Source: an optimization exercise on an open RTL-to-GDS flow (aim: small area). Production flows keep margins and buffers that such runs may drop.
RTL that was checked went through simulation tests only; none was proved equivalent to the original.
The series may have gaps, and a smaller design here may also do less where the tests do not look.
No functional check of the RTL was part of run 8.
Power and IR drop assume default switching activity.

File: flow/run.sh
#!/bin/bash
# The standard layout (standard.sh, ORFS from synthesis to finish)
# with two changes, none of which touches the registers:
#  - Yosys's synth skips its early ABC pass (-noabc), so the carry-save
#    adder trees written in rtl/pe.v reach extract_fa as written; the later
#    ABC mapping of the remaining logic still runs;
#  - the port buffers are buf_1 cells;
# Every tool's output goes to a log file in this folder.
set -euo pipefail
bash standard.sh \
  SYNTH_ARGS=-noabc \
  "BUFFER_PORTS_ARGS=-buffer_cell sky130_fd_sc_hd__buf_1" \
  finish > make_finish.log 2>&1
File: standard.sh
#!/bin/bash
# synth_recipe.tcl (not shown) runs the flow's synth.tcl, then flattens the netlist and writes it again
# the make line also repeats each setting of config.mk as NAME=value (left out here)
make -C /OpenROAD-flow-scripts/flow DESIGN_CONFIG=/design/flow/config.mk WORK_HOME=/design/flow/orfs CLKGATE_MAP_FILE= SYNTH_SCRIPT=/design/flow/synth_recipe.tcl "${@:-finish}"
File: config.mk
export PLATFORM = sky130hd
export DESIGN_NAME = mxu
export DESIGN_NICKNAME = mxu
export VERILOG_FILES = /design/flow/design.v
export SDC_FILE = /design/flow/constraint.sdc
export NUM_CORES = 4
export LEC_CHECK = 0
export ABC_AREA = 1
export CAP_MARGIN = 20
export CORE_MARGIN = 2
export CORE_UTILIZATION = 55
export PLACE_DENSITY = 0.65
export SLEW_MARGIN = 20
File: constraint.sdc
create_clock -name core_clock -period 10.0 [get_ports {clk}]
set_input_delay 2.0000 -clock core_clock [delete_from_list [all_inputs] [get_ports {clk}]]
set_output_delay 2.0000 -clock core_clock [all_outputs]
set_load 0.01 [all_outputs]
File: design.v
module DFFR(
    clk,
    rst_n,
    d,
    q
);
parameter WIDTH = 1;
input wire clk;
input wire rst_n;
input wire [WIDTH-1:0]d;
output reg [WIDTH-1:0]q;
always@(posedge clk or negedge rst_n)begin
    if(~rst_n)begin
        q <= {WIDTH{1'b0}};
    end
    else begin
        q <= d;
    end
end
endmodule
module DFFE(
    clk,
    d,
    en,
    q
);
parameter WIDTH = 1;
input wire clk;
input wire en;
input wire [WIDTH-1:0]d;
output reg [WIDTH-1:0]q;
always@(posedge clk)begin
    if(en) begin
        q <= d;
    end
end
endmodule
module DFFRE(
    clk,
    rst_n,
    d,
    en,
    q
);
parameter WIDTH = 1;
input wire clk;
input wire rst_n;
input wire en;
input wire [WIDTH-1:0]d;
output reg [WIDTH-1:0]q;
always@(posedge clk or negedge rst_n)begin
    if(~rst_n)begin
        q <= {WIDTH{1'b0}};
    end
    else if(en) begin
        q <= d;
    end
end
endmodule
module DFFSE(
    clk,
    rst_n,
    d,
    en,
    q
);
parameter WIDTH = 1;
input wire clk;
input wire rst_n;
input wire en;
input wire [WIDTH-1:0]d;
output reg [WIDTH-1:0]q;
always@(posedge clk or negedge rst_n)begin
    if(~rst_n)begin
        q <= {WIDTH{1'b1}};
    end
    else if(en) begin
        q <= d;
    end
end
endmodule
module pe (
    acc_q,
    add_en,
    in0_data,
    in1_data,
    sum_qual
);
    input [15:0] acc_q;
    input add_en;
    input [7:0] in0_data;
    input [7:0] in1_data;
    output [15:0] sum_qual;
    wire [7:0] a = in0_data & {8{add_en}};
    wire [7:0] b = in1_data;
    wire [16:0] sum_raw;
    wire pp1;
    wire pp2;
    wire pp3;
    wire pp4;
    wire pp5;
    wire pp6;
    wire pp7;
    wire pp8;
    wire pp9;
    wire pp10;
    wire pp11;
    wire pp12;
    wire pp13;
    wire pp14;
    wire pp15;
    wire pp16;
    wire pp17;
    wire pp18;
    wire pp19;
    wire pp20;
    wire pp21;
    wire pp22;
    wire pp23;
    wire pp24;
    wire pp25;
    wire pp26;
    wire pp27;
    wire pp28;
    wire pp29;
    wire pp30;
    wire pp31;
    wire pp32;
    wire pp33;
    wire pp34;
    wire pp35;
    wire pp36;
    wire pp37;
    wire pp38;
    wire pp39;
    wire pp40;
    wire pp41;
    wire pp42;
    wire pp43;
    wire pp44;
    wire pp45;
    wire pp46;
    wire pp47;
    wire pp48;
    wire pp49;
    wire pp50;
    wire pp51;
    wire pp52;
    wire pp53;
    wire pp54;
    wire pp55;
    wire pp56;
    wire pp57;
    wire pp58;
    wire pp59;
    wire pp60;
    wire pp61;
    wire pp62;
    wire pp63;
    wire pp64;
    wire pp65;
    wire s66;
    wire c67;
    wire s68;
    wire c69;
    wire s70;
    wire c71;
    wire s72;
    wire c73;
    wire s74;
    wire c75;
    wire s76;
    wire c77;
    wire s78;
    wire c79;
    wire s80;
    wire c81;
    wire s82;
    wire c83;
    wire s84;
    wire c85;
    wire s86;
    wire c87;
    wire s88;
    wire c89;
    wire s90;
    wire c91;
    wire s92;
    wire c93;
    wire s94;
    wire c95;
    wire s96;
    wire c97;
    wire s98;
    wire c99;
    wire s100;
    wire c101;
    wire s102;
    wire c103;
    wire s104;
    wire c105;
    wire s106;
    wire c107;
    wire s108;
    wire c109;
    wire s110;
    wire c111;
    wire s112;
    wire c113;
    wire s114;
    wire c115;
    wire s116;
    wire c117;
    wire s118;
    wire c119;
    wire s120;
    wire c121;
    wire s122;
    wire c123;
    wire s124;
    wire c125;
    wire s126;
    wire c127;
    wire s128;
    wire c129;
    wire s130;
    wire c131;
    wire s132;
    wire c133;
    wire s134;
    wire c135;
    wire s136;
    wire c137;
    wire s138;
    wire c139;
    wire s140;
    wire c141;
    wire s142;
    wire c143;
    wire s144;
    wire c145;
    wire s146;
    wire c147;
    wire s148;
    wire c149;
    wire s150;
    wire c151;
    wire s152;
    wire c153;
    wire s154;
    wire c155;
    wire s156;
    wire c157;
    wire s158;
    wire c159;
    wire s160;
    wire c161;
    wire s162;
    wire c163;
    wire s164;
    wire c165;
    wire s166;
    wire c167;
    wire s168;
    wire c169;
    wire s170;
    wire c171;
    wire s172;
    wire c173;
    wire s174;
    wire c175;
    wire s176;
    wire c177;
    wire s178;
    wire c179;
    wire s180;
    wire c181;
    wire s182;
    wire c183;
    wire s184;
    wire c185;
    wire s186;
    wire c187;
    wire s188;
    wire c189;
    wire s190;
    wire c191;
    wire s192;
    wire c193;
    wire s194;
    wire c195;
    wire s196;
    wire c197;
    wire s198;
    wire c199;
    wire s200;
    wire c201;
    wire s202;
    wire c203;
    wire s204;
    wire c205;
    wire s206;
    wire c207;
    wire s208;
    wire c209;
    wire s210;
    wire c211;
    wire s212;
    wire c213;
    wire s214;
    wire c215;
    wire s216;
    wire c217;
    wire s218;
    wire c219;
    wire s220;
    wire c221;
    wire s222;
    wire c223;
    wire s224;
    wire c225;
    assign pp1 = a[0] & b[0];
    assign pp2 = a[0] & b[1];
    assign pp3 = a[0] & b[2];
    assign pp4 = a[0] & b[3];
    assign pp5 = a[0] & b[4];
    assign pp6 = a[0] & b[5];
    assign pp7 = a[0] & b[6];
    assign pp8 = ~(a[0] & b[7]);
    assign pp9 = a[1] & b[0];
    assign pp10 = a[1] & b[1];
    assign pp11 = a[1] & b[2];
    assign pp12 = a[1] & b[3];
    assign pp13 = a[1] & b[4];
    assign pp14 = a[1] & b[5];
    assign pp15 = a[1] & b[6];
    assign pp16 = ~(a[1] & b[7]);
    assign pp17 = a[2] & b[0];
    assign pp18 = a[2] & b[1];
    assign pp19 = a[2] & b[2];
    assign pp20 = a[2] & b[3];
    assign pp21 = a[2] & b[4];
    assign pp22 = a[2] & b[5];
    assign pp23 = a[2] & b[6];
    assign pp24 = ~(a[2] & b[7]);
    assign pp25 = a[3] & b[0];
    assign pp26 = a[3] & b[1];
    assign pp27 = a[3] & b[2];
    assign pp28 = a[3] & b[3];
    assign pp29 = a[3] & b[4];
    assign pp30 = a[3] & b[5];
    assign pp31 = a[3] & b[6];
    assign pp32 = ~(a[3] & b[7]);
    assign pp33 = a[4] & b[0];
    assign pp34 = a[4] & b[1];
    assign pp35 = a[4] & b[2];
    assign pp36 = a[4] & b[3];
    assign pp37 = a[4] & b[4];
    assign pp38 = a[4] & b[5];
    assign pp39 = a[4] & b[6];
    assign pp40 = ~(a[4] & b[7]);
    assign pp41 = a[5] & b[0];
    assign pp42 = a[5] & b[1];
    assign pp43 = a[5] & b[2];
    assign pp44 = a[5] & b[3];
    assign pp45 = a[5] & b[4];
    assign pp46 = a[5] & b[5];
    assign pp47 = a[5] & b[6];
    assign pp48 = ~(a[5] & b[7]);
    assign pp49 = a[6] & b[0];
    assign pp50 = a[6] & b[1];
    assign pp51 = a[6] & b[2];
    assign pp52 = a[6] & b[3];
    assign pp53 = a[6] & b[4];
    assign pp54 = a[6] & b[5];
    assign pp55 = a[6] & b[6];
    assign pp56 = ~(a[6] & b[7]);
    assign pp57 = ~(a[7] & b[0]);
    assign pp58 = ~(a[7] & b[1]);
    assign pp59 = a[7] & b[1];
    assign pp60 = ~(a[7] & b[2]);
    assign pp61 = ~(a[7] & b[3]);
    assign pp62 = ~(a[7] & b[4]);
    assign pp63 = ~(a[7] & b[5]);
    assign pp64 = ~(a[7] & b[6]);
    assign pp65 = a[7] & b[7];
    assign s66 = pp6 ^ pp13;
    assign c67 = pp6 & pp13;
    assign s68 = pp7 ^ pp14 ^ pp21;
    assign c69 = (pp7 & pp14) | (pp21 & (pp7 ^ pp14));
    assign s70 = pp28 ^ pp35;
    assign c71 = pp28 & pp35;
    assign s72 = pp8 ^ pp15 ^ pp22;
    assign c73 = (pp8 & pp15) | (pp22 & (pp8 ^ pp15));
    assign s74 = pp29 ^ pp36 ^ pp43;
    assign c75 = (pp29 & pp36) | (pp43 & (pp29 ^ pp36));
    assign s76 = pp50 ^ pp57;
    assign c77 = pp50 & pp57;
    assign s78 = pp16 ^ pp23 ^ pp30;
    assign c79 = (pp16 & pp23) | (pp30 & (pp16 ^ pp23));
    assign s80 = pp37 ^ pp44 ^ pp51;
    assign c81 = (pp37 & pp44) | (pp51 & (pp37 ^ pp44));
    assign s82 = pp59 ^ acc_q[8];
    assign c83 = pp59 & acc_q[8];
    assign s84 = pp24 ^ pp31 ^ pp38;
    assign c85 = (pp24 & pp31) | (pp38 & (pp24 ^ pp31));
    assign s86 = pp45 ^ pp52 ^ pp58;
    assign c87 = (pp45 & pp52) | (pp58 & (pp45 ^ pp52));
    assign s88 = pp60 ^ acc_q[9];
    assign c89 = pp60 & acc_q[9];
    assign s90 = pp32 ^ pp39 ^ pp46;
    assign c91 = (pp32 & pp39) | (pp46 & (pp32 ^ pp39));
    assign s92 = pp53 ^ pp61;
    assign c93 = pp53 & pp61;
    assign s94 = pp40 ^ pp47;
    assign c95 = pp40 & pp47;
    assign s96 = pp4 ^ pp11;
    assign c97 = pp4 & pp11;
    assign s98 = pp5 ^ pp12 ^ pp19;
    assign c99 = (pp5 & pp12) | (pp19 & (pp5 ^ pp12));
    assign s100 = pp26 ^ pp33;
    assign c101 = pp26 & pp33;
    assign s102 = pp20 ^ pp27 ^ pp34;
    assign c103 = (pp20 & pp27) | (pp34 & (pp20 ^ pp27));
    assign s104 = pp41 ^ acc_q[5] ^ s66;
    assign c105 = (pp41 & acc_q[5]) | (s66 & (pp41 ^ acc_q[5]));
    assign s106 = pp42 ^ pp49 ^ acc_q[6];
    assign c107 = (pp42 & pp49) | (acc_q[6] & (pp42 ^ pp49));
    assign s108 = s68 ^ s70 ^ c67;
    assign c109 = (s68 & s70) | (c67 & (s68 ^ s70));
    assign s110 = acc_q[7] ^ s72 ^ s74;
    assign c111 = (acc_q[7] & s72) | (s74 & (acc_q[7] ^ s72));
    assign s112 = s76 ^ c69 ^ c71;
    assign c113 = (s76 & c69) | (c71 & (s76 ^ c69));
    assign s114 = s78 ^ s80 ^ s82;
    assign c115 = (s78 & s80) | (s82 & (s78 ^ s80));
    assign s116 = c73 ^ c75 ^ c77;
    assign c117 = (c73 & c75) | (c77 & (c73 ^ c75));
    assign s118 = s84 ^ s86 ^ s88;
    assign c119 = (s84 & s86) | (s88 & (s84 ^ s86));
    assign s120 = c79 ^ c81 ^ c83;
    assign c121 = (c79 & c81) | (c83 & (c79 ^ c81));
    assign s122 = acc_q[10] ^ s90 ^ s92;
    assign c123 = (acc_q[10] & s90) | (s92 & (acc_q[10] ^ s90));
    assign s124 = c85 ^ c87 ^ c89;
    assign c125 = (c85 & c87) | (c89 & (c85 ^ c87));
    assign s126 = pp54 ^ pp62 ^ acc_q[11];
    assign c127 = (pp54 & pp62) | (acc_q[11] & (pp54 ^ pp62));
    assign s128 = s94 ^ c91 ^ c93;
    assign c129 = (s94 & c91) | (c93 & (s94 ^ c91));
    assign s130 = pp48 ^ pp55 ^ pp63;
    assign c131 = (pp48 & pp55) | (pp63 & (pp48 ^ pp55));
    assign s132 = acc_q[12] ^ c95;
    assign c133 = acc_q[12] & c95;
    assign s134 = pp56 ^ pp64;
    assign c135 = pp56 & pp64;
    assign s136 = pp3 ^ pp10;
    assign c137 = pp3 & pp10;
    assign s138 = pp18 ^ pp25 ^ acc_q[3];
    assign c139 = (pp18 & pp25) | (acc_q[3] & (pp18 ^ pp25));
    assign s140 = acc_q[4] ^ s98 ^ s100;
    assign c141 = (acc_q[4] & s98) | (s100 & (acc_q[4] ^ s98));
    assign s142 = s102 ^ s104 ^ c99;
    assign c143 = (s102 & s104) | (c99 & (s102 ^ s104));
    assign s144 = s106 ^ s108 ^ c103;
    assign c145 = (s106 & s108) | (c103 & (s106 ^ s108));
    assign s146 = s110 ^ s112 ^ c107;
    assign c147 = (s110 & s112) | (c107 & (s110 ^ s112));
    assign s148 = s114 ^ s116 ^ c111;
    assign c149 = (s114 & s116) | (c111 & (s114 ^ s116));
    assign s150 = s118 ^ s120 ^ c115;
    assign c151 = (s118 & s120) | (c115 & (s118 ^ s120));
    assign s152 = s122 ^ s124 ^ c119;
    assign c153 = (s122 & s124) | (c119 & (s122 ^ s124));
    assign s154 = s126 ^ s128 ^ c123;
    assign c155 = (s126 & s128) | (c123 & (s126 ^ s128));
    assign s156 = s130 ^ s132 ^ c127;
    assign c157 = (s130 & s132) | (c127 & (s130 ^ s132));
    assign s158 = acc_q[13] ^ s134 ^ c131;
    assign c159 = (acc_q[13] & s134) | (c131 & (acc_q[13] ^ s134));
    assign s160 = pp65 ^ acc_q[14];
    assign c161 = pp65 & acc_q[14];
    assign s162 = pp2 ^ pp9;
    assign c163 = pp2 & pp9;
    assign s164 = pp17 ^ acc_q[2] ^ s136;
    assign c165 = (pp17 & acc_q[2]) | (s136 & (pp17 ^ acc_q[2]));
    assign s166 = s96 ^ s138 ^ c137;
    assign c167 = (s96 & s138) | (c137 & (s96 ^ s138));
    assign s168 = c97 ^ s140 ^ c139;
    assign c169 = (c97 & s140) | (c139 & (c97 ^ s140));
    assign s170 = c101 ^ s142 ^ c141;
    assign c171 = (c101 & s142) | (c141 & (c101 ^ s142));
    assign s172 = c105 ^ s144 ^ c143;
    assign c173 = (c105 & s144) | (c143 & (c105 ^ s144));
    assign s174 = c109 ^ s146 ^ c145;
    assign c175 = (c109 & s146) | (c145 & (c109 ^ s146));
    assign s176 = c113 ^ s148 ^ c147;
    assign c177 = (c113 & s148) | (c147 & (c113 ^ s148));
    assign s178 = c117 ^ s150 ^ c149;
    assign c179 = (c117 & s150) | (c149 & (c117 ^ s150));
    assign s180 = c121 ^ s152 ^ c151;
    assign c181 = (c121 & s152) | (c151 & (c121 ^ s152));
    assign s182 = c125 ^ s154 ^ c153;
    assign c183 = (c125 & s154) | (c153 & (c125 ^ s154));
    assign s184 = c129 ^ s156 ^ c155;
    assign c185 = (c129 & s156) | (c155 & (c129 ^ s156));
    assign s186 = c133 ^ s158 ^ c157;
    assign c187 = (c133 & s158) | (c157 & (c133 ^ s158));
    assign s188 = c135 ^ s160 ^ c159;
    assign c189 = (c135 & s160) | (c159 & (c135 ^ s160));
    assign s190 = ~acc_q[15] ^ c161;
    assign c191 = ~acc_q[15] & c161;
    assign s192 = pp1 ^ acc_q[0];
    assign c193 = pp1 & acc_q[0];
    assign s194 = acc_q[1] ^ s162 ^ c193;
    assign c195 = (acc_q[1] & s162) | (c193 & (acc_q[1] ^ s162));
    assign s196 = s164 ^ c163 ^ c195;
    assign c197 = (s164 & c163) | (c195 & (s164 ^ c163));
    assign s198 = s166 ^ c165 ^ c197;
    assign c199 = (s166 & c165) | (c197 & (s166 ^ c165));
    assign s200 = s168 ^ c167 ^ c199;
    assign c201 = (s168 & c167) | (c199 & (s168 ^ c167));
    assign s202 = s170 ^ c169 ^ c201;
    assign c203 = (s170 & c169) | (c201 & (s170 ^ c169));
    assign s204 = s172 ^ c171 ^ c203;
    assign c205 = (s172 & c171) | (c203 & (s172 ^ c171));
    assign s206 = s174 ^ c173 ^ c205;
    assign c207 = (s174 & c173) | (c205 & (s174 ^ c173));
    assign s208 = s176 ^ c175 ^ c207;
    assign c209 = (s176 & c175) | (c207 & (s176 ^ c175));
    assign s210 = s178 ^ c177 ^ c209;
    assign c211 = (s178 & c177) | (c209 & (s178 ^ c177));
    assign s212 = s180 ^ c179 ^ c211;
    assign c213 = (s180 & c179) | (c211 & (s180 ^ c179));
    assign s214 = s182 ^ c181 ^ c213;
    assign c215 = (s182 & c181) | (c213 & (s182 ^ c181));
    assign s216 = s184 ^ c183 ^ c215;
    assign c217 = (s184 & c183) | (c215 & (s184 ^ c183));
    assign s218 = s186 ^ c185 ^ c217;
    assign c219 = (s186 & c185) | (c217 & (s186 ^ c185));
    assign s220 = s188 ^ c187 ^ c219;
    assign c221 = (s188 & c187) | (c219 & (s188 ^ c187));
    assign s222 = s190 ^ c189 ^ c221;
    assign c223 = (s190 & c189) | (c221 & (s190 ^ c189));
    assign s224 = 1'b1 ^ c191 ^ c223;
    assign c225 = (1'b1 & c191) | (c223 & (1'b1 ^ c191));
    assign sum_raw[0] = s192;
    assign sum_raw[1] = s194;
    assign sum_raw[2] = s196;
    assign sum_raw[3] = s198;
    assign sum_raw[4] = s200;
    assign sum_raw[5] = s202;
    assign sum_raw[6] = s204;
    assign sum_raw[7] = s206;
    assign sum_raw[8] = s208;
    assign sum_raw[9] = s210;
    assign sum_raw[10] = s212;
    assign sum_raw[11] = s214;
    assign sum_raw[12] = s216;
    assign sum_raw[13] = s218;
    assign sum_raw[14] = s220;
    assign sum_raw[15] = s222;
    assign sum_raw[16] = s224;
    assign sum_qual = (sum_raw[16:15] == 2'b01) ? 16'h7fff :
                      (sum_raw[16:15] == 2'b10) ? 16'h8000 :
                      sum_raw[15:0];
endmodule
module acc(
    clk,
    rst_n,
    acc_clr,
    acc_vld,
    load_vld,
    in0_data,
    in1_data,
    out_data_int16,
    out_data_int8
);
    input clk;
    input rst_n;
    input acc_clr;
    input acc_vld;
    input load_vld;
    input [7:0] in0_data;
    input [7:0] in1_data;
    output reg [15:0] out_data_int16;
    output [7:0] out_data_int8;
    wire [15:0] sum_qual;
    wire int8_direct_use_allow;
    pe u_pe (
        .acc_q(out_data_int16),
        .add_en(acc_vld & ~load_vld),
        .in0_data(in0_data),
        .in1_data(in1_data),
        .sum_qual(sum_qual)
    );
    always @(posedge clk or negedge rst_n) begin
        if (~rst_n)
            out_data_int16 <= 16'h0000;
        else if (acc_clr | load_vld & out_data_int16[15])
            out_data_int16 <= 16'h0000;
        else
            out_data_int16 <= sum_qual;
    end
    assign int8_direct_use_allow = (&out_data_int16[15:7]) | ~(|out_data_int16[15:7]);
    assign out_data_int8 = int8_direct_use_allow ? out_data_int16[7:0] :
                           out_data_int16[15] ? 8'h80 : 8'h7f;
endmodule
module mxu (
    clk,
    rst_n,
    start_vld,
    lsu_mxu_vld,
    lsu_mxu_conv_vld,
    lsu_mxu_clr,
    lsu_mxu_iram_vld,
    lsu_mxu_iram_pld,
    lsu_mxu_wram_vld,
    lsu_mxu_wram_pld,
    lsu_mxu_pool_vld,
    lsu_mxu_pool_size,
    lsu_mxu_act_vld,
    lsu_mxu_act_type,
    lsu_mxu_wfi,
    mxu_lsu_int8_row0_data,
    mxu_lsu_int16_row0_data,
    mxu_lsu_int8_row1_data,
    mxu_lsu_int16_row1_data,
    mxu_lsu_int8_row2_data,
    mxu_lsu_int16_row2_data,
    mxu_lsu_int8_row3_data,
    mxu_lsu_int16_row3_data,
    mxu_lsu_int8_row4_data,
    mxu_lsu_int16_row4_data,
    mxu_lsu_int8_row5_data,
    mxu_lsu_int16_row5_data,
    mxu_lsu_int8_row6_data,
    mxu_lsu_int16_row6_data,
    mxu_lsu_int8_row7_data,
    mxu_lsu_int16_row7_data,
    mxu_lsu_data_rdy,
    mxu_lsu_rdy,
    wfi
);
    input clk;
    input rst_n;
    input start_vld;
    input lsu_mxu_vld;
    input lsu_mxu_conv_vld;
    input lsu_mxu_clr;
    input [7:0] lsu_mxu_iram_vld;
    input [63:0] lsu_mxu_iram_pld;
    input [7:0] lsu_mxu_wram_vld;
    input [63:0] lsu_mxu_wram_pld;
    input lsu_mxu_pool_vld;
    input [1:0] lsu_mxu_pool_size;
    input lsu_mxu_act_vld;
    input [1:0] lsu_mxu_act_type;
    input lsu_mxu_wfi;
    output [63:0] mxu_lsu_int8_row0_data;
    output [127:0] mxu_lsu_int16_row0_data;
    output [63:0] mxu_lsu_int8_row1_data;
    output [127:0] mxu_lsu_int16_row1_data;
    output [63:0] mxu_lsu_int8_row2_data;
    output [127:0] mxu_lsu_int16_row2_data;
    output [63:0] mxu_lsu_int8_row3_data;
    output [127:0] mxu_lsu_int16_row3_data;
    output [63:0] mxu_lsu_int8_row4_data;
    output [127:0] mxu_lsu_int16_row4_data;
    output [63:0] mxu_lsu_int8_row5_data;
    output [127:0] mxu_lsu_int16_row5_data;
    output [63:0] mxu_lsu_int8_row6_data;
    output [127:0] mxu_lsu_int16_row6_data;
    output [63:0] mxu_lsu_int8_row7_data;
    output [127:0] mxu_lsu_int16_row7_data;
    output mxu_lsu_data_rdy;
    output mxu_lsu_rdy;
    output wfi;
    genvar r, c;
    wire lsu_mxu_vld_qual;
    wire mxu_done;
    wire acc_clr_qual;
    wire mxu_act_vld;
    wire any_c1_vld;
    reg mxu_vld;
    reg mxu_vld_d;
    reg any_c1_vld_q;
    reg [2:0] mxu_conv_awake_cnt;
    reg wfi_q;
    reg [7:0] iram_vld_q [1:8];
    reg [63:0] iram_pld_q [1:8];
    reg [7:0] wram_vld_q [1:8];
    reg [63:0] wram_pld_q [1:8];
    integer k;
    always @(posedge clk or negedge rst_n) begin
        if (~rst_n) begin
            for (k = 1; k <= 8; k = k + 1) begin
                iram_vld_q[k] <= 8'h00;
                wram_vld_q[k] <= 8'h00;
            end
        end else begin
            iram_vld_q[1] <= lsu_mxu_iram_vld;
            wram_vld_q[1] <= lsu_mxu_wram_vld;
            for (k = 2; k <= 8; k = k + 1) begin
                iram_vld_q[k] <= iram_vld_q[k-1];
                wram_vld_q[k] <= wram_vld_q[k-1];
            end
        end
    end
    always @(posedge clk) begin
        iram_pld_q[1] <= lsu_mxu_iram_pld;
        wram_pld_q[1] <= lsu_mxu_wram_pld;
        for (k = 2; k <= 8; k = k + 1) begin
            iram_pld_q[k] <= iram_pld_q[k-1];
            wram_pld_q[k] <= wram_pld_q[k-1];
        end
    end
    assign lsu_mxu_vld_qual = lsu_mxu_vld & mxu_lsu_rdy;
    assign mxu_done = ~(|mxu_conv_awake_cnt) & ~any_c1_vld;
    assign mxu_lsu_rdy = mxu_done | ~mxu_vld;
    assign mxu_lsu_data_rdy = ~any_c1_vld & ~mxu_act_vld;
    assign acc_clr_qual = lsu_mxu_clr & lsu_mxu_vld_qual & lsu_mxu_conv_vld;
    assign mxu_act_vld = lsu_mxu_act_vld & lsu_mxu_vld_qual;
    assign wfi = wfi_q;
    always @(posedge clk or negedge rst_n) begin
        if (~rst_n) begin
            mxu_vld <= 1'b0;
            mxu_vld_d <= 1'b0;
            any_c1_vld_q <= 1'b0;
            mxu_conv_awake_cnt <= 3'b000;
            wfi_q <= 1'b1;
        end else begin
            mxu_vld <= lsu_mxu_vld_qual | mxu_vld & ~mxu_done;
            mxu_vld_d <= mxu_vld;
            any_c1_vld_q <= |c0_vld;
            if ((|mxu_conv_awake_cnt) | lsu_mxu_vld_qual & lsu_mxu_conv_vld)
                mxu_conv_awake_cnt <= (|{lsu_mxu_iram_vld, lsu_mxu_wram_vld}) ? 3'b111 : mxu_conv_awake_cnt - 3'b001;
            if (lsu_mxu_vld_qual | start_vld)
                wfi_q <= ~start_vld & lsu_mxu_wfi;
        end
    end
    wire [63:0] c0_vld;
    wire [63:0] c1_vld;
    wire [127:0] int16_data [0:7];
    wire [63:0] int8_data [0:7];
    generate
        for (r = 0; r < 8; r = r + 1) begin : g_row
            for (c = 0; c < 8; c = c + 1) begin : g_col
                if (r == 0 && c == 0) begin : g_c0_in
                    assign c0_vld[8*r+c] = lsu_mxu_iram_vld[c] & lsu_mxu_wram_vld[r] & mxu_vld;
                end else if (r == 0) begin : g_c0_top
                    assign c0_vld[8*r+c] = lsu_mxu_iram_vld[c] & wram_vld_q[c][r] & mxu_vld;
                end else if (c == 0) begin : g_c0_left
                    assign c0_vld[8*r+c] = iram_vld_q[r][c] & lsu_mxu_wram_vld[r] & mxu_vld;
                end else begin : g_c0_mid
                    assign c0_vld[8*r+c] = iram_vld_q[r][c] & wram_vld_q[c][r] & mxu_vld;
                end
                assign c1_vld[8*r+c] = iram_vld_q[r+1][c] & wram_vld_q[c+1][r] & mxu_vld_d;
                acc u_acc (
                    .clk(clk),
                    .rst_n(rst_n),
                    .acc_clr(acc_clr_qual),
                    .acc_vld(c1_vld[8*r+c]),
                    .load_vld(mxu_act_vld),
                    .in0_data(iram_pld_q[r+1][8*c+7:8*c]),
                    .in1_data(wram_pld_q[c+1][8*r+7:8*r]),
                    .out_data_int16(int16_data[r][16*c+15:16*c]),
                    .out_data_int8(int8_data[r][8*c+7:8*c])
                );
            end
        end
    endgenerate
    assign any_c1_vld = any_c1_vld_q;
    assign mxu_lsu_int16_row0_data = int16_data[0];
    assign mxu_lsu_int16_row1_data = int16_data[1];
    assign mxu_lsu_int16_row2_data = int16_data[2];
    assign mxu_lsu_int16_row3_data = int16_data[3];
    assign mxu_lsu_int16_row4_data = int16_data[4];
    assign mxu_lsu_int16_row5_data = int16_data[5];
    assign mxu_lsu_int16_row6_data = int16_data[6];
    assign mxu_lsu_int16_row7_data = int16_data[7];
    assign mxu_lsu_int8_row0_data = int8_data[0];
    assign mxu_lsu_int8_row1_data = int8_data[1];
    assign mxu_lsu_int8_row2_data = int8_data[2];
    assign mxu_lsu_int8_row3_data = int8_data[3];
    assign mxu_lsu_int8_row4_data = int8_data[4];
    assign mxu_lsu_int8_row5_data = int8_data[5];
    assign mxu_lsu_int8_row6_data = int8_data[6];
    assign mxu_lsu_int8_row7_data = int8_data[7];
endmodule
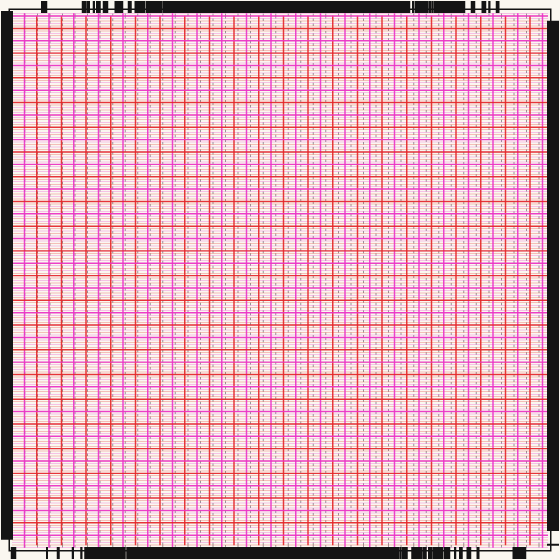
**Above:** run 1 (floorplan with the power grid).
Pins as bars on the die edge. Tap cells in gray.
| net | color |
|---|---|
| VDD | red |
| VSS | magenta |
rows: 216
signal pins: 1696
met5 straps: 43
tap cells: 4578
width of the chip: 594 µm
Max VDD drop: 397 µV
die height: 594 µm

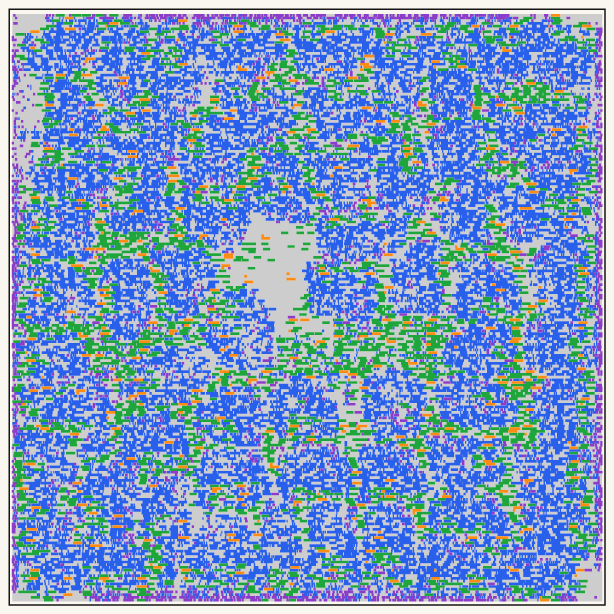
**Above:** run 1 (placement by cell class).
Scale: 1 px per µm. Fill, decap, tap and diode cells in gray.
| class | color | cells | share of their area |
|---|---|---|---|
| flip-flops | green | 2183 | 23% |
| other buffers and delay cells | purple | 2695 | 6.8% |
| clock drivers and dummy loads | orange | 493 | 4.3% |
| all other logic | blue | 15636 | 66% |
Rows: 216
utilization after layout: 63.2%
Floorplan Core Area: 346000 µm²
fin area: 219000 µm²

==> impl_metrics.tcl, run 1 <==
set metrics [dict create \
    status "complete, no violations" \
    synth_nets 23600 \
    reg2reg_to "g_row[7].g_col[4].u_acc.out_data_int16[7]" \
    hp-class "reg -> reg" \
    reg2reg_slack_ns 0.67 \
    hold_end "wram_pld_q[7][60]" \
    yosys.area.top_type_share_pct 42.1 \
    grt_pass1_wl_mm 1020 \
    port_buffers 1690 \
    yosys_warnings 10 \
    area_growth_pct 14.3 \
    dr.pass1.iters 7 \
    drt-total-wl_mm 688 \
    min_period_over_period_pct 97.7 \
    synth_compound_area_share_pct 2.59 \
    drive_above_1_share_pct 8.38 \
    synth_area_leader_cell "fa_1" \
    dpl.hpwl_mm 572 \
    crit_type "in -> reg" \
    rsz0062_at_grt "yes" \
    dp_slack_ns -1.02 \
    critPathMaxFanout 24 \
    post_cts_buffers 0 \
    min_from "wram_pld_q[6][60]" \
    fin_ws_ns 0.232 \
    cts_sinks 2183 \
    ys_ff_latch 2183 \
]
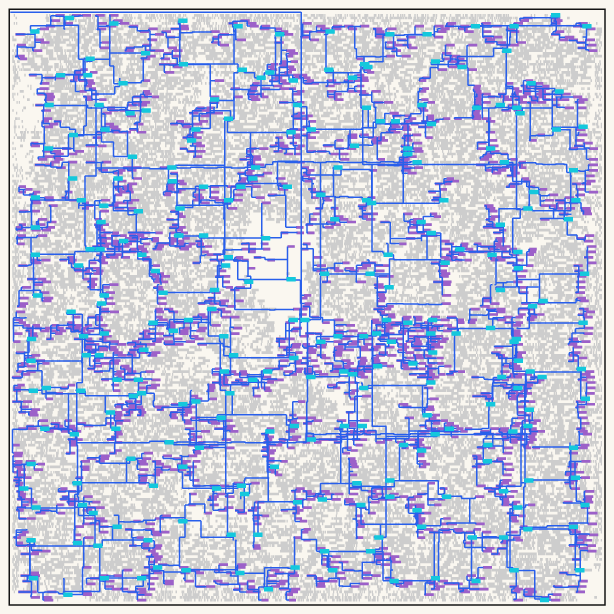
**Above:** run 1 (routed clock nets over the placement).
Scale: 1 px per µm.
[flip-flops] purple | count: 2183
[clock wires] blue | length: 32.3 mm
[cells driving clock nets] cyan | count: 268
routed clock nets: 269
clock power share: 13.3%
clock group total power: 10.3 mW
Worst-Skew Late Latency: 0.96 ns
skew final: 0.0466 ns

[run 1: cells by family after synthesis]
family	count (synthesis)
buffers and inverters	2290
flip-flops	2183
adder cells (fa/ha/maj)	5057
XOR/XNOR	65
AO/OA/AOI/OAI	990
AND/OR/NAND/NOR	7821
[run 1: layout by cell type, fill, tap and decap left out, types with 44 or more instances in the layout]
cell and n:
buf_1 1689, buf_4 962, clkbuf_1 51, clkbuf_16 281
dfrtp_1 1157, dfxtp_1 1024, fa_1 4032, ha_1 1025
inv_1 1700, nand2_1 1396, nand2_2 61, nand3_1 561
nand3_2 88, nand4_1 1198, nor2_1 4316, nor2_2 71
nor2_4 44, nor3_1 74, o21ai_0 961
[run 1: power by group]
part / total (mW) / switching (mW) / internal [mW]
Combinational: 49.7 / 28.8 / 20.8
Sequential: 17.4 / 5.15 / 12.3
Clock: 10.3 / 4.27 / 5.99
Total: 77.3 / 38.2 / 39.1
[run 1: state kept, by name, indices dropped and copies added, names as in the netlist]
register                          count
g_row.g_col.u_acc.out_data_int16   1024
iram_pld_q                          512
wram_pld_q                          512
iram_vld_q                           64
wram_vld_q                           64
mxu_conv_awake_cnt                    3
any_c1_vld_q                          1
mxu_vld                               1
mxu_vld_d                             1
wfi_q                                 1
[run 1: area by class of cell]
| class | instances | share of cell area (%) |
|---|---|---|
| diodes | 40 | 0.0457 |
| repair buffers | 2695 | 6.57 |
| flip-flops and latches | 2183 | 22.6 |
| clock inverters | 128 | 0.681 |
| multi-input cells | 13900 | 61.1 |
| well taps | 4578 | 2.61 |
| clock buffers | 365 | 3.50 |
| inverters | 1703 | 2.92 |
[run 1: timing repair]
action	CTS	global route
pin swaps	0	0
cloned	0	1
hold endpoints to repair	0	0
endpoints found under the setup margin	18	945
hold buffers	0	0
gates resized for setup	6	166
[run 1: stage by stage]
step | util [%] | area (µm²) | cells
global placement | 60.3 | 209000 | 25100
floorplan | - | 192000 | 18400
detailed placement | 60.3 | 209000 | 25100
finish | 63.2 | 219000 | 25600
global route | 63.2 | 219000 | 25600
CTS | 63.0 | 218000 | 25600
[run 1: per-layer routing]
layer	part of all wire, %	vias to the layer above	track usage, %
li1	-	63500	-
met1	36	75300	48.4
met2	44	6963	59.3
met3	9.8	1708	11.1
met4	10	40	32.6
met5	0.036	-	0
## Run 2: what changed since run 1
--- a/design.v
+++ b/design.v
@@ -84,16 +84,23 @@
     add_en,
     in0_data,
     in1_data,
-    sum_qual
+    sum_low,
+    sum_top,
+    sum_sat,
+    sat_bit
 );
     input [15:0] acc_q;
     input add_en;
     input [7:0] in0_data;
     input [7:0] in1_data;
-    output [15:0] sum_qual;
+    output [14:0] sum_low;
+    output sum_top;
+    output sum_sat;
+    output sat_bit;
     wire [7:0] a = in0_data & {8{add_en}};
     wire [7:0] b = in1_data;
     wire [16:0] sum_raw;
+    wire c15, g15, p15, k16;
     wire pp1;
     wire pp2;
     wire pp3;
@@ -315,10 +322,6 @@
     wire c219;
     wire s220;
     wire c221;
-    wire s222;
-    wire c223;
-    wire s224;
-    wire c225;
     assign pp1 = a[0] & b[0];
     assign pp2 = a[0] & b[1];
     assign pp3 = a[0] & b[2];
@@ -540,10 +543,14 @@
     assign c219 = (s186 & c185) | (c217 & (s186 ^ c185));
     assign s220 = s188 ^ c187 ^ c219;
     assign c221 = (s188 & c187) | (c219 & (s188 ^ c187));
-    assign s222 = s190 ^ c189 ^ c221;
-    assign c223 = (s190 & c189) | (c221 & (s190 ^ c189));
-    assign s224 = 1'b1 ^ c191 ^ c223;
-    assign c225 = (1'b1 & c191) | (c223 & (1'b1 ^ c191));
+    assign c15 = c221;
+    assign g15 = s190 & c189;
+    assign p15 = s190 | c189;
+    assign k16 = 1'b1 ^ c191;
+    assign sum_raw[15] = s190 ^ c189 ^ c15;
+    assign sum_raw[16] = k16 ^ (c15 ? p15 : g15);
+    assign sum_sat = c15 ? ~(k16 ^ g15) : (k16 ^ p15);
+    assign sat_bit = c15 ? ~(k16 ^ p15) : ~(k16 ^ g15);
     assign sum_raw[0] = s192;
     assign sum_raw[1] = s194;
     assign sum_raw[2] = s196;
@@ -559,11 +566,8 @@
     assign sum_raw[12] = s216;
     assign sum_raw[13] = s218;
     assign sum_raw[14] = s220;
-    assign sum_raw[15] = s222;
-    assign sum_raw[16] = s224;
-    assign sum_qual = (sum_raw[16:15] == 2'b01) ? 16'h7fff :
-                      (sum_raw[16:15] == 2'b10) ? 16'h8000 :
-                      sum_raw[15:0];
+    assign sum_low = sum_raw[14:0];
+    assign sum_top = sum_raw[16];
 endmodule
 module acc(
     clk,
@@ -585,22 +589,34 @@
     input [7:0] in1_data;
     output reg [15:0] out_data_int16;
     output [7:0] out_data_int8;
-    wire [15:0] sum_qual;
+    wire [14:0] sum_low;
+    wire sum_top;
+    wire sum_sat;
+    wire sat_bit;
+    wire keep_zero;
+    wire take_sum;
+    wire sat_val;
     wire int8_direct_use_allow;
     pe u_pe (
         .acc_q(out_data_int16),
         .add_en(acc_vld & ~load_vld),
         .in0_data(in0_data),
         .in1_data(in1_data),
-        .sum_qual(sum_qual)
+        .sum_low(sum_low),
+        .sum_top(sum_top),
+        .sum_sat(sum_sat),
+        .sat_bit(sat_bit)
     );
+    assign keep_zero = acc_clr | load_vld & out_data_int16[15];
+    assign take_sum = ~keep_zero & ~sum_sat;
+    assign sat_val = ~keep_zero & sum_sat & sat_bit;
     always @(posedge clk or negedge rst_n) begin
         if (~rst_n)
             out_data_int16 <= 16'h0000;
-        else if (acc_clr | load_vld & out_data_int16[15])
-            out_data_int16 <= 16'h0000;
-        else
-            out_data_int16 <= sum_qual;
+        else begin
+            out_data_int16[14:0] <= {15{take_sum}} & sum_low | {15{sat_val}};
+            out_data_int16[15] <= ~keep_zero & sum_top;
+        end
     end
     assign int8_direct_use_allow = (&out_data_int16[15:7]) | ~(|out_data_int16[15:7]);
     assign out_data_int8 = int8_direct_use_allow ? out_data_int16[7:0] :
@@ -686,6 +702,9 @@
     reg mxu_vld_d;
     reg any_c1_vld_q;
     reg [2:0] mxu_conv_awake_cnt;
+    reg mxu_conv_awake_cnt_zero;
+    wire mxu_conv_awake_cnt_en;
+    wire [2:0] mxu_conv_awake_cnt_nxt;
     reg wfi_q;
     reg [7:0] iram_vld_q [1:8];
     reg [63:0] iram_pld_q [1:8];
@@ -716,25 +735,30 @@
         end
     end
     assign lsu_mxu_vld_qual = lsu_mxu_vld & mxu_lsu_rdy;
-    assign mxu_done = ~(|mxu_conv_awake_cnt) & ~any_c1_vld;
+    assign mxu_done = mxu_conv_awake_cnt_zero & ~any_c1_vld;
     assign mxu_lsu_rdy = mxu_done | ~mxu_vld;
     assign mxu_lsu_data_rdy = ~any_c1_vld & ~mxu_act_vld;
     assign acc_clr_qual = lsu_mxu_clr & lsu_mxu_vld_qual & lsu_mxu_conv_vld;
     assign mxu_act_vld = lsu_mxu_act_vld & lsu_mxu_vld_qual;
     assign wfi = wfi_q;
+    assign mxu_conv_awake_cnt_en = (|mxu_conv_awake_cnt) | lsu_mxu_vld_qual & lsu_mxu_conv_vld;
+    assign mxu_conv_awake_cnt_nxt = ~mxu_conv_awake_cnt_en ? mxu_conv_awake_cnt :
+                                    (|{lsu_mxu_iram_vld, lsu_mxu_wram_vld}) ? 3'b111 :
+                                    mxu_conv_awake_cnt - 3'b001;
     always @(posedge clk or negedge rst_n) begin
         if (~rst_n) begin
             mxu_vld <= 1'b0;
             mxu_vld_d <= 1'b0;
             any_c1_vld_q <= 1'b0;
             mxu_conv_awake_cnt <= 3'b000;
+            mxu_conv_awake_cnt_zero <= 1'b1;
             wfi_q <= 1'b1;
         end else begin
             mxu_vld <= lsu_mxu_vld_qual | mxu_vld & ~mxu_done;
             mxu_vld_d <= mxu_vld;
             any_c1_vld_q <= |c0_vld;
-            if ((|mxu_conv_awake_cnt) | lsu_mxu_vld_qual & lsu_mxu_conv_vld)
-                mxu_conv_awake_cnt <= (|{lsu_mxu_iram_vld, lsu_mxu_wram_vld}) ? 3'b111 : mxu_conv_awake_cnt - 3'b001;
+            mxu_conv_awake_cnt <= mxu_conv_awake_cnt_nxt;
+            mxu_conv_awake_cnt_zero <= ~(|mxu_conv_awake_cnt_nxt);
             if (lsu_mxu_vld_qual | start_vld)
                 wfi_q <= ~start_vld & lsu_mxu_wfi;
         end
==> flow/run.sh (replaced) <==
#!/bin/bash
# The standard layout (standard.sh, ORFS from synthesis to finish)
# with three changes, none of which touches the registers:
#  - Yosys's synth skips its early ABC pass (-noabc), so the carry-save
#    adder trees written in rtl/pe.v reach extract_fa as written; the later
#    ABC mapping of the remaining logic still runs;
#  - the port buffers are buf_1 cells;
#  - clock tree synthesis inserts no dummy loads and clusters up to 25
#    sinks within 100 um under each leaf buffer.
# Every tool's output goes to a log file in this folder.
set -euo pipefail
bash standard.sh \
  SYNTH_ARGS=-noabc \
  "BUFFER_PORTS_ARGS=-buffer_cell sky130_fd_sc_hd__buf_1" \
  "CTS_ARGS=-sink_clustering_enable -repair_clock_nets -dont_use_dummy_load -sink_clustering_size 25 -sink_clustering_max_diameter 100" \
  finish > make_finish.log 2>&1
--- a/config.mk
+++ b/config.mk
@@ -8,6 +8,6 @@
 export ABC_AREA = 1
 export CAP_MARGIN = 20
 export CORE_MARGIN = 2
-export CORE_UTILIZATION = 55
-export PLACE_DENSITY = 0.65
+export CORE_UTILIZATION = 62
+export PLACE_DENSITY = 0.7
 export SLEW_MARGIN = 20
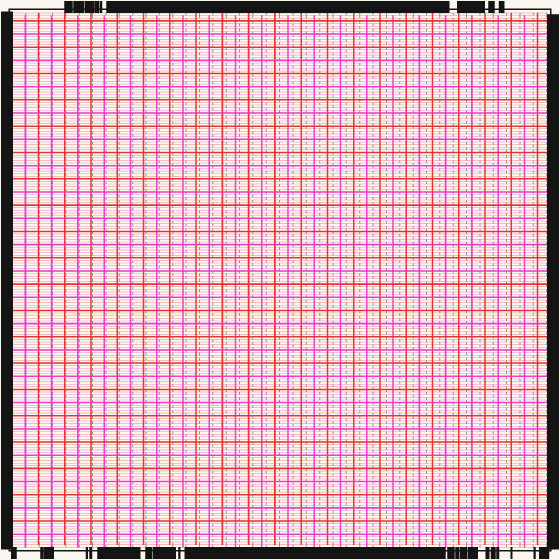
**Above:** run 2 (floorplan with the power grid).
Pins as bars on the die edge. Tap cells in gray.
| net | color |
|---|---|
| VDD | red |
| VSS | magenta |
rows: 203
met5 straps: 40
tap cells: 4100
signal pins: 1696
met4 straps: 40
Floorplan Core Area: 306000 µm²
width of the chip: 558 µm

==> impl_metrics.tcl, run 2 <==
set metrics [dict create \
    final_common_cell "nand2_1" \
    fmax_mhz 104 \
    ys_ff_latch 2184 \
    synth_area_leader_cell "fa_1" \
    ctsResizeCount 0 \
    reg2reg_to "g_row[5].g_col[4].u_acc.out_data_int16[8]" \
    dpl.hpwl_mm 550 \
    yosys.area.top_type_share_pct 41.8 \
    cts_sinks 2184 \
    final_cell_mix "nand2_1 (4049), fa_1 (3968), nor2_1 (3488)" \
    start_util_pct 62.3 \
    post-route-util_pct 69.4 \
    dpl_cell_area_um2 209000 \
    reg.largest.list "g_row.g_col.u_acc.out_data_int16: 1024 flops, iram_pld_q: 512 flops, wram_pld_q: 512 flops" \
    crit_type "in -> reg" \
    port_buffers 1690 \
    nets 26800 \
    fin_crit_ns 9.63 \
    synth_compound_area_share_pct 0.703 \
    crit_path_frequent_cell "fa_1" \
    min_from "wram_pld_q[7][1]" \
    status "complete, no violations" \
    vdd_drop_max_uv 407 \
    design_area_um2 212000 \
    dieArea_um2 311000 \
    fin_total_pwr_mw 68.7 \
    grt_pass1_wl_mm 965 \
    synthMuxAreaShare_pct 0 \
    synth_nets 24300 \
    synthSimpleGateAreaFrac_pct 19.6 \
    rsz0062_at_grt "no" \
    ioPinCount 1696 \
    critPathMaxFanout 18 \
    top_register "g_row.g_col.u_acc.out_data_int16" \
    cts_hold_buf 0 \
    hp-class "reg -> reg" \
    critPathCaptureType "flop" \
    drive_above_1_share_pct 6.41 \
    setup-violations-final 0 \
    min_period_over_period_pct 96.3 \
    synth_edf_count 0 \
    p_per_area_nw_per_um2 324 \
    reg2reg_slack_ns 1.25 \
    ff2ff_path_depth 32 \
    hold_end "wram_pld_q[8][1]" \
    drt-total-wl_mm 651 \
    synthXorXnorAreaFrac_pct 0.239 \
    dr.pass1.iters 7 \
    post-synth-top-count-cell "nand2_1" \
    yosys_warnings 10 \
    area_growth_pct 11.5 \
    start_kind "input pin" \
    hold_depth 0 \
    largest_register_ffs 1024 \
    post_cts_buffers 0 \
    core.rowCount 203 \
]
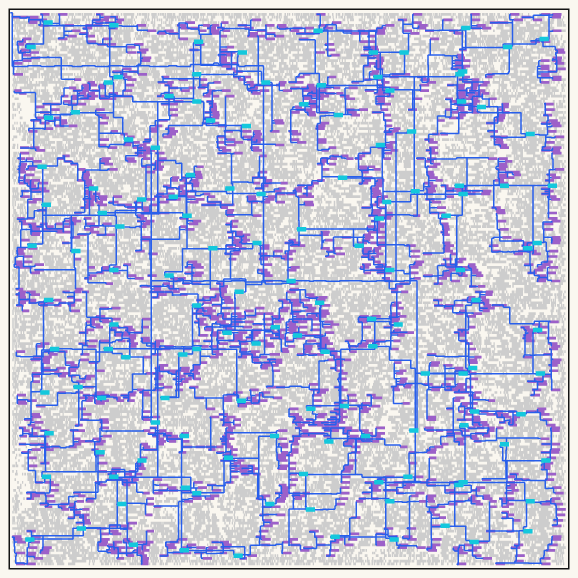
**Above:** run 2 (routed clock nets over the placement).
Scale: 1 px per µm.
[flip-flops] purple | count: 2184
[cells driving clock nets] cyan | count: 138
[clock wires] blue | length: 27.5 mm
routed clock nets: 139
flops lie: all over the die
skew final: 0.0599 ns
Worst-Skew Late Latency: 0.91 ns

-- run 2: cell types whose count changed after synthesis, sizes merged, moves of 62 or more --
cell    delta
nand3    +445
o21ai    -862
fa        -64
buf      -152
nand2   +2642
xnor2     -62
nand4    -861
inv      +417
clkbuf   -112
nor2     -943
-- run 2: routing by layer --
layer	vias up	track usage, %	routed length (µm)
li1	63500	-	-
met1	74300	52.7	230000
met2	7299	62.4	283000
met3	1704	14.2	74400
met4	28	33.6	64100
met5	-	0.324	310
-- run 2: stage by stage --
stage | instances | hold WS (ns) | setup WS [ns] | setup TNS, ns
floorplan | 19100 | 0.331 | 0.362 | 0
global placement | 25600 | 0.334 | -0.352 | -179.92
detailed placement | 25600 | 0.335 | -0.471 | -261.74
CTS | 25700 | 0.326 | 0.431 | 0
global route | 25700 | 0.334 | 0.0313 | 0
finish | 25700 | 0.322 | 0.373 | 0
-- run 2: how the worst max path moves through the flow --
stage	from	end	slack, ns	cells after the start
6_report	lsu_mxu_vld	g_row[5].g_col[4].u_acc.out_data_int16[8]	0.37	34
3_5_place_dp	lsu_mxu_vld	g_row[5].g_col[6].u_acc.out_data_int16[12]	-0.47	36
3_3_place_gp	lsu_mxu_vld	g_row[6].g_col[4].u_acc.out_data_int16[3]	-0.35	33
5_1_grt	lsu_mxu_vld	g_row[5].g_col[4].u_acc.out_data_int16[12]	0.03	34
2_1_floorplan	lsu_mxu_vld	g_row[7].g_col[3].u_acc.out_data_int16[0]	0.36	33
4_1_cts	lsu_mxu_vld	g_row[5].g_col[4].u_acc.out_data_int16[12]	0.43	35
-- run 2: kinds of logic (layout without fill, tap and decap cells) --
kind of cell    Yosys count  in the layout
compound gates          235            235
xor+xnor                 52             52
fa+ha+maj              4993           4993
buf+inv                2453           4938
flops                  2184           2184
other cells               0             23
simple gates           9201           9201
-- run 2: cell type report --
| cell class | instances | area, µm² |
|---|---|---|
| timing repair buffer | 2670 | 14700 |
| multi-input combinational | 14500 | 131000 |
| tap | 4100 | 5130 |
| fill | 24100 | 93400 |
| sequential | 2184 | 49500 |
| clock buffer | 138 | 3450 |
| antenna | 23 | 57.6 |
| inverter | 2130 | 8000 |
-- run 2: power breakdown --
group          switching (mW)  internal (mW)  total, mW
combinational            26.6           19.6       46.2
clock                    3.14           2.47       5.60
sequential               5.02           12.0       17.0
total                    34.8           34.0       68.7
## Run 3: what changed since run 2
--- a/design.v
+++ b/design.v
@@ -329,7 +329,7 @@
     assign pp5 = a[0] & b[4];
     assign pp6 = a[0] & b[5];
     assign pp7 = a[0] & b[6];
-    assign pp8 = ~(a[0] & b[7]);
+    assign pp8 = ~a[0] | ~b[7];
     assign pp9 = a[1] & b[0];
     assign pp10 = a[1] & b[1];
     assign pp11 = a[1] & b[2];
@@ -337,7 +337,7 @@
     assign pp13 = a[1] & b[4];
     assign pp14 = a[1] & b[5];
     assign pp15 = a[1] & b[6];
-    assign pp16 = ~(a[1] & b[7]);
+    assign pp16 = ~a[1] | ~b[7];
     assign pp17 = a[2] & b[0];
     assign pp18 = a[2] & b[1];
     assign pp19 = a[2] & b[2];
@@ -345,7 +345,7 @@
     assign pp21 = a[2] & b[4];
     assign pp22 = a[2] & b[5];
     assign pp23 = a[2] & b[6];
-    assign pp24 = ~(a[2] & b[7]);
+    assign pp24 = ~a[2] | ~b[7];
     assign pp25 = a[3] & b[0];
     assign pp26 = a[3] & b[1];
     assign pp27 = a[3] & b[2];
@@ -353,7 +353,7 @@
     assign pp29 = a[3] & b[4];
     assign pp30 = a[3] & b[5];
     assign pp31 = a[3] & b[6];
-    assign pp32 = ~(a[3] & b[7]);
+    assign pp32 = ~a[3] | ~b[7];
     assign pp33 = a[4] & b[0];
     assign pp34 = a[4] & b[1];
     assign pp35 = a[4] & b[2];
@@ -361,7 +361,7 @@
     assign pp37 = a[4] & b[4];
     assign pp38 = a[4] & b[5];
     assign pp39 = a[4] & b[6];
-    assign pp40 = ~(a[4] & b[7]);
+    assign pp40 = ~a[4] | ~b[7];
     assign pp41 = a[5] & b[0];
     assign pp42 = a[5] & b[1];
     assign pp43 = a[5] & b[2];
@@ -369,7 +369,7 @@
     assign pp45 = a[5] & b[4];
     assign pp46 = a[5] & b[5];
     assign pp47 = a[5] & b[6];
-    assign pp48 = ~(a[5] & b[7]);
+    assign pp48 = ~a[5] | ~b[7];
     assign pp49 = a[6] & b[0];
     assign pp50 = a[6] & b[1];
     assign pp51 = a[6] & b[2];
@@ -377,15 +377,15 @@
     assign pp53 = a[6] & b[4];
     assign pp54 = a[6] & b[5];
     assign pp55 = a[6] & b[6];
-    assign pp56 = ~(a[6] & b[7]);
-    assign pp57 = ~(a[7] & b[0]);
-    assign pp58 = ~(a[7] & b[1]);
+    assign pp56 = ~a[6] | ~b[7];
+    assign pp57 = ~a[7] | ~b[0];
+    assign pp58 = ~a[7] | ~b[1];
     assign pp59 = a[7] & b[1];
-    assign pp60 = ~(a[7] & b[2]);
-    assign pp61 = ~(a[7] & b[3]);
-    assign pp62 = ~(a[7] & b[4]);
-    assign pp63 = ~(a[7] & b[5]);
-    assign pp64 = ~(a[7] & b[6]);
+    assign pp60 = ~a[7] | ~b[2];
+    assign pp61 = ~a[7] | ~b[3];
+    assign pp62 = ~a[7] | ~b[4];
+    assign pp63 = ~a[7] | ~b[5];
+    assign pp64 = ~a[7] | ~b[6];
     assign pp65 = a[7] & b[7];
     assign s66 = pp6 ^ pp13;
     assign c67 = pp6 & pp13;
--- a/config.mk
+++ b/config.mk
@@ -9,5 +9,6 @@
 export CAP_MARGIN = 20
 export CORE_MARGIN = 2
 export CORE_UTILIZATION = 62
+export GPL_TIMING_DRIVEN = 0
 export PLACE_DENSITY = 0.7
 export SLEW_MARGIN = 20
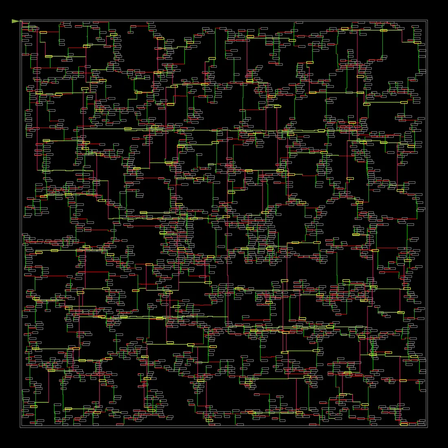
**Above:** run 3 (clock routing).
skew final: 0.0825 ns
Worst-Skew Late Latency: 0.90 ns
TritonCTS buffer count: 138

==> impl_metrics.tcl, run 3 <==
set metrics [dict create \
    status "complete, no violations" \
    dr.pass1.iters 9 \
    largest_register_ffs 1024 \
    async_flop_share_pct 53.1 \
    cts_sinks 2184 \
    start_util_pct 62.1 \
    grt_antenna_before_repair 51 \
    grt_pass1_wl_mm 942 \
    crit_slowest_cell "fa_1" \
    coreArea_um2 302000 \
    synth_area_leader_cell "fa_1" \
    port_buffers 1690 \
    hold_end "wram_pld_q[4][23]" \
    synth_compound_area_share_pct 0.686 \
    yosys.area.top_type_share_pct 42.3 \
    synthXorXnorAreaFrac_pct 0.280 \
    synth_edf_count 0 \
    drt-total-wl_mm 631 \
    drive_above_1_share_pct 4.63 \
    crit_type "in -> reg" \
    p_per_area_nw_per_um2 331 \
    start_kind "input pin" \
    nets 25200 \
    post_cts_buffers 0 \
    clk_path_buf_depth 4 \
    reg2reg_slack_ns 0.73 \
    dieArea_um2 307000 \
    reg.largest.list "g_row.g_col.u_acc.out_data_int16: 1024 flops, iram_pld_q: 512 flops, wram_pld_q: 512 flops" \
    crit_path_max_incr_delay_ns 0.54 \
    ctsResizeCount 55 \
    dieWidth_um 554 \
    critPathCaptureType "flop" \
    min_from "wram_pld_q[3][23]" \
    cts_hold_buf 0 \
    post-synth-top-count-cell "fa_1" \
    critPathMaxFanout 10 \
    synthMuxAreaShare_pct 0 \
    core.rowCount 202 \
    final_common_cell "fa_1" \
    fin_crit_ns 9.71 \
    synth_nets 23300 \
    final_cell_mix "fa_1 (3967), nor2_1 (3690), nand2_1 (3221)" \
    ff2ff_path_depth 32 \
    yosys_warnings 10 \
    setup-violations-final 0 \
    min_period_over_period_pct 97.1 \
    dp_slack_ns -1.28 \
    area_growth_pct 8.84 \
    fmax_mhz 103 \
    dpl.hpwl_mm 532 \
    hp-class "reg -> reg" \
    vdd_drop_max_uv 280 \
    dpl_cell_area_um2 200000 \
    rsz0062_at_grt "yes" \
    design_area_um2 204000 \
    fin_ws_ns 0.294 \
]
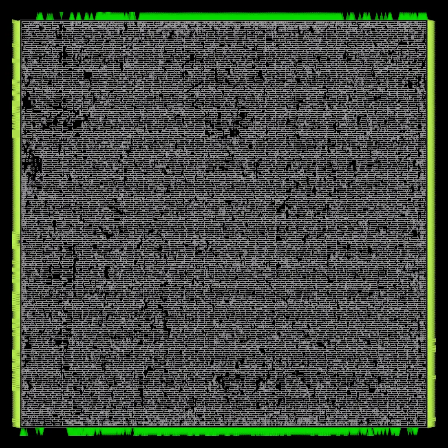
**Above:** run 3 (placement view).
Filler cells: 24100
tap cells: 3978

run 3: cell types whose count changed in the layout (fill, tap and decap cells not counted), sizes merged, moves of 13 or more:
cell | previous run | this run
buf | 2668 | 2009
clkbuf | 140 | 317
inv | 2120 | 1033
nand2 | 4099 | 3570
nand3 | 1097 | 1425
nand4 | 337 | 324
nor2 | 3488 | 3694
run 3: worst max path at each step:
stage                           start                                          to  slack (ns)  depth (start not counted)
after floorplan           lsu_mxu_vld  g_row[0].g_col[6].u_acc.out_data_int16[14]        0.28                         33
after global placement          rst_n   g_row[6].g_col[7].u_acc.out_data_int16[0]      -59.11                          1
after detailed placement  lsu_mxu_vld   g_row[0].g_col[6].u_acc.out_data_int16[5]       -1.28                         34
after CTS                 lsu_mxu_vld  g_row[6].g_col[5].u_acc.out_data_int16[14]       -0.02                         33
after global routing      lsu_mxu_vld  g_row[3].g_col[1].u_acc.out_data_int16[14]       -0.03                         35
final                     lsu_mxu_vld   g_row[1].g_col[0].u_acc.out_data_int16[2]        0.29                         33
run 3: critical path: cells and delay by family:
kind,cells,cell delay (ns)
compound gates,2,0.13
fa+ha+maj,14,5.96
buf+inv,7,1.05
simple gates,10,1.25
run 3: per-stage QoR:
step	std cells	power [mW]	TNS, ns
2_1_floorplan	18100	46.1	0
3_3_place_gp	23800	60.2	-
3_5_place_dp	23900	61.2	-754.37
4_1_cts	24000	67.3	-0.127
5_1_grt	24000	74.5	-0.238
6_report	24000	67.7	0
run 3: logic make-up after synthesis:
logic type,count (synthesis)
xor+xnor,60
compound gates,225
fa+ha+maj,4993
simple gates,9189
flops,2184
buf+inv,1486
run 3: routing by layer:
layer | global-route usage, % | wire length (µm) | vias to the layer above
li1 | - | - | 60700
met5 | 0 | 327 | -
met1 | 52.2 | 222000 | 72200
met2 | 60.9 | 273000 | 7026
met4 | 31.2 | 59700 | 46
met3 | 15.2 | 76200 | 1641
run 3: report_power, final:
| group | internal, mW | switching (mW) |
|---|---|---|
| sequential | 11.9 | 5.03 |
| combinational | 18.8 | 26.4 |
| clock | 2.46 | 3.14 |
run 3: area by class of cell:
class	count	area, µm²
tap	3978	4980
clock buffer	138	3450
fill	24100	97800
multi-input combinational	14500	133000
antenna	22	55.1
buffer	445	2450
timing repair buffer	1743	7390
sequential	2184	49500
inverter	1036	3900
## Run 4: what changed since run 3
--- a/config.mk
+++ b/config.mk
@@ -9,6 +9,5 @@
 export CAP_MARGIN = 20
 export CORE_MARGIN = 2
 export CORE_UTILIZATION = 62
-export GPL_TIMING_DRIVEN = 0
 export PLACE_DENSITY = 0.7
 export SLEW_MARGIN = 20
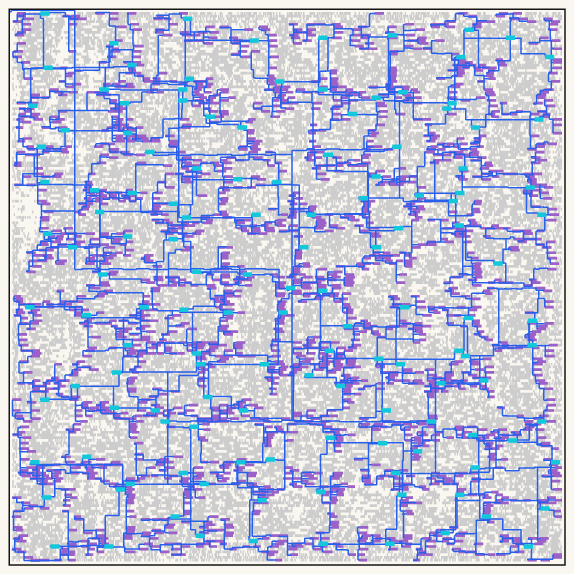
**Above:** run 4 (routed clock nets over the placement).
Scale: 1 px per µm.
[cells driving clock nets] cyan | count: 136
[flip-flops] purple | count: 2184
[clock wires] blue | length: 27.6 mm
flops lie: all over the die
routed clock nets: 137
clock group total power: 5.56 mW
skew final: 0.105 ns
clock power share: 8.2%
Worst-Skew Late Latency: 0.91 ns

==> impl_metrics.tcl, run 4 <==
set metrics [dict create \
    grt_antenna_before_repair 30 \
    cp_top_family "adder cells" \
    p_per_area_nw_per_um2 327 \
    fmax_mhz 103 \
    fin_setup_tns_ns 0 \
    largest_register_ffs 1024 \
    core.rowCount 202 \
    ctsResizeCount 0 \
    fin_ws_ns 0.297 \
    min_period_over_period_pct 97.0 \
    fin_crit_ns 9.70 \
    rsz0062_at_grt "no" \
    dp_slack_ns -0.611 \
    dpl_cell_area_um2 204000 \
    nets 25600 \
    start_kind "input pin" \
    min_from "wram_pld_q[5][1]" \
    reg2reg_slack_ns 1.07 \
    drive_above_1_share_pct 6.55 \
    crit_type "in -> reg" \
    dieArea_um2 307000 \
    fin_total_pwr_mw 67.9 \
    critPathCaptureType "flop" \
    status "complete, no violations" \
    setup-violations-final 0 \
    num-fill-cells 23800 \
    dieWidth_um 554 \
    dp.cells 24300 \
    cts_made_buffers 136 \
    final_cell_count_no_fill 24400 \
]
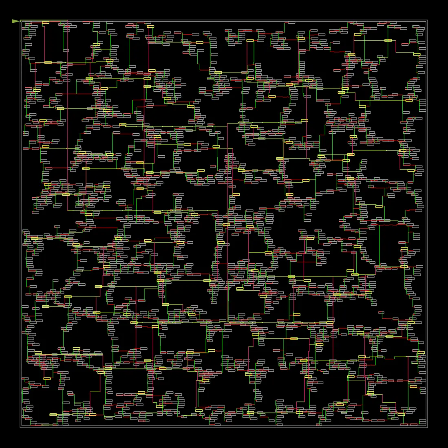
**Above:** run 4 (clock routing).
sequential cell count: 2184
Clock buffer cells: 136

-- run 4: cell counts after synthesis --
No cell type changed its count.
-- run 4: cell type report --
cell class              count  area [µm²]  share of cell area, %
diodes                     16        40.0                 0.0193
clock buffers             136        3400                   1.64
inverters                1036        3890                   1.87
multi-input cells       14500      132000                   63.5
flip-flops and latches   2184       49500                   23.8
well taps                3978        4980                   2.39
repair buffers           2621       14000                   6.75
-- run 4: layer usage --
layer	GRT usage, %	vias to the layer above	routed length, µm
met5	0	-	197
met4	28.4	28	54400
met1	52.3	73100	221000
met2	61.0	7196	273000
met3	14.3	1540	73100
li1	-	61500	-
-- run 4: cell families after synthesis --
kind of cell / after synthesis / share of synthesized area, %
simple gates: 9189 / 20.2
flops: 2184 / 26.4
buf+inv: 1486 / 3.28
compound gates: 225 / 0.686
xor+xnor: 60 / 0.280
fa+ha+maj: 4993 / 49.2
-- run 4: power by group --
part,switching [mW],internal [mW],leakage (nW)
clock,3.13,2.43,1.68
sequential,5.14,11.9,22.6
combinational,26.1,19.2,78.7
-- run 4: worst reg2reg max path: cells and delay by family, from the launching register on --
| family | cells | cell delay (ns) |
|---|---|---|
| adders and majority gates | 15 | 6.06 |
| DFF | 1 | 0.40 |
| buffers and inverters | 3 | 0.95 |
| and+or+nand+nor | 9 | 1.19 |
| AOI/OAI and AO/OA | 1 | 0.18 |
-- run 4: how the worst max path moves through the flow --
stage	from	end	slack, ns	cells past startpoint
2_1_floorplan	lsu_mxu_vld	g_row[0].g_col[6].u_acc.out_data_int16[14]	0.28	33
3_3_place_gp	lsu_mxu_vld	g_row[7].g_col[0].u_acc.out_data_int16[3]	-0.43	34
3_5_place_dp	lsu_mxu_vld	g_row[7].g_col[0].u_acc.out_data_int16[6]	-0.61	33
4_1_cts	lsu_mxu_vld	g_row[7].g_col[0].u_acc.out_data_int16[2]	0.36	34
5_1_grt	lsu_mxu_vld	g_row[7].g_col[0].u_acc.out_data_int16[12]	0.006	34
6_report	lsu_mxu_vld	g_row[7].g_col[1].u_acc.out_data_int16[0]	0.30	33
## Run 5: what changed since run 4
--- a/config.mk
+++ b/config.mk
@@ -8,6 +8,7 @@
 export ABC_AREA = 1
 export CAP_MARGIN = 20
 export CORE_MARGIN = 2
-export CORE_UTILIZATION = 62
-export PLACE_DENSITY = 0.7
+export CORE_UTILIZATION = 70
+export GPL_TIMING_DRIVEN = 0
+export PLACE_DENSITY = 0.78
 export SLEW_MARGIN = 20
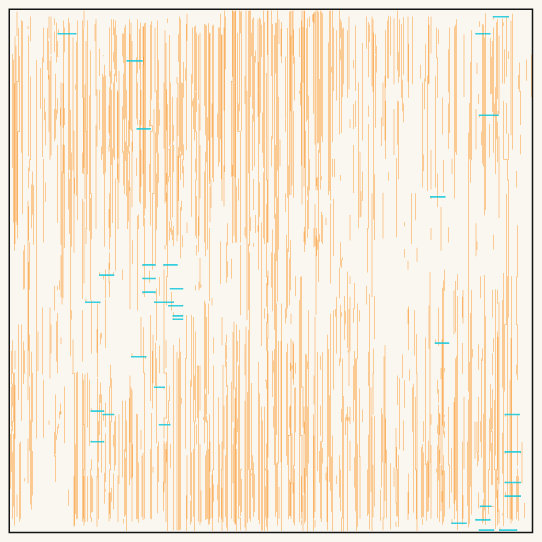
**Above:** run 5 (signal wires by layer).
Scale: 1 px per µm. Two of the layers only.
| layer | color | wire length |
|---|---|---|
| met4 | orange | 73.3 mm |
| met5 | cyan | 451 µm |
wire per inst: 26.9 µm
routed vias: 145000
GRT Total Usage: 47.9%
DRT Wirelength: 634 mm

==> impl_metrics.tcl, run 5 <==
set metrics [dict create \
    use_met3_pct 19.5 \
    final_cell_count_no_fill 23600 \
    setup-violations-final 0 \
    status "complete, no violations" \
    dp.cells 23400 \
    dieArea_um2 272000 \
    fin_crit_ns 9.76 \
    grtUsageMet1_pct 57.0 \
    use_met2_pct 67.0 \
    coreArea_um2 267000 \
    route.detailed.drc 0 \
    start_kind "input pin" \
    largest_register_ffs 1024 \
    ctsResizeCount 88 \
    skew_ns 0.0592 \
    hp-class "reg -> reg" \
    reg2reg_slack_ns 0.70 \
    fmax_mhz 102 \
    critPathCaptureType "flop" \
    grt_antenna_before_repair 76 \
    min_period_over_period_pct 97.6 \
    rsz0062_at_grt "yes" \
    clkLatencyLatePin_ns 0.87 \
    p_per_area_nw_per_um2 334 \
    fin_setup_tns_ns 0 \
    crit_type "in -> reg" \
    nets 25100 \
    drive_above_1_share_pct 4.59 \
    dieWidth_um 522 \
]
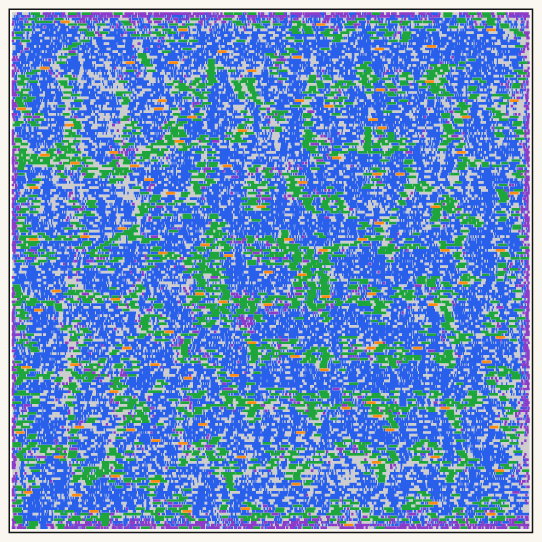
**Above:** run 5 (placement by cell class).
Scale: 1 px per µm. Fill, decap, tap and diode cells in gray.
| class | color | cells | share of their area |
|---|---|---|---|
| flip-flops | green | 2184 | 25% |
| all other logic | blue | 15503 | 69% |
| cells driving clock nets | orange | 113 | 1.4% |
| other buffers and delay cells | purple | 2190 | 5.0% |
Seq area share: 24.4%
utilization after layout: 76.1%
Rows: 190
fin area: 203000 µm²

==> run 5: kinds of logic after synthesis <==
group,Yosys count,share of synthesized area [%]
XOR/XNOR,60,0.280
buffers and inverters,1486,3.28
AND/OR/NAND/NOR,9189,20.2
flip-flops,2184,26.4
adder cells (fa/ha/maj),4993,49.2
AO/OA/AOI/OAI,225,0.686
==> run 5: area by class of cell <==
| class | count | area, µm² |
|---|---|---|
| Antenna cell | 43 | 108 |
| Buffer | 445 | 2470 |
| Clock buffer | 113 | 2830 |
| Fill cell | 18900 | 64000 |
| Inverter | 1036 | 3910 |
| Multi-Input combinational cell | 14500 | 133000 |
| Sequential cell | 2184 | 49500 |
| Tap cell | 3552 | 4440 |
| Timing Repair Buffer | 1745 | 7390 |
==> run 5: routing by layer <==
layer  share of wire (%)  vias up
li1                    -    60600
met1                  32    73500
met2                  42     8909
met3                  14     2275
met4                  12       68
met5               0.071        -
==> run 5: power breakdown <==
group,total (mW),internal (mW),switching (mW),leakage (nW)
clock network,5.01,2.00,3.01,1.39
registers,16.9,11.9,4.96,22.6
logic,46.0,19.0,27.1,76.1
total,67.9,32.9,35.0,100
==> run 5: worst max-delay path: cells and delay by family <==
kind,cells,cell delay (ns)
fa+ha+maj,15,5.98
buf+inv,8,1.16
simple gates,10,1.07
compound gates,2,0.26
==> run 5: path summary, 6_finish.rpt <==
check,start,end,depth (start not counted)
min in group asynchronous,rst_n,g_row[1].g_col[0].u_acc.out_data_int16[0],1
setup reg to reg,mxu_vld_d,g_row[0].g_col[6].u_acc.out_data_int16[4],32
hold / removal,iram_pld_q[4][7],iram_pld_q[5][7],0
hold reg to reg,iram_pld_q[4][7],iram_pld_q[5][7],0
max in group asynchronous,rst_n,g_row[6].g_col[7].u_acc.out_data_int16[1],12
setup / recovery,lsu_mxu_vld,g_row[1].g_col[1].u_acc.out_data_int16[1],35
==> run 5: stage by stage <==
stage	area (µm²)	setup slack (ns)	total power [mW]	hold WS, ns
2_1_floorplan	188000	0.282	46.1	0.329
3_3_place_gp	198000	-57.93	59.7	0.333
3_5_place_dp	199000	-1.30	61.4	0.333
4_1_cts	202000	-0.0146	66.9	0.324
5_1_grt	203000	-0.101	74.3	0.328
6_report	203000	0.237	67.9	0.323
## Run 6: what changed since run 5
--- a/config.mk
+++ b/config.mk
@@ -8,7 +8,7 @@
 export ABC_AREA = 1
 export CAP_MARGIN = 20
 export CORE_MARGIN = 2
-export CORE_UTILIZATION = 70
+export CORE_UTILIZATION = 58
 export GPL_TIMING_DRIVEN = 0
-export PLACE_DENSITY = 0.78
+export PLACE_DENSITY = 0.66
 export SLEW_MARGIN = 20
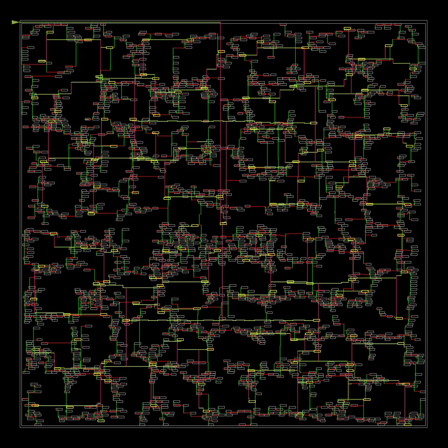
**Above:** run 6 (clock routing).
skew final: 0.0780 ns
clock group total power: 5.57 mW

==> impl_metrics.tcl, run 6 <==
set metrics [dict create \
    critPathCaptureType "flop" \
    nets 25200 \
    design_area_um2 205000 \
    postRouteAntennaNets 0 \
    grt.total_usage_pct 39.0 \
    drive_above_1_share_pct 4.64 \
    slew_headroom_pct 17.7 \
    drt-met1-wl_mm 229 \
    p_per_area_nw_per_um2 329 \
    reg2reg_slack_ns 0.71 \
    regArea_um2 49500 \
    dieArea_um2 328000 \
    num-fill-cells 27300 \
    dpl_cell_area_um2 200000 \
    status "complete, no violations" \
    hp-class "reg -> reg" \
    clkLatencyLatePin_ns 0.90 \
    wl_met3_mm 63.1 \
    crit_type "in -> reg" \
    multiInputGateArea_um2 132000 \
    largest_register_ffs 1024 \
    fin_setup_tns_ns 0 \
    hold_slack_ns 0.324 \
    clk_pin_slew_ns 0.10 \
    reg2reg_to "g_row[6].g_col[1].u_acc.out_data_int16[8]" \
    min_from "iram_pld_q[1][31]" \
    grt_antenna_before_repair 47 \
    hold_depth 0 \
    highest_layer "met5" \
    coreArea_um2 321000 \
    gp_congestion 1.01 \
    min_period_over_period_pct 97.7 \
    setup-violations-final 0 \
    hold_end "iram_pld_q[2][31]" \
    ff2ff_path_depth 32 \
    route.detailed.drc 0 \
    rsz0062_at_grt "yes" \
    fmax_mhz 102 \
    fin_total_pwr_mw 67.4 \
    r2r_start "mxu_vld_d" \
    avgSynthCellArea_um2 10.3 \
    dp_slack_ns -1.45 \
    fin_crit_ns 9.77 \
    start_kind "input pin" \
    core.rowCount 208 \
    dieWidth_um 573 \
]
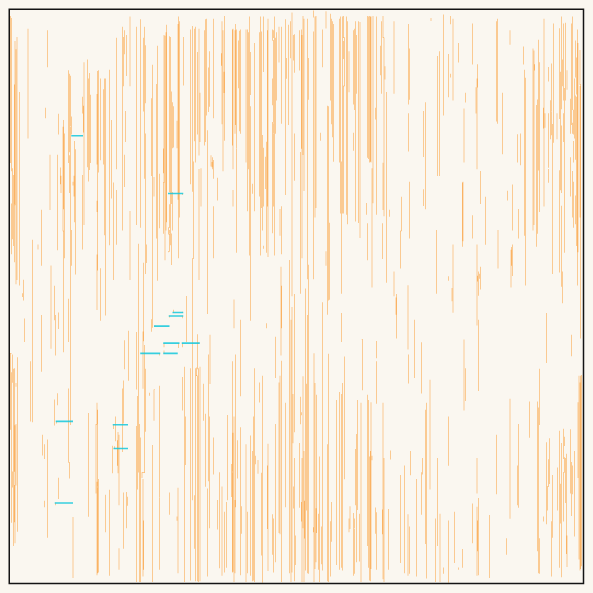
**Above:** run 6 (signal wires by layer).
Scale: 1 px per µm. Two of the layers only.
| layer | color | wire length |
|---|---|---|
| met4 | orange | 54.1 mm |
| met5 | cyan | 181 µm |
wire per inst: 25.7 µm
DRT Wirelength: 625 mm
routed vias: 141000

[run 6: metal layers]
| metal | up-vias | global-route usage [%] |
|---|---|---|
| met5 | - | 0 |
| met4 | 26 | 27.1 |
| met3 | 1328 | 11.7 |
| met2 | 6180 | 58.3 |
| met1 | 72400 | 48.8 |
| li1 | 60700 | - |
[run 6: metrics by stage]
step	instances	util, %
final	24400	63.7
after floorplan	18100	-
after global placement	24100	62.0
after global routing	24300	63.7
after detailed placement	24200	62.4
after CTS	24300	63.5
[run 6: layout make-up]
| cell class | count | share of cell area [%] |
|---|---|---|
| Buffer | 446 | 1.18 |
| Clock buffer | 137 | 1.68 |
| Timing Repair Buffer | 1746 | 3.63 |
| Antenna cell | 31 | 0.0379 |
| Inverter | 1036 | 1.91 |
| Tap cell | 4305 | 2.63 |
| Multi-Input combinational cell | 14500 | 64.7 |
| Sequential cell | 2184 | 24.2 |
[run 6: power breakdown]
group          internal (mW)  leakage, nW  switching (mW)
Sequential              11.9         22.6            5.02
Clock                   2.45         1.69            3.12
Combinational           18.8         76.1            26.0
[run 6: logic make-up after synthesis]
group | count (synthesis) | synth area share, %
flops | 2184 | 26.4
buf+inv | 1486 | 3.28
xor+xnor | 60 | 0.280
compound gates | 225 | 0.686
simple gates | 9189 | 20.2
fa+ha+maj | 4993 | 49.2
[run 6: timing repair]
item / in CTS / in global routing
buffers inserted: 0 / 6
resized for setup: 57 / 282
hold buffers: 0 / 0
pin swaps: 0 / 0
endpoints found under the setup margin: 345 / 880
[run 6: worst max-delay path by stage]
stage / start / end / slack, ns / cells after the start
global route: lsu_mxu_vld / g_row[6].g_col[1].u_acc.out_data_int16[8] / -0.05 / 34
finish: lsu_mxu_vld / g_row[7].g_col[7].u_acc.out_data_int16[5] / 0.23 / 34
CTS: lsu_mxu_vld / g_row[4].g_col[6].u_acc.out_data_int16[3] / 0.008 / 34
global placement: rst_n / g_row[7].g_col[7].u_acc.out_data_int16[4] / -59.81 / 1
detailed placement: lsu_mxu_vld / g_row[1].g_col[4].u_acc.out_data_int16[3] / -1.45 / 34
floorplan: lsu_mxu_vld / g_row[0].g_col[6].u_acc.out_data_int16[14] / 0.28 / 33
[run 6: worst max-delay path: cells and delay by family]
kind	cells	cell delay, ns
and+or+nand+nor	10	1.30
adders and majority gates	15	5.91
AOI/OAI and AO/OA	2	0.21
buffers and inverters	7	1.04
## Run 7: what changed since run 6
==> flow/run.sh (replaced) <==
#!/bin/bash
# The standard layout (standard.sh, ORFS from synthesis to finish)
# with three changes, none of which touches the registers:
#  - Yosys's synth skips its early ABC pass (-noabc), so the carry-save
#    adder trees written in rtl/pe.v reach extract_fa as written; the later
#    ABC mapping of the remaining logic still runs;
#  - the port buffers are buf_1 cells;
#  - clock tree synthesis inserts no dummy loads and clusters up to 12
#    sinks within 100 um under each leaf buffer, with clkbuf_8 buffers.
# Every tool's output goes to a log file in this folder.
set -euo pipefail
bash standard.sh \
  SYNTH_ARGS=-noabc \
  "BUFFER_PORTS_ARGS=-buffer_cell sky130_fd_sc_hd__buf_1" \
  "CTS_ARGS=-sink_clustering_enable -repair_clock_nets -dont_use_dummy_load -sink_clustering_size 12 -sink_clustering_max_diameter 100 -buf_list sky130_fd_sc_hd__clkbuf_8" \
  finish > make_finish.log 2>&1
--- a/config.mk
+++ b/config.mk
@@ -8,7 +8,7 @@
 export ABC_AREA = 1
 export CAP_MARGIN = 20
 export CORE_MARGIN = 2
-export CORE_UTILIZATION = 58
+export CORE_UTILIZATION = 66
 export GPL_TIMING_DRIVEN = 0
-export PLACE_DENSITY = 0.66
+export PLACE_DENSITY = 0.74
 export SLEW_MARGIN = 20
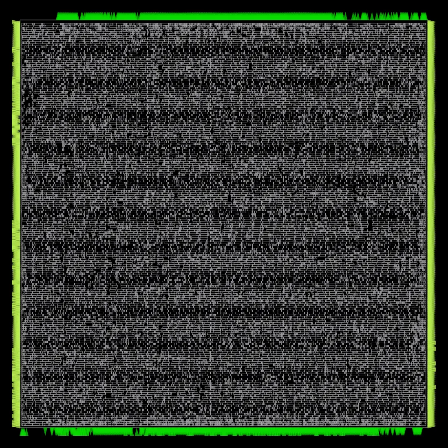
**Above:** run 7 (placement view).
Floorplan Core Area: 283000 µm²
Finished Layout Cells: 23900
Filler cells: 21400
Seq area share: 24.4%
Rows: 195

==> impl_metrics.tcl, run 7 <==
set metrics [dict create \
    r2r_start "mxu_conv_awake_cnt_zero" \
    grt.total_usage_pct 44.7 \
    dieArea_um2 289000 \
    min_from "wram_pld_q[3][47]" \
    crit_type "in -> reg" \
    critPathBufInv 6 \
    start_kind "input pin" \
    avgSynthCellArea_um2 10.3 \
    nets 25200 \
    clk_pin_slew_ns 0.10 \
    cp_top_family "adder cells" \
    hp-class "reg -> reg" \
    largest_register_ffs 1024 \
    dp_slack_ns -1.20 \
    p_switching_mw 34.7 \
    fin_total_pwr_mw 67.2 \
    avgRoutedWirePerCell_um 26.3 \
    critPathCaptureType "flop" \
    fmax_mhz 103 \
    dieWidth_um 537 \
    critPathLaunch "lsu_mxu_vld" \
    grt_antenna_before_repair 50 \
    status "complete, no violations" \
    min_period_over_period_pct 97.0 \
    seqPwrFrac_pct 25.2 \
    route.detailed.drc 0 \
    hold_slack_ns 0.329 \
    gp_congestion 1.04 \
]
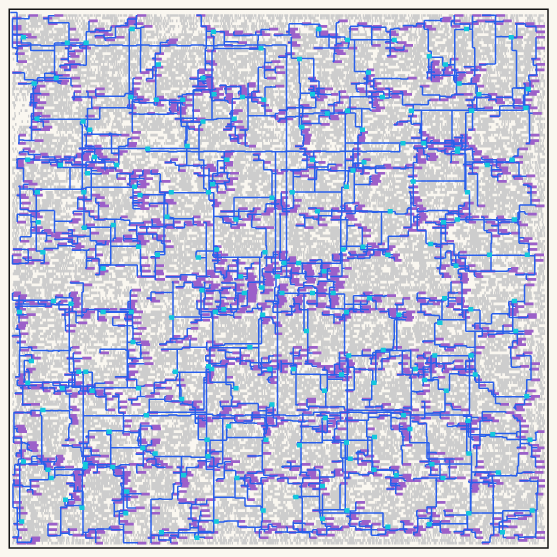
**Above:** run 7 (routed clock nets over the placement).
Scale: 1 px per µm.
[cells driving clock nets] cyan | count: 204
[flip-flops] purple | count: 2184
[clock wires] blue | length: 29.7 mm
flops lie: all over the die
routed clock nets: 205
skew final: 0.0673 ns
Worst-Skew Late Latency: 1.09 ns
clock power share: 7.4%
clock group total power: 5.00 mW

==> run 7: cell counts after synthesis <==
Identical to the previous run, type by type.
==> run 7: final timing paths <==
kind                            slack [ns]                                          to  cells after the start
worst max-delay path                  0.30  g_row[1].g_col[2].u_acc.out_data_int16[14]                     31
worst min-delay path                  0.33                           wram_pld_q[4][47]                      0
worst max register to register        0.79  g_row[1].g_col[2].u_acc.out_data_int16[14]                     30
worst min register to register        0.33                           wram_pld_q[4][47]                      0
max in group asynchronous             6.55   g_row[7].g_col[7].u_acc.out_data_int16[2]                     11
min in group asynchronous             0.84  g_row[0].g_col[0].u_acc.out_data_int16[14]                      1
==> run 7: repair_timing <==
action | 4_1_cts | 5_1_grt
gates resized for setup | 3 | 203
endpoints found under the setup margin | 29 | 696
buffers inserted | 0 | 2
gates cloned | 0 | 0
==> run 7: cells by family after synthesis <==
logic type / count (synthesis) / synth area share [%]
and+or+nand+nor: 9189 / 20.2
adders and majority gates: 4993 / 49.2
DFF: 2184 / 26.4
buffers and inverters: 1486 / 3.28
AOI/OAI and AO/OA: 225 / 0.686
xor gates and xnor gates: 60 / 0.280
==> run 7: power by group through the flow <==
stage          combinational, mW  sequential [mW]  clock (mW)
5_1_grt                     51.7             17.0        5.37
2_1_floorplan               30.8             15.3           0
4_1_cts                     44.8             16.7        5.07
6_report                    45.2             17.0        5.00
3_3_place_gp                43.1             16.9           0
3_5_place_dp                44.2             16.9           0
==> run 7: layout make-up <==
class,count,area (µm²)
Multi-Input combinational cell,14500,132000
Antenna cell,33,82.6
Timing Repair Buffer,1738,7330
Sequential cell,2184,49500
Inverter,1036,3890
Fill cell,21400,79600
Tap cell,3743,4680
Clock buffer,204,2810
Buffer,448,2340
==> run 7: per-layer routing <==
| layer | GRT usage [%] | up-vias | routed length [µm] |
|---|---|---|---|
| li1 | - | 60700 | - |
| met1 | 54.6 | 72400 | 213000 |
| met2 | 63.1 | 7970 | 267000 |
| met3 | 17.3 | 1870 | 81500 |
| met4 | 36.9 | 46 | 66400 |
| met5 | 0.658 | - | 551 |
==> run 7: per-stage QoR <==
stage	instance area, µm²	utilization, %
6_report	203000	71.8
3_5_place_dp	200000	70.7
4_1_cts	203000	71.7
3_3_place_gp	199000	70.3
2_1_floorplan	188000	-
5_1_grt	203000	71.8
--- run 8: outline of the changes from run 7 ---
design.v: 814 -> 2201 lines; modules unchanged: 4
  pe: edited, 490 -> 81 lines
  acc: edited, 53 -> 54 lines
  mxu: edited, 190 -> 1985 lines
==> module acc as of run 8 <==
module acc(
    clk,
    rst_n,
    acc_clr,
    acc_vld,
    acc_data,
    load_vld,
    load_data,
    out_data_int16,
    out_data_int8
);
    input clk;
    input rst_n;
    input acc_clr;
    input acc_vld;
    input [15:0] acc_data;
    input load_vld;
    input [15:0] load_data;
    output [15:0] out_data_int16;
    output [7:0] out_data_int8;
    wire out_data_int16_en;
    wire [15:0] out_data_int16_nxt;
    wire [15:0] acc_sum_raw;
    wire acc_sum_of;
    wire acc_sum_uf;
    wire [15:0] acc_sum_qual;
    wire int8_direct_use_allow;
    wire int8_cast_pos_max;
    wire int8_cast_neg_min;
    assign acc_sum_raw = out_data_int16 + acc_data;
    assign acc_sum_of = ~out_data_int16[15] & ~acc_data[15] & acc_sum_raw[15];
    assign acc_sum_uf = out_data_int16[15] & acc_data[15] & ~acc_sum_raw[15];
    assign acc_sum_qual = acc_sum_of ? 16'h7fff :
                          acc_sum_uf ? 16'h8000 :
                          acc_sum_raw;
    assign out_data_int16_en = acc_clr | load_vld | acc_vld;
    assign out_data_int16_nxt = acc_clr ? 16'h0000 :
                                load_vld ? load_data :
                                acc_sum_qual;
    DFFRE #(.WIDTH(16))
    ff_out_data_int16(
        .clk(clk),
        .rst_n(rst_n),
        .en(out_data_int16_en),
        .d(out_data_int16_nxt),
        .q(out_data_int16)
    );
    assign int8_direct_use_allow = (&out_data_int16[15:7]) | ~(|out_data_int16[15:7]);
    assign int8_cast_pos_max = ~out_data_int16[15] & (|out_data_int16[15:7]);
    assign int8_cast_neg_min = out_data_int16[15] & ~(&out_data_int16[15:7]);
    assign out_data_int8 = {8{int8_direct_use_allow}} & out_data_int16[7:0]
                         | {8{int8_cast_pos_max}} & 8'h7f
                         | {8{int8_cast_neg_min}} & 8'h80;
endmodule
==> module pe as of run 8 <==
module pe (
    clk,
    rst_n,
    in0_vld,
    in0_data,
    in1_vld,
    in1_data,
    pe_en,
    out0_vld,
    out0_data,
    out1_vld,
    out1_data,
    pe_doing,
    c1_vld,
    c1_data
);
    input clk;
    input rst_n;
    input in0_vld;
    input [7:0] in0_data;
    input in1_vld;
    input [7:0] in1_data;
    input pe_en;
    output out0_vld;
    output [7:0] out0_data;
    output out1_vld ;
    output [7:0] out1_data;
    output pe_doing;
    output c1_vld;
    output [15:0] c1_data;
    wire multi_vld;
    wire multi_busy = 1'b0;
    wire c0_vld;
    wire [15:0] c0_data;
    assign multi_vld = in0_vld & in1_vld & pe_en;
    assign c0_vld = multi_vld;
    assign c0_data = {{8{in0_data[7]}}, in0_data} * {{8{in1_data[7]}}, in1_data};
    DFFR #(.WIDTH(1)) 
    ff_c1_vld(
        .clk(clk),
        .rst_n(rst_n),
        .d(c0_vld),
        .q(c1_vld)
    );
    DFFE #(.WIDTH(16)) 
    ff_c1_data(
        .clk(clk),
        .en(c0_vld),
        .d(c0_data),
        .q(c1_data)
    );
    DFFR #(.WIDTH(1)) 
    ff_out0_vld(
        .clk(clk),
        .rst_n(rst_n),
        .d(in0_vld),
        .q(out0_vld)
    );
    DFFE #(.WIDTH(8)) 
    ff_out0_data(
        .clk(clk),
        .en(in0_vld),
        .d(in0_data),
        .q(out0_data)
    );
    DFFR #(.WIDTH(1)) 
    ff_out1_vld(
        .clk(clk),
        .rst_n(rst_n),
        .d(in1_vld),
        .q(out1_vld)
    );
    DFFE #(.WIDTH(8)) 
    ff_out1_data(
        .clk(clk),
        .en(in1_vld),
        .d(in1_data),
        .q(out1_data)
    );
    assign pe_doing = multi_busy;
endmodule
==> run.sh (new file) <==
#!/bin/bash
# synth_recipe.tcl (not shown) runs the flow's synth.tcl, then flattens the netlist and writes it again
# the make line also repeats each setting of config.mk as NAME=value (left out here)
make -C /OpenROAD-flow-scripts/flow DESIGN_CONFIG=/design/flow/config.mk WORK_HOME=/design/flow/orfs CLKGATE_MAP_FILE= SYNTH_SCRIPT=/design/flow/synth_recipe.tcl finish
--- a/config.mk
+++ b/config.mk
@@ -6,9 +6,6 @@
 export NUM_CORES = 4
 export LEC_CHECK = 0
-export ABC_AREA = 1
 export CAP_MARGIN = 20
 export CORE_MARGIN = 2
-export CORE_UTILIZATION = 66
-export GPL_TIMING_DRIVEN = 0
-export PLACE_DENSITY = 0.74
+export CORE_UTILIZATION = 40
 export SLEW_MARGIN = 20
removed: flow/run.sh
removed: standard.sh
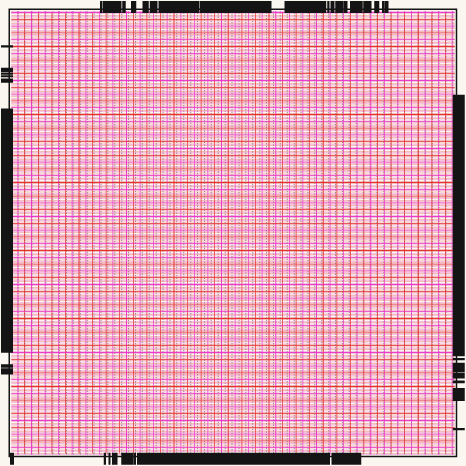
**Above:** run 8 (floorplan with the power grid).
Scale: 0.5 px per µm. Pins as bars on the die edge. Tap cells in gray.
| net | color |
|---|---|
| VSS | magenta |
| VDD | red |
met4 straps: 65
met5 straps: 65
tap cells: 10496
signal pins: 1696
die height: 892 µm
width of the chip: 892 µm
Max VDD drop: 204 µV
Floorplan Core Area: 787000 µm²

==> impl_metrics.tcl, run 8 <==
set metrics [dict create \
    min_period_over_period_pct 76.1 \
    fin_setup_tns_ns 0 \
    num-fill-cells 73600 \
    synthXorXnorAreaFrac_pct 4.30 \
    synth_top_family_by_area "adder cells" \
    crit_type "reg -> out" \
    p_switching_mw 46.9 \
    regArea_um2 87800 \
    reg2reg_slack_ns 3.36 \
    avgRoutedWirePerCell_um 21.2 \
    final_cell_count_no_fill 44400 \
    hold_slack_ns 0.477 \
    gp_congestion 0.918 \
    post-route-util_pct 45.5 \
    fmax_mhz 131 \
    grt_antenna_before_repair 91 \
    r2r_start "u_pe_row6_col0.ff_c1_vld.q" \
    synth_compound_area_share_pct 11.3 \
    reg2reg_to "u_acc_row1_col3.ff_out_data_int16.q[12]" \
    cp_top_family "simple AND/OR/NAND/NOR gates" \
    ctsResizeCount 0 \
    hold_depth 2 \
    hold_end "ff_wfi.q" \
    pg_seq_mw 24.8 \
    critPathBufInv 1 \
    clkLatencyLatePin_ns 1.09 \
    critPathCaptureType "output pin" \
    status "complete, no violations" \
    synthMuxAreaShare_pct 0.527 \
    fin_total_pwr_mw 103 \
    clk_pin_slew_ns 0.06 \
    grt.total_usage_pct 23.5 \
    synthAdderAreaFrac_pct 34.5 \
    multiInputGateArea_um2 203000 \
    nets 40200 \
    avgSynthCellArea_um2 9.94 \
    post_cts_buffers 0 \
    dieArea_um2 795000 \
    seqPwrFrac_pct 24.0 \
    pg_comb_mw 63.4 \
    start_kind "flop" \
    min_from "ff_wfi.q" \
    power-top-group "combinational logic" \
]
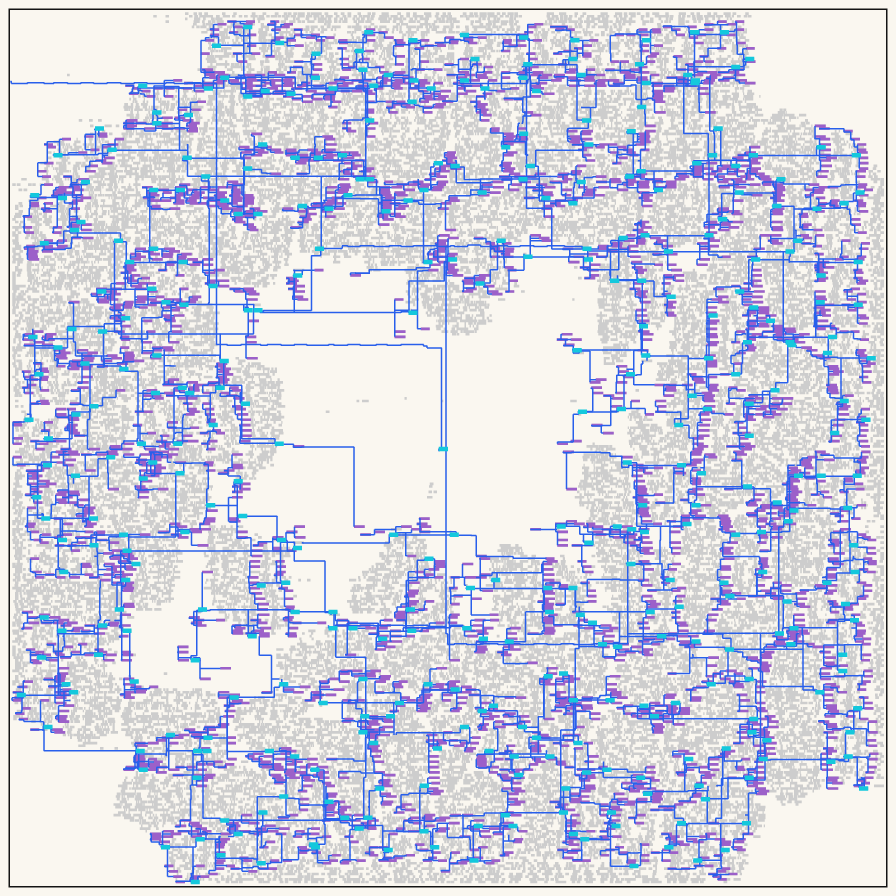
**Above:** run 8 (routed clock nets over the placement).
[clock wires] blue | length: 51.0 mm
[flip-flops] purple | count: 3125
[cells driving clock nets] cyan | count: 391
flops lie: all over the die
clock group total power: 15.1 mW
skew final: 0.0947 ns
clock power share: 14.6%

run 8: changes by cell type after synthesis, sizes merged, moves of 623 or more:
| cell | before | now |
|---|---|---|
| nand3 | 1425 | 374 |
| dfxtp | 1024 | 0 |
| a21oi | 48 | 1543 |
| xnor2 | 2 | 1357 |
| nor2b | 0 | 623 |
| o21ai | 117 | 1513 |
| inv | 1036 | 6014 |
| a21o | 0 | 826 |
| nand2 | 3570 | 2252 |
| edfxtp | 0 | 1920 |
| nor2 | 3694 | 1066 |
| ha | 1025 | 2946 |
| and2 | 37 | 2772 |
run 8: layer usage:
layer	GRT usage, %	part of all wire, %	up-vias
met5	0	0.034	-
met4	11.8	5.9	52
met3	4.25	6.0	1450
met2	39.6	48	5631
met1	29.0	40	116000
li1	-	-	108000
run 8: worst min-delay path: stages (launching register included):
cell,delay (ns)
dfstp_2,0.37
nand2_1,0.05
a21oi_1,0.05
run 8: metrics by stage:
| stage | setup slack (ns) | cell area [µm²] |
|---|---|---|
| CTS | 2.00 | 358000 |
| floorplan | 3.75 | 315000 |
| finish | 2.39 | 358000 |
| detailed placement | 2.43 | 344000 |
| global route | 2.18 | 358000 |
| global placement | 2.48 | 344000 |
run 8: worst max path at each step:
stage | start | endpoint | slack [ns] | cells past startpoint
floorplan | lsu_mxu_wram_pld[50] | u_pe_row6_col0.ff_c1_data.q[14] | 3.75 | 18
global placement | lsu_mxu_iram_pld[53] | u_pe_row0_col6.ff_c1_data.q[14] | 2.48 | 19
detailed placement | lsu_mxu_wram_pld[2] | u_pe_row0_col0.ff_c1_data.q[14] | 2.43 | 19
CTS | u_pe_row6_col0.ff_c1_vld.q | mxu_lsu_rdy | 2.00 | 5
global route | u_pe_row0_col7.ff_c1_vld.q | mxu_lsu_rdy | 2.18 | 5
finish | u_pe_row6_col0.ff_c1_vld.q | mxu_lsu_rdy | 2.39 | 5
run 8: layout make-up:
| cell class | count | area share [%] |
|---|---|---|
| Antenna cell | 50 | 0.0349 |
| Clock buffer | 494 | 2.95 |
| Clock inverter | 245 | 0.849 |
| Inverter | 6014 | 6.30 |
| Multi-Input combinational cell | 22200 | 56.7 |
| Sequential cell | 3125 | 24.5 |
| Tap cell | 10500 | 3.67 |
| Timing Repair Buffer | 1779 | 4.96 |

==> separate check: timing with driven ports <==
No port has a modelled driver above. Below, the same layouts with a new extraction and two added sets of constraints. Step 1 assumes that a clkbuf_16 drives the clock port and a buf_2 every other input. Step 2 times the ports against the registers' clock, not the clock port: input delays grow and output delays shrink by t, the midpoint of the rising clock arrivals with the driver on. Slacks: ideal ports / drivers / drivers and shift; pairs: ideal ports / drivers.
run	t (ns)	slack for setup (ns)	worst setup path after step 2	clock arrival spread, ns	cell pins on the clock port's net
run 1	1.046	0.232 / 0.320 / -0.726	input to register	0.056 / 0.056	1
run 2	0.998	0.373 / 0.476 / -0.522	input to register	0.071 / 0.072	1
run 3	0.979	0.294 / 0.221 / -0.758	input to register	0.085 / 0.084	1
run 4	0.976	0.297 / 0.388 / -0.588	input to register	0.107 / 0.108	1
run 5	0.947	0.237 / 0.166 / -0.780	input to register	0.076 / 0.077	1
run 6	0.975	0.227 / 0.165 / -0.809	input to register	0.083 / 0.083	1
run 7	1.181	0.299 / 0.197 / -0.985	input to register	0.082 / 0.083	1
run 8	1.190	2.386 / 2.240 / 2.400	input to register	0.097 / 0.098	1
Met with ideal ports but missed after step 2: setup timing in 7 of these runs. The setup slack of run 7, which loses most, moves by -0.102 ns with the drivers and by -1.284 ns with both steps.
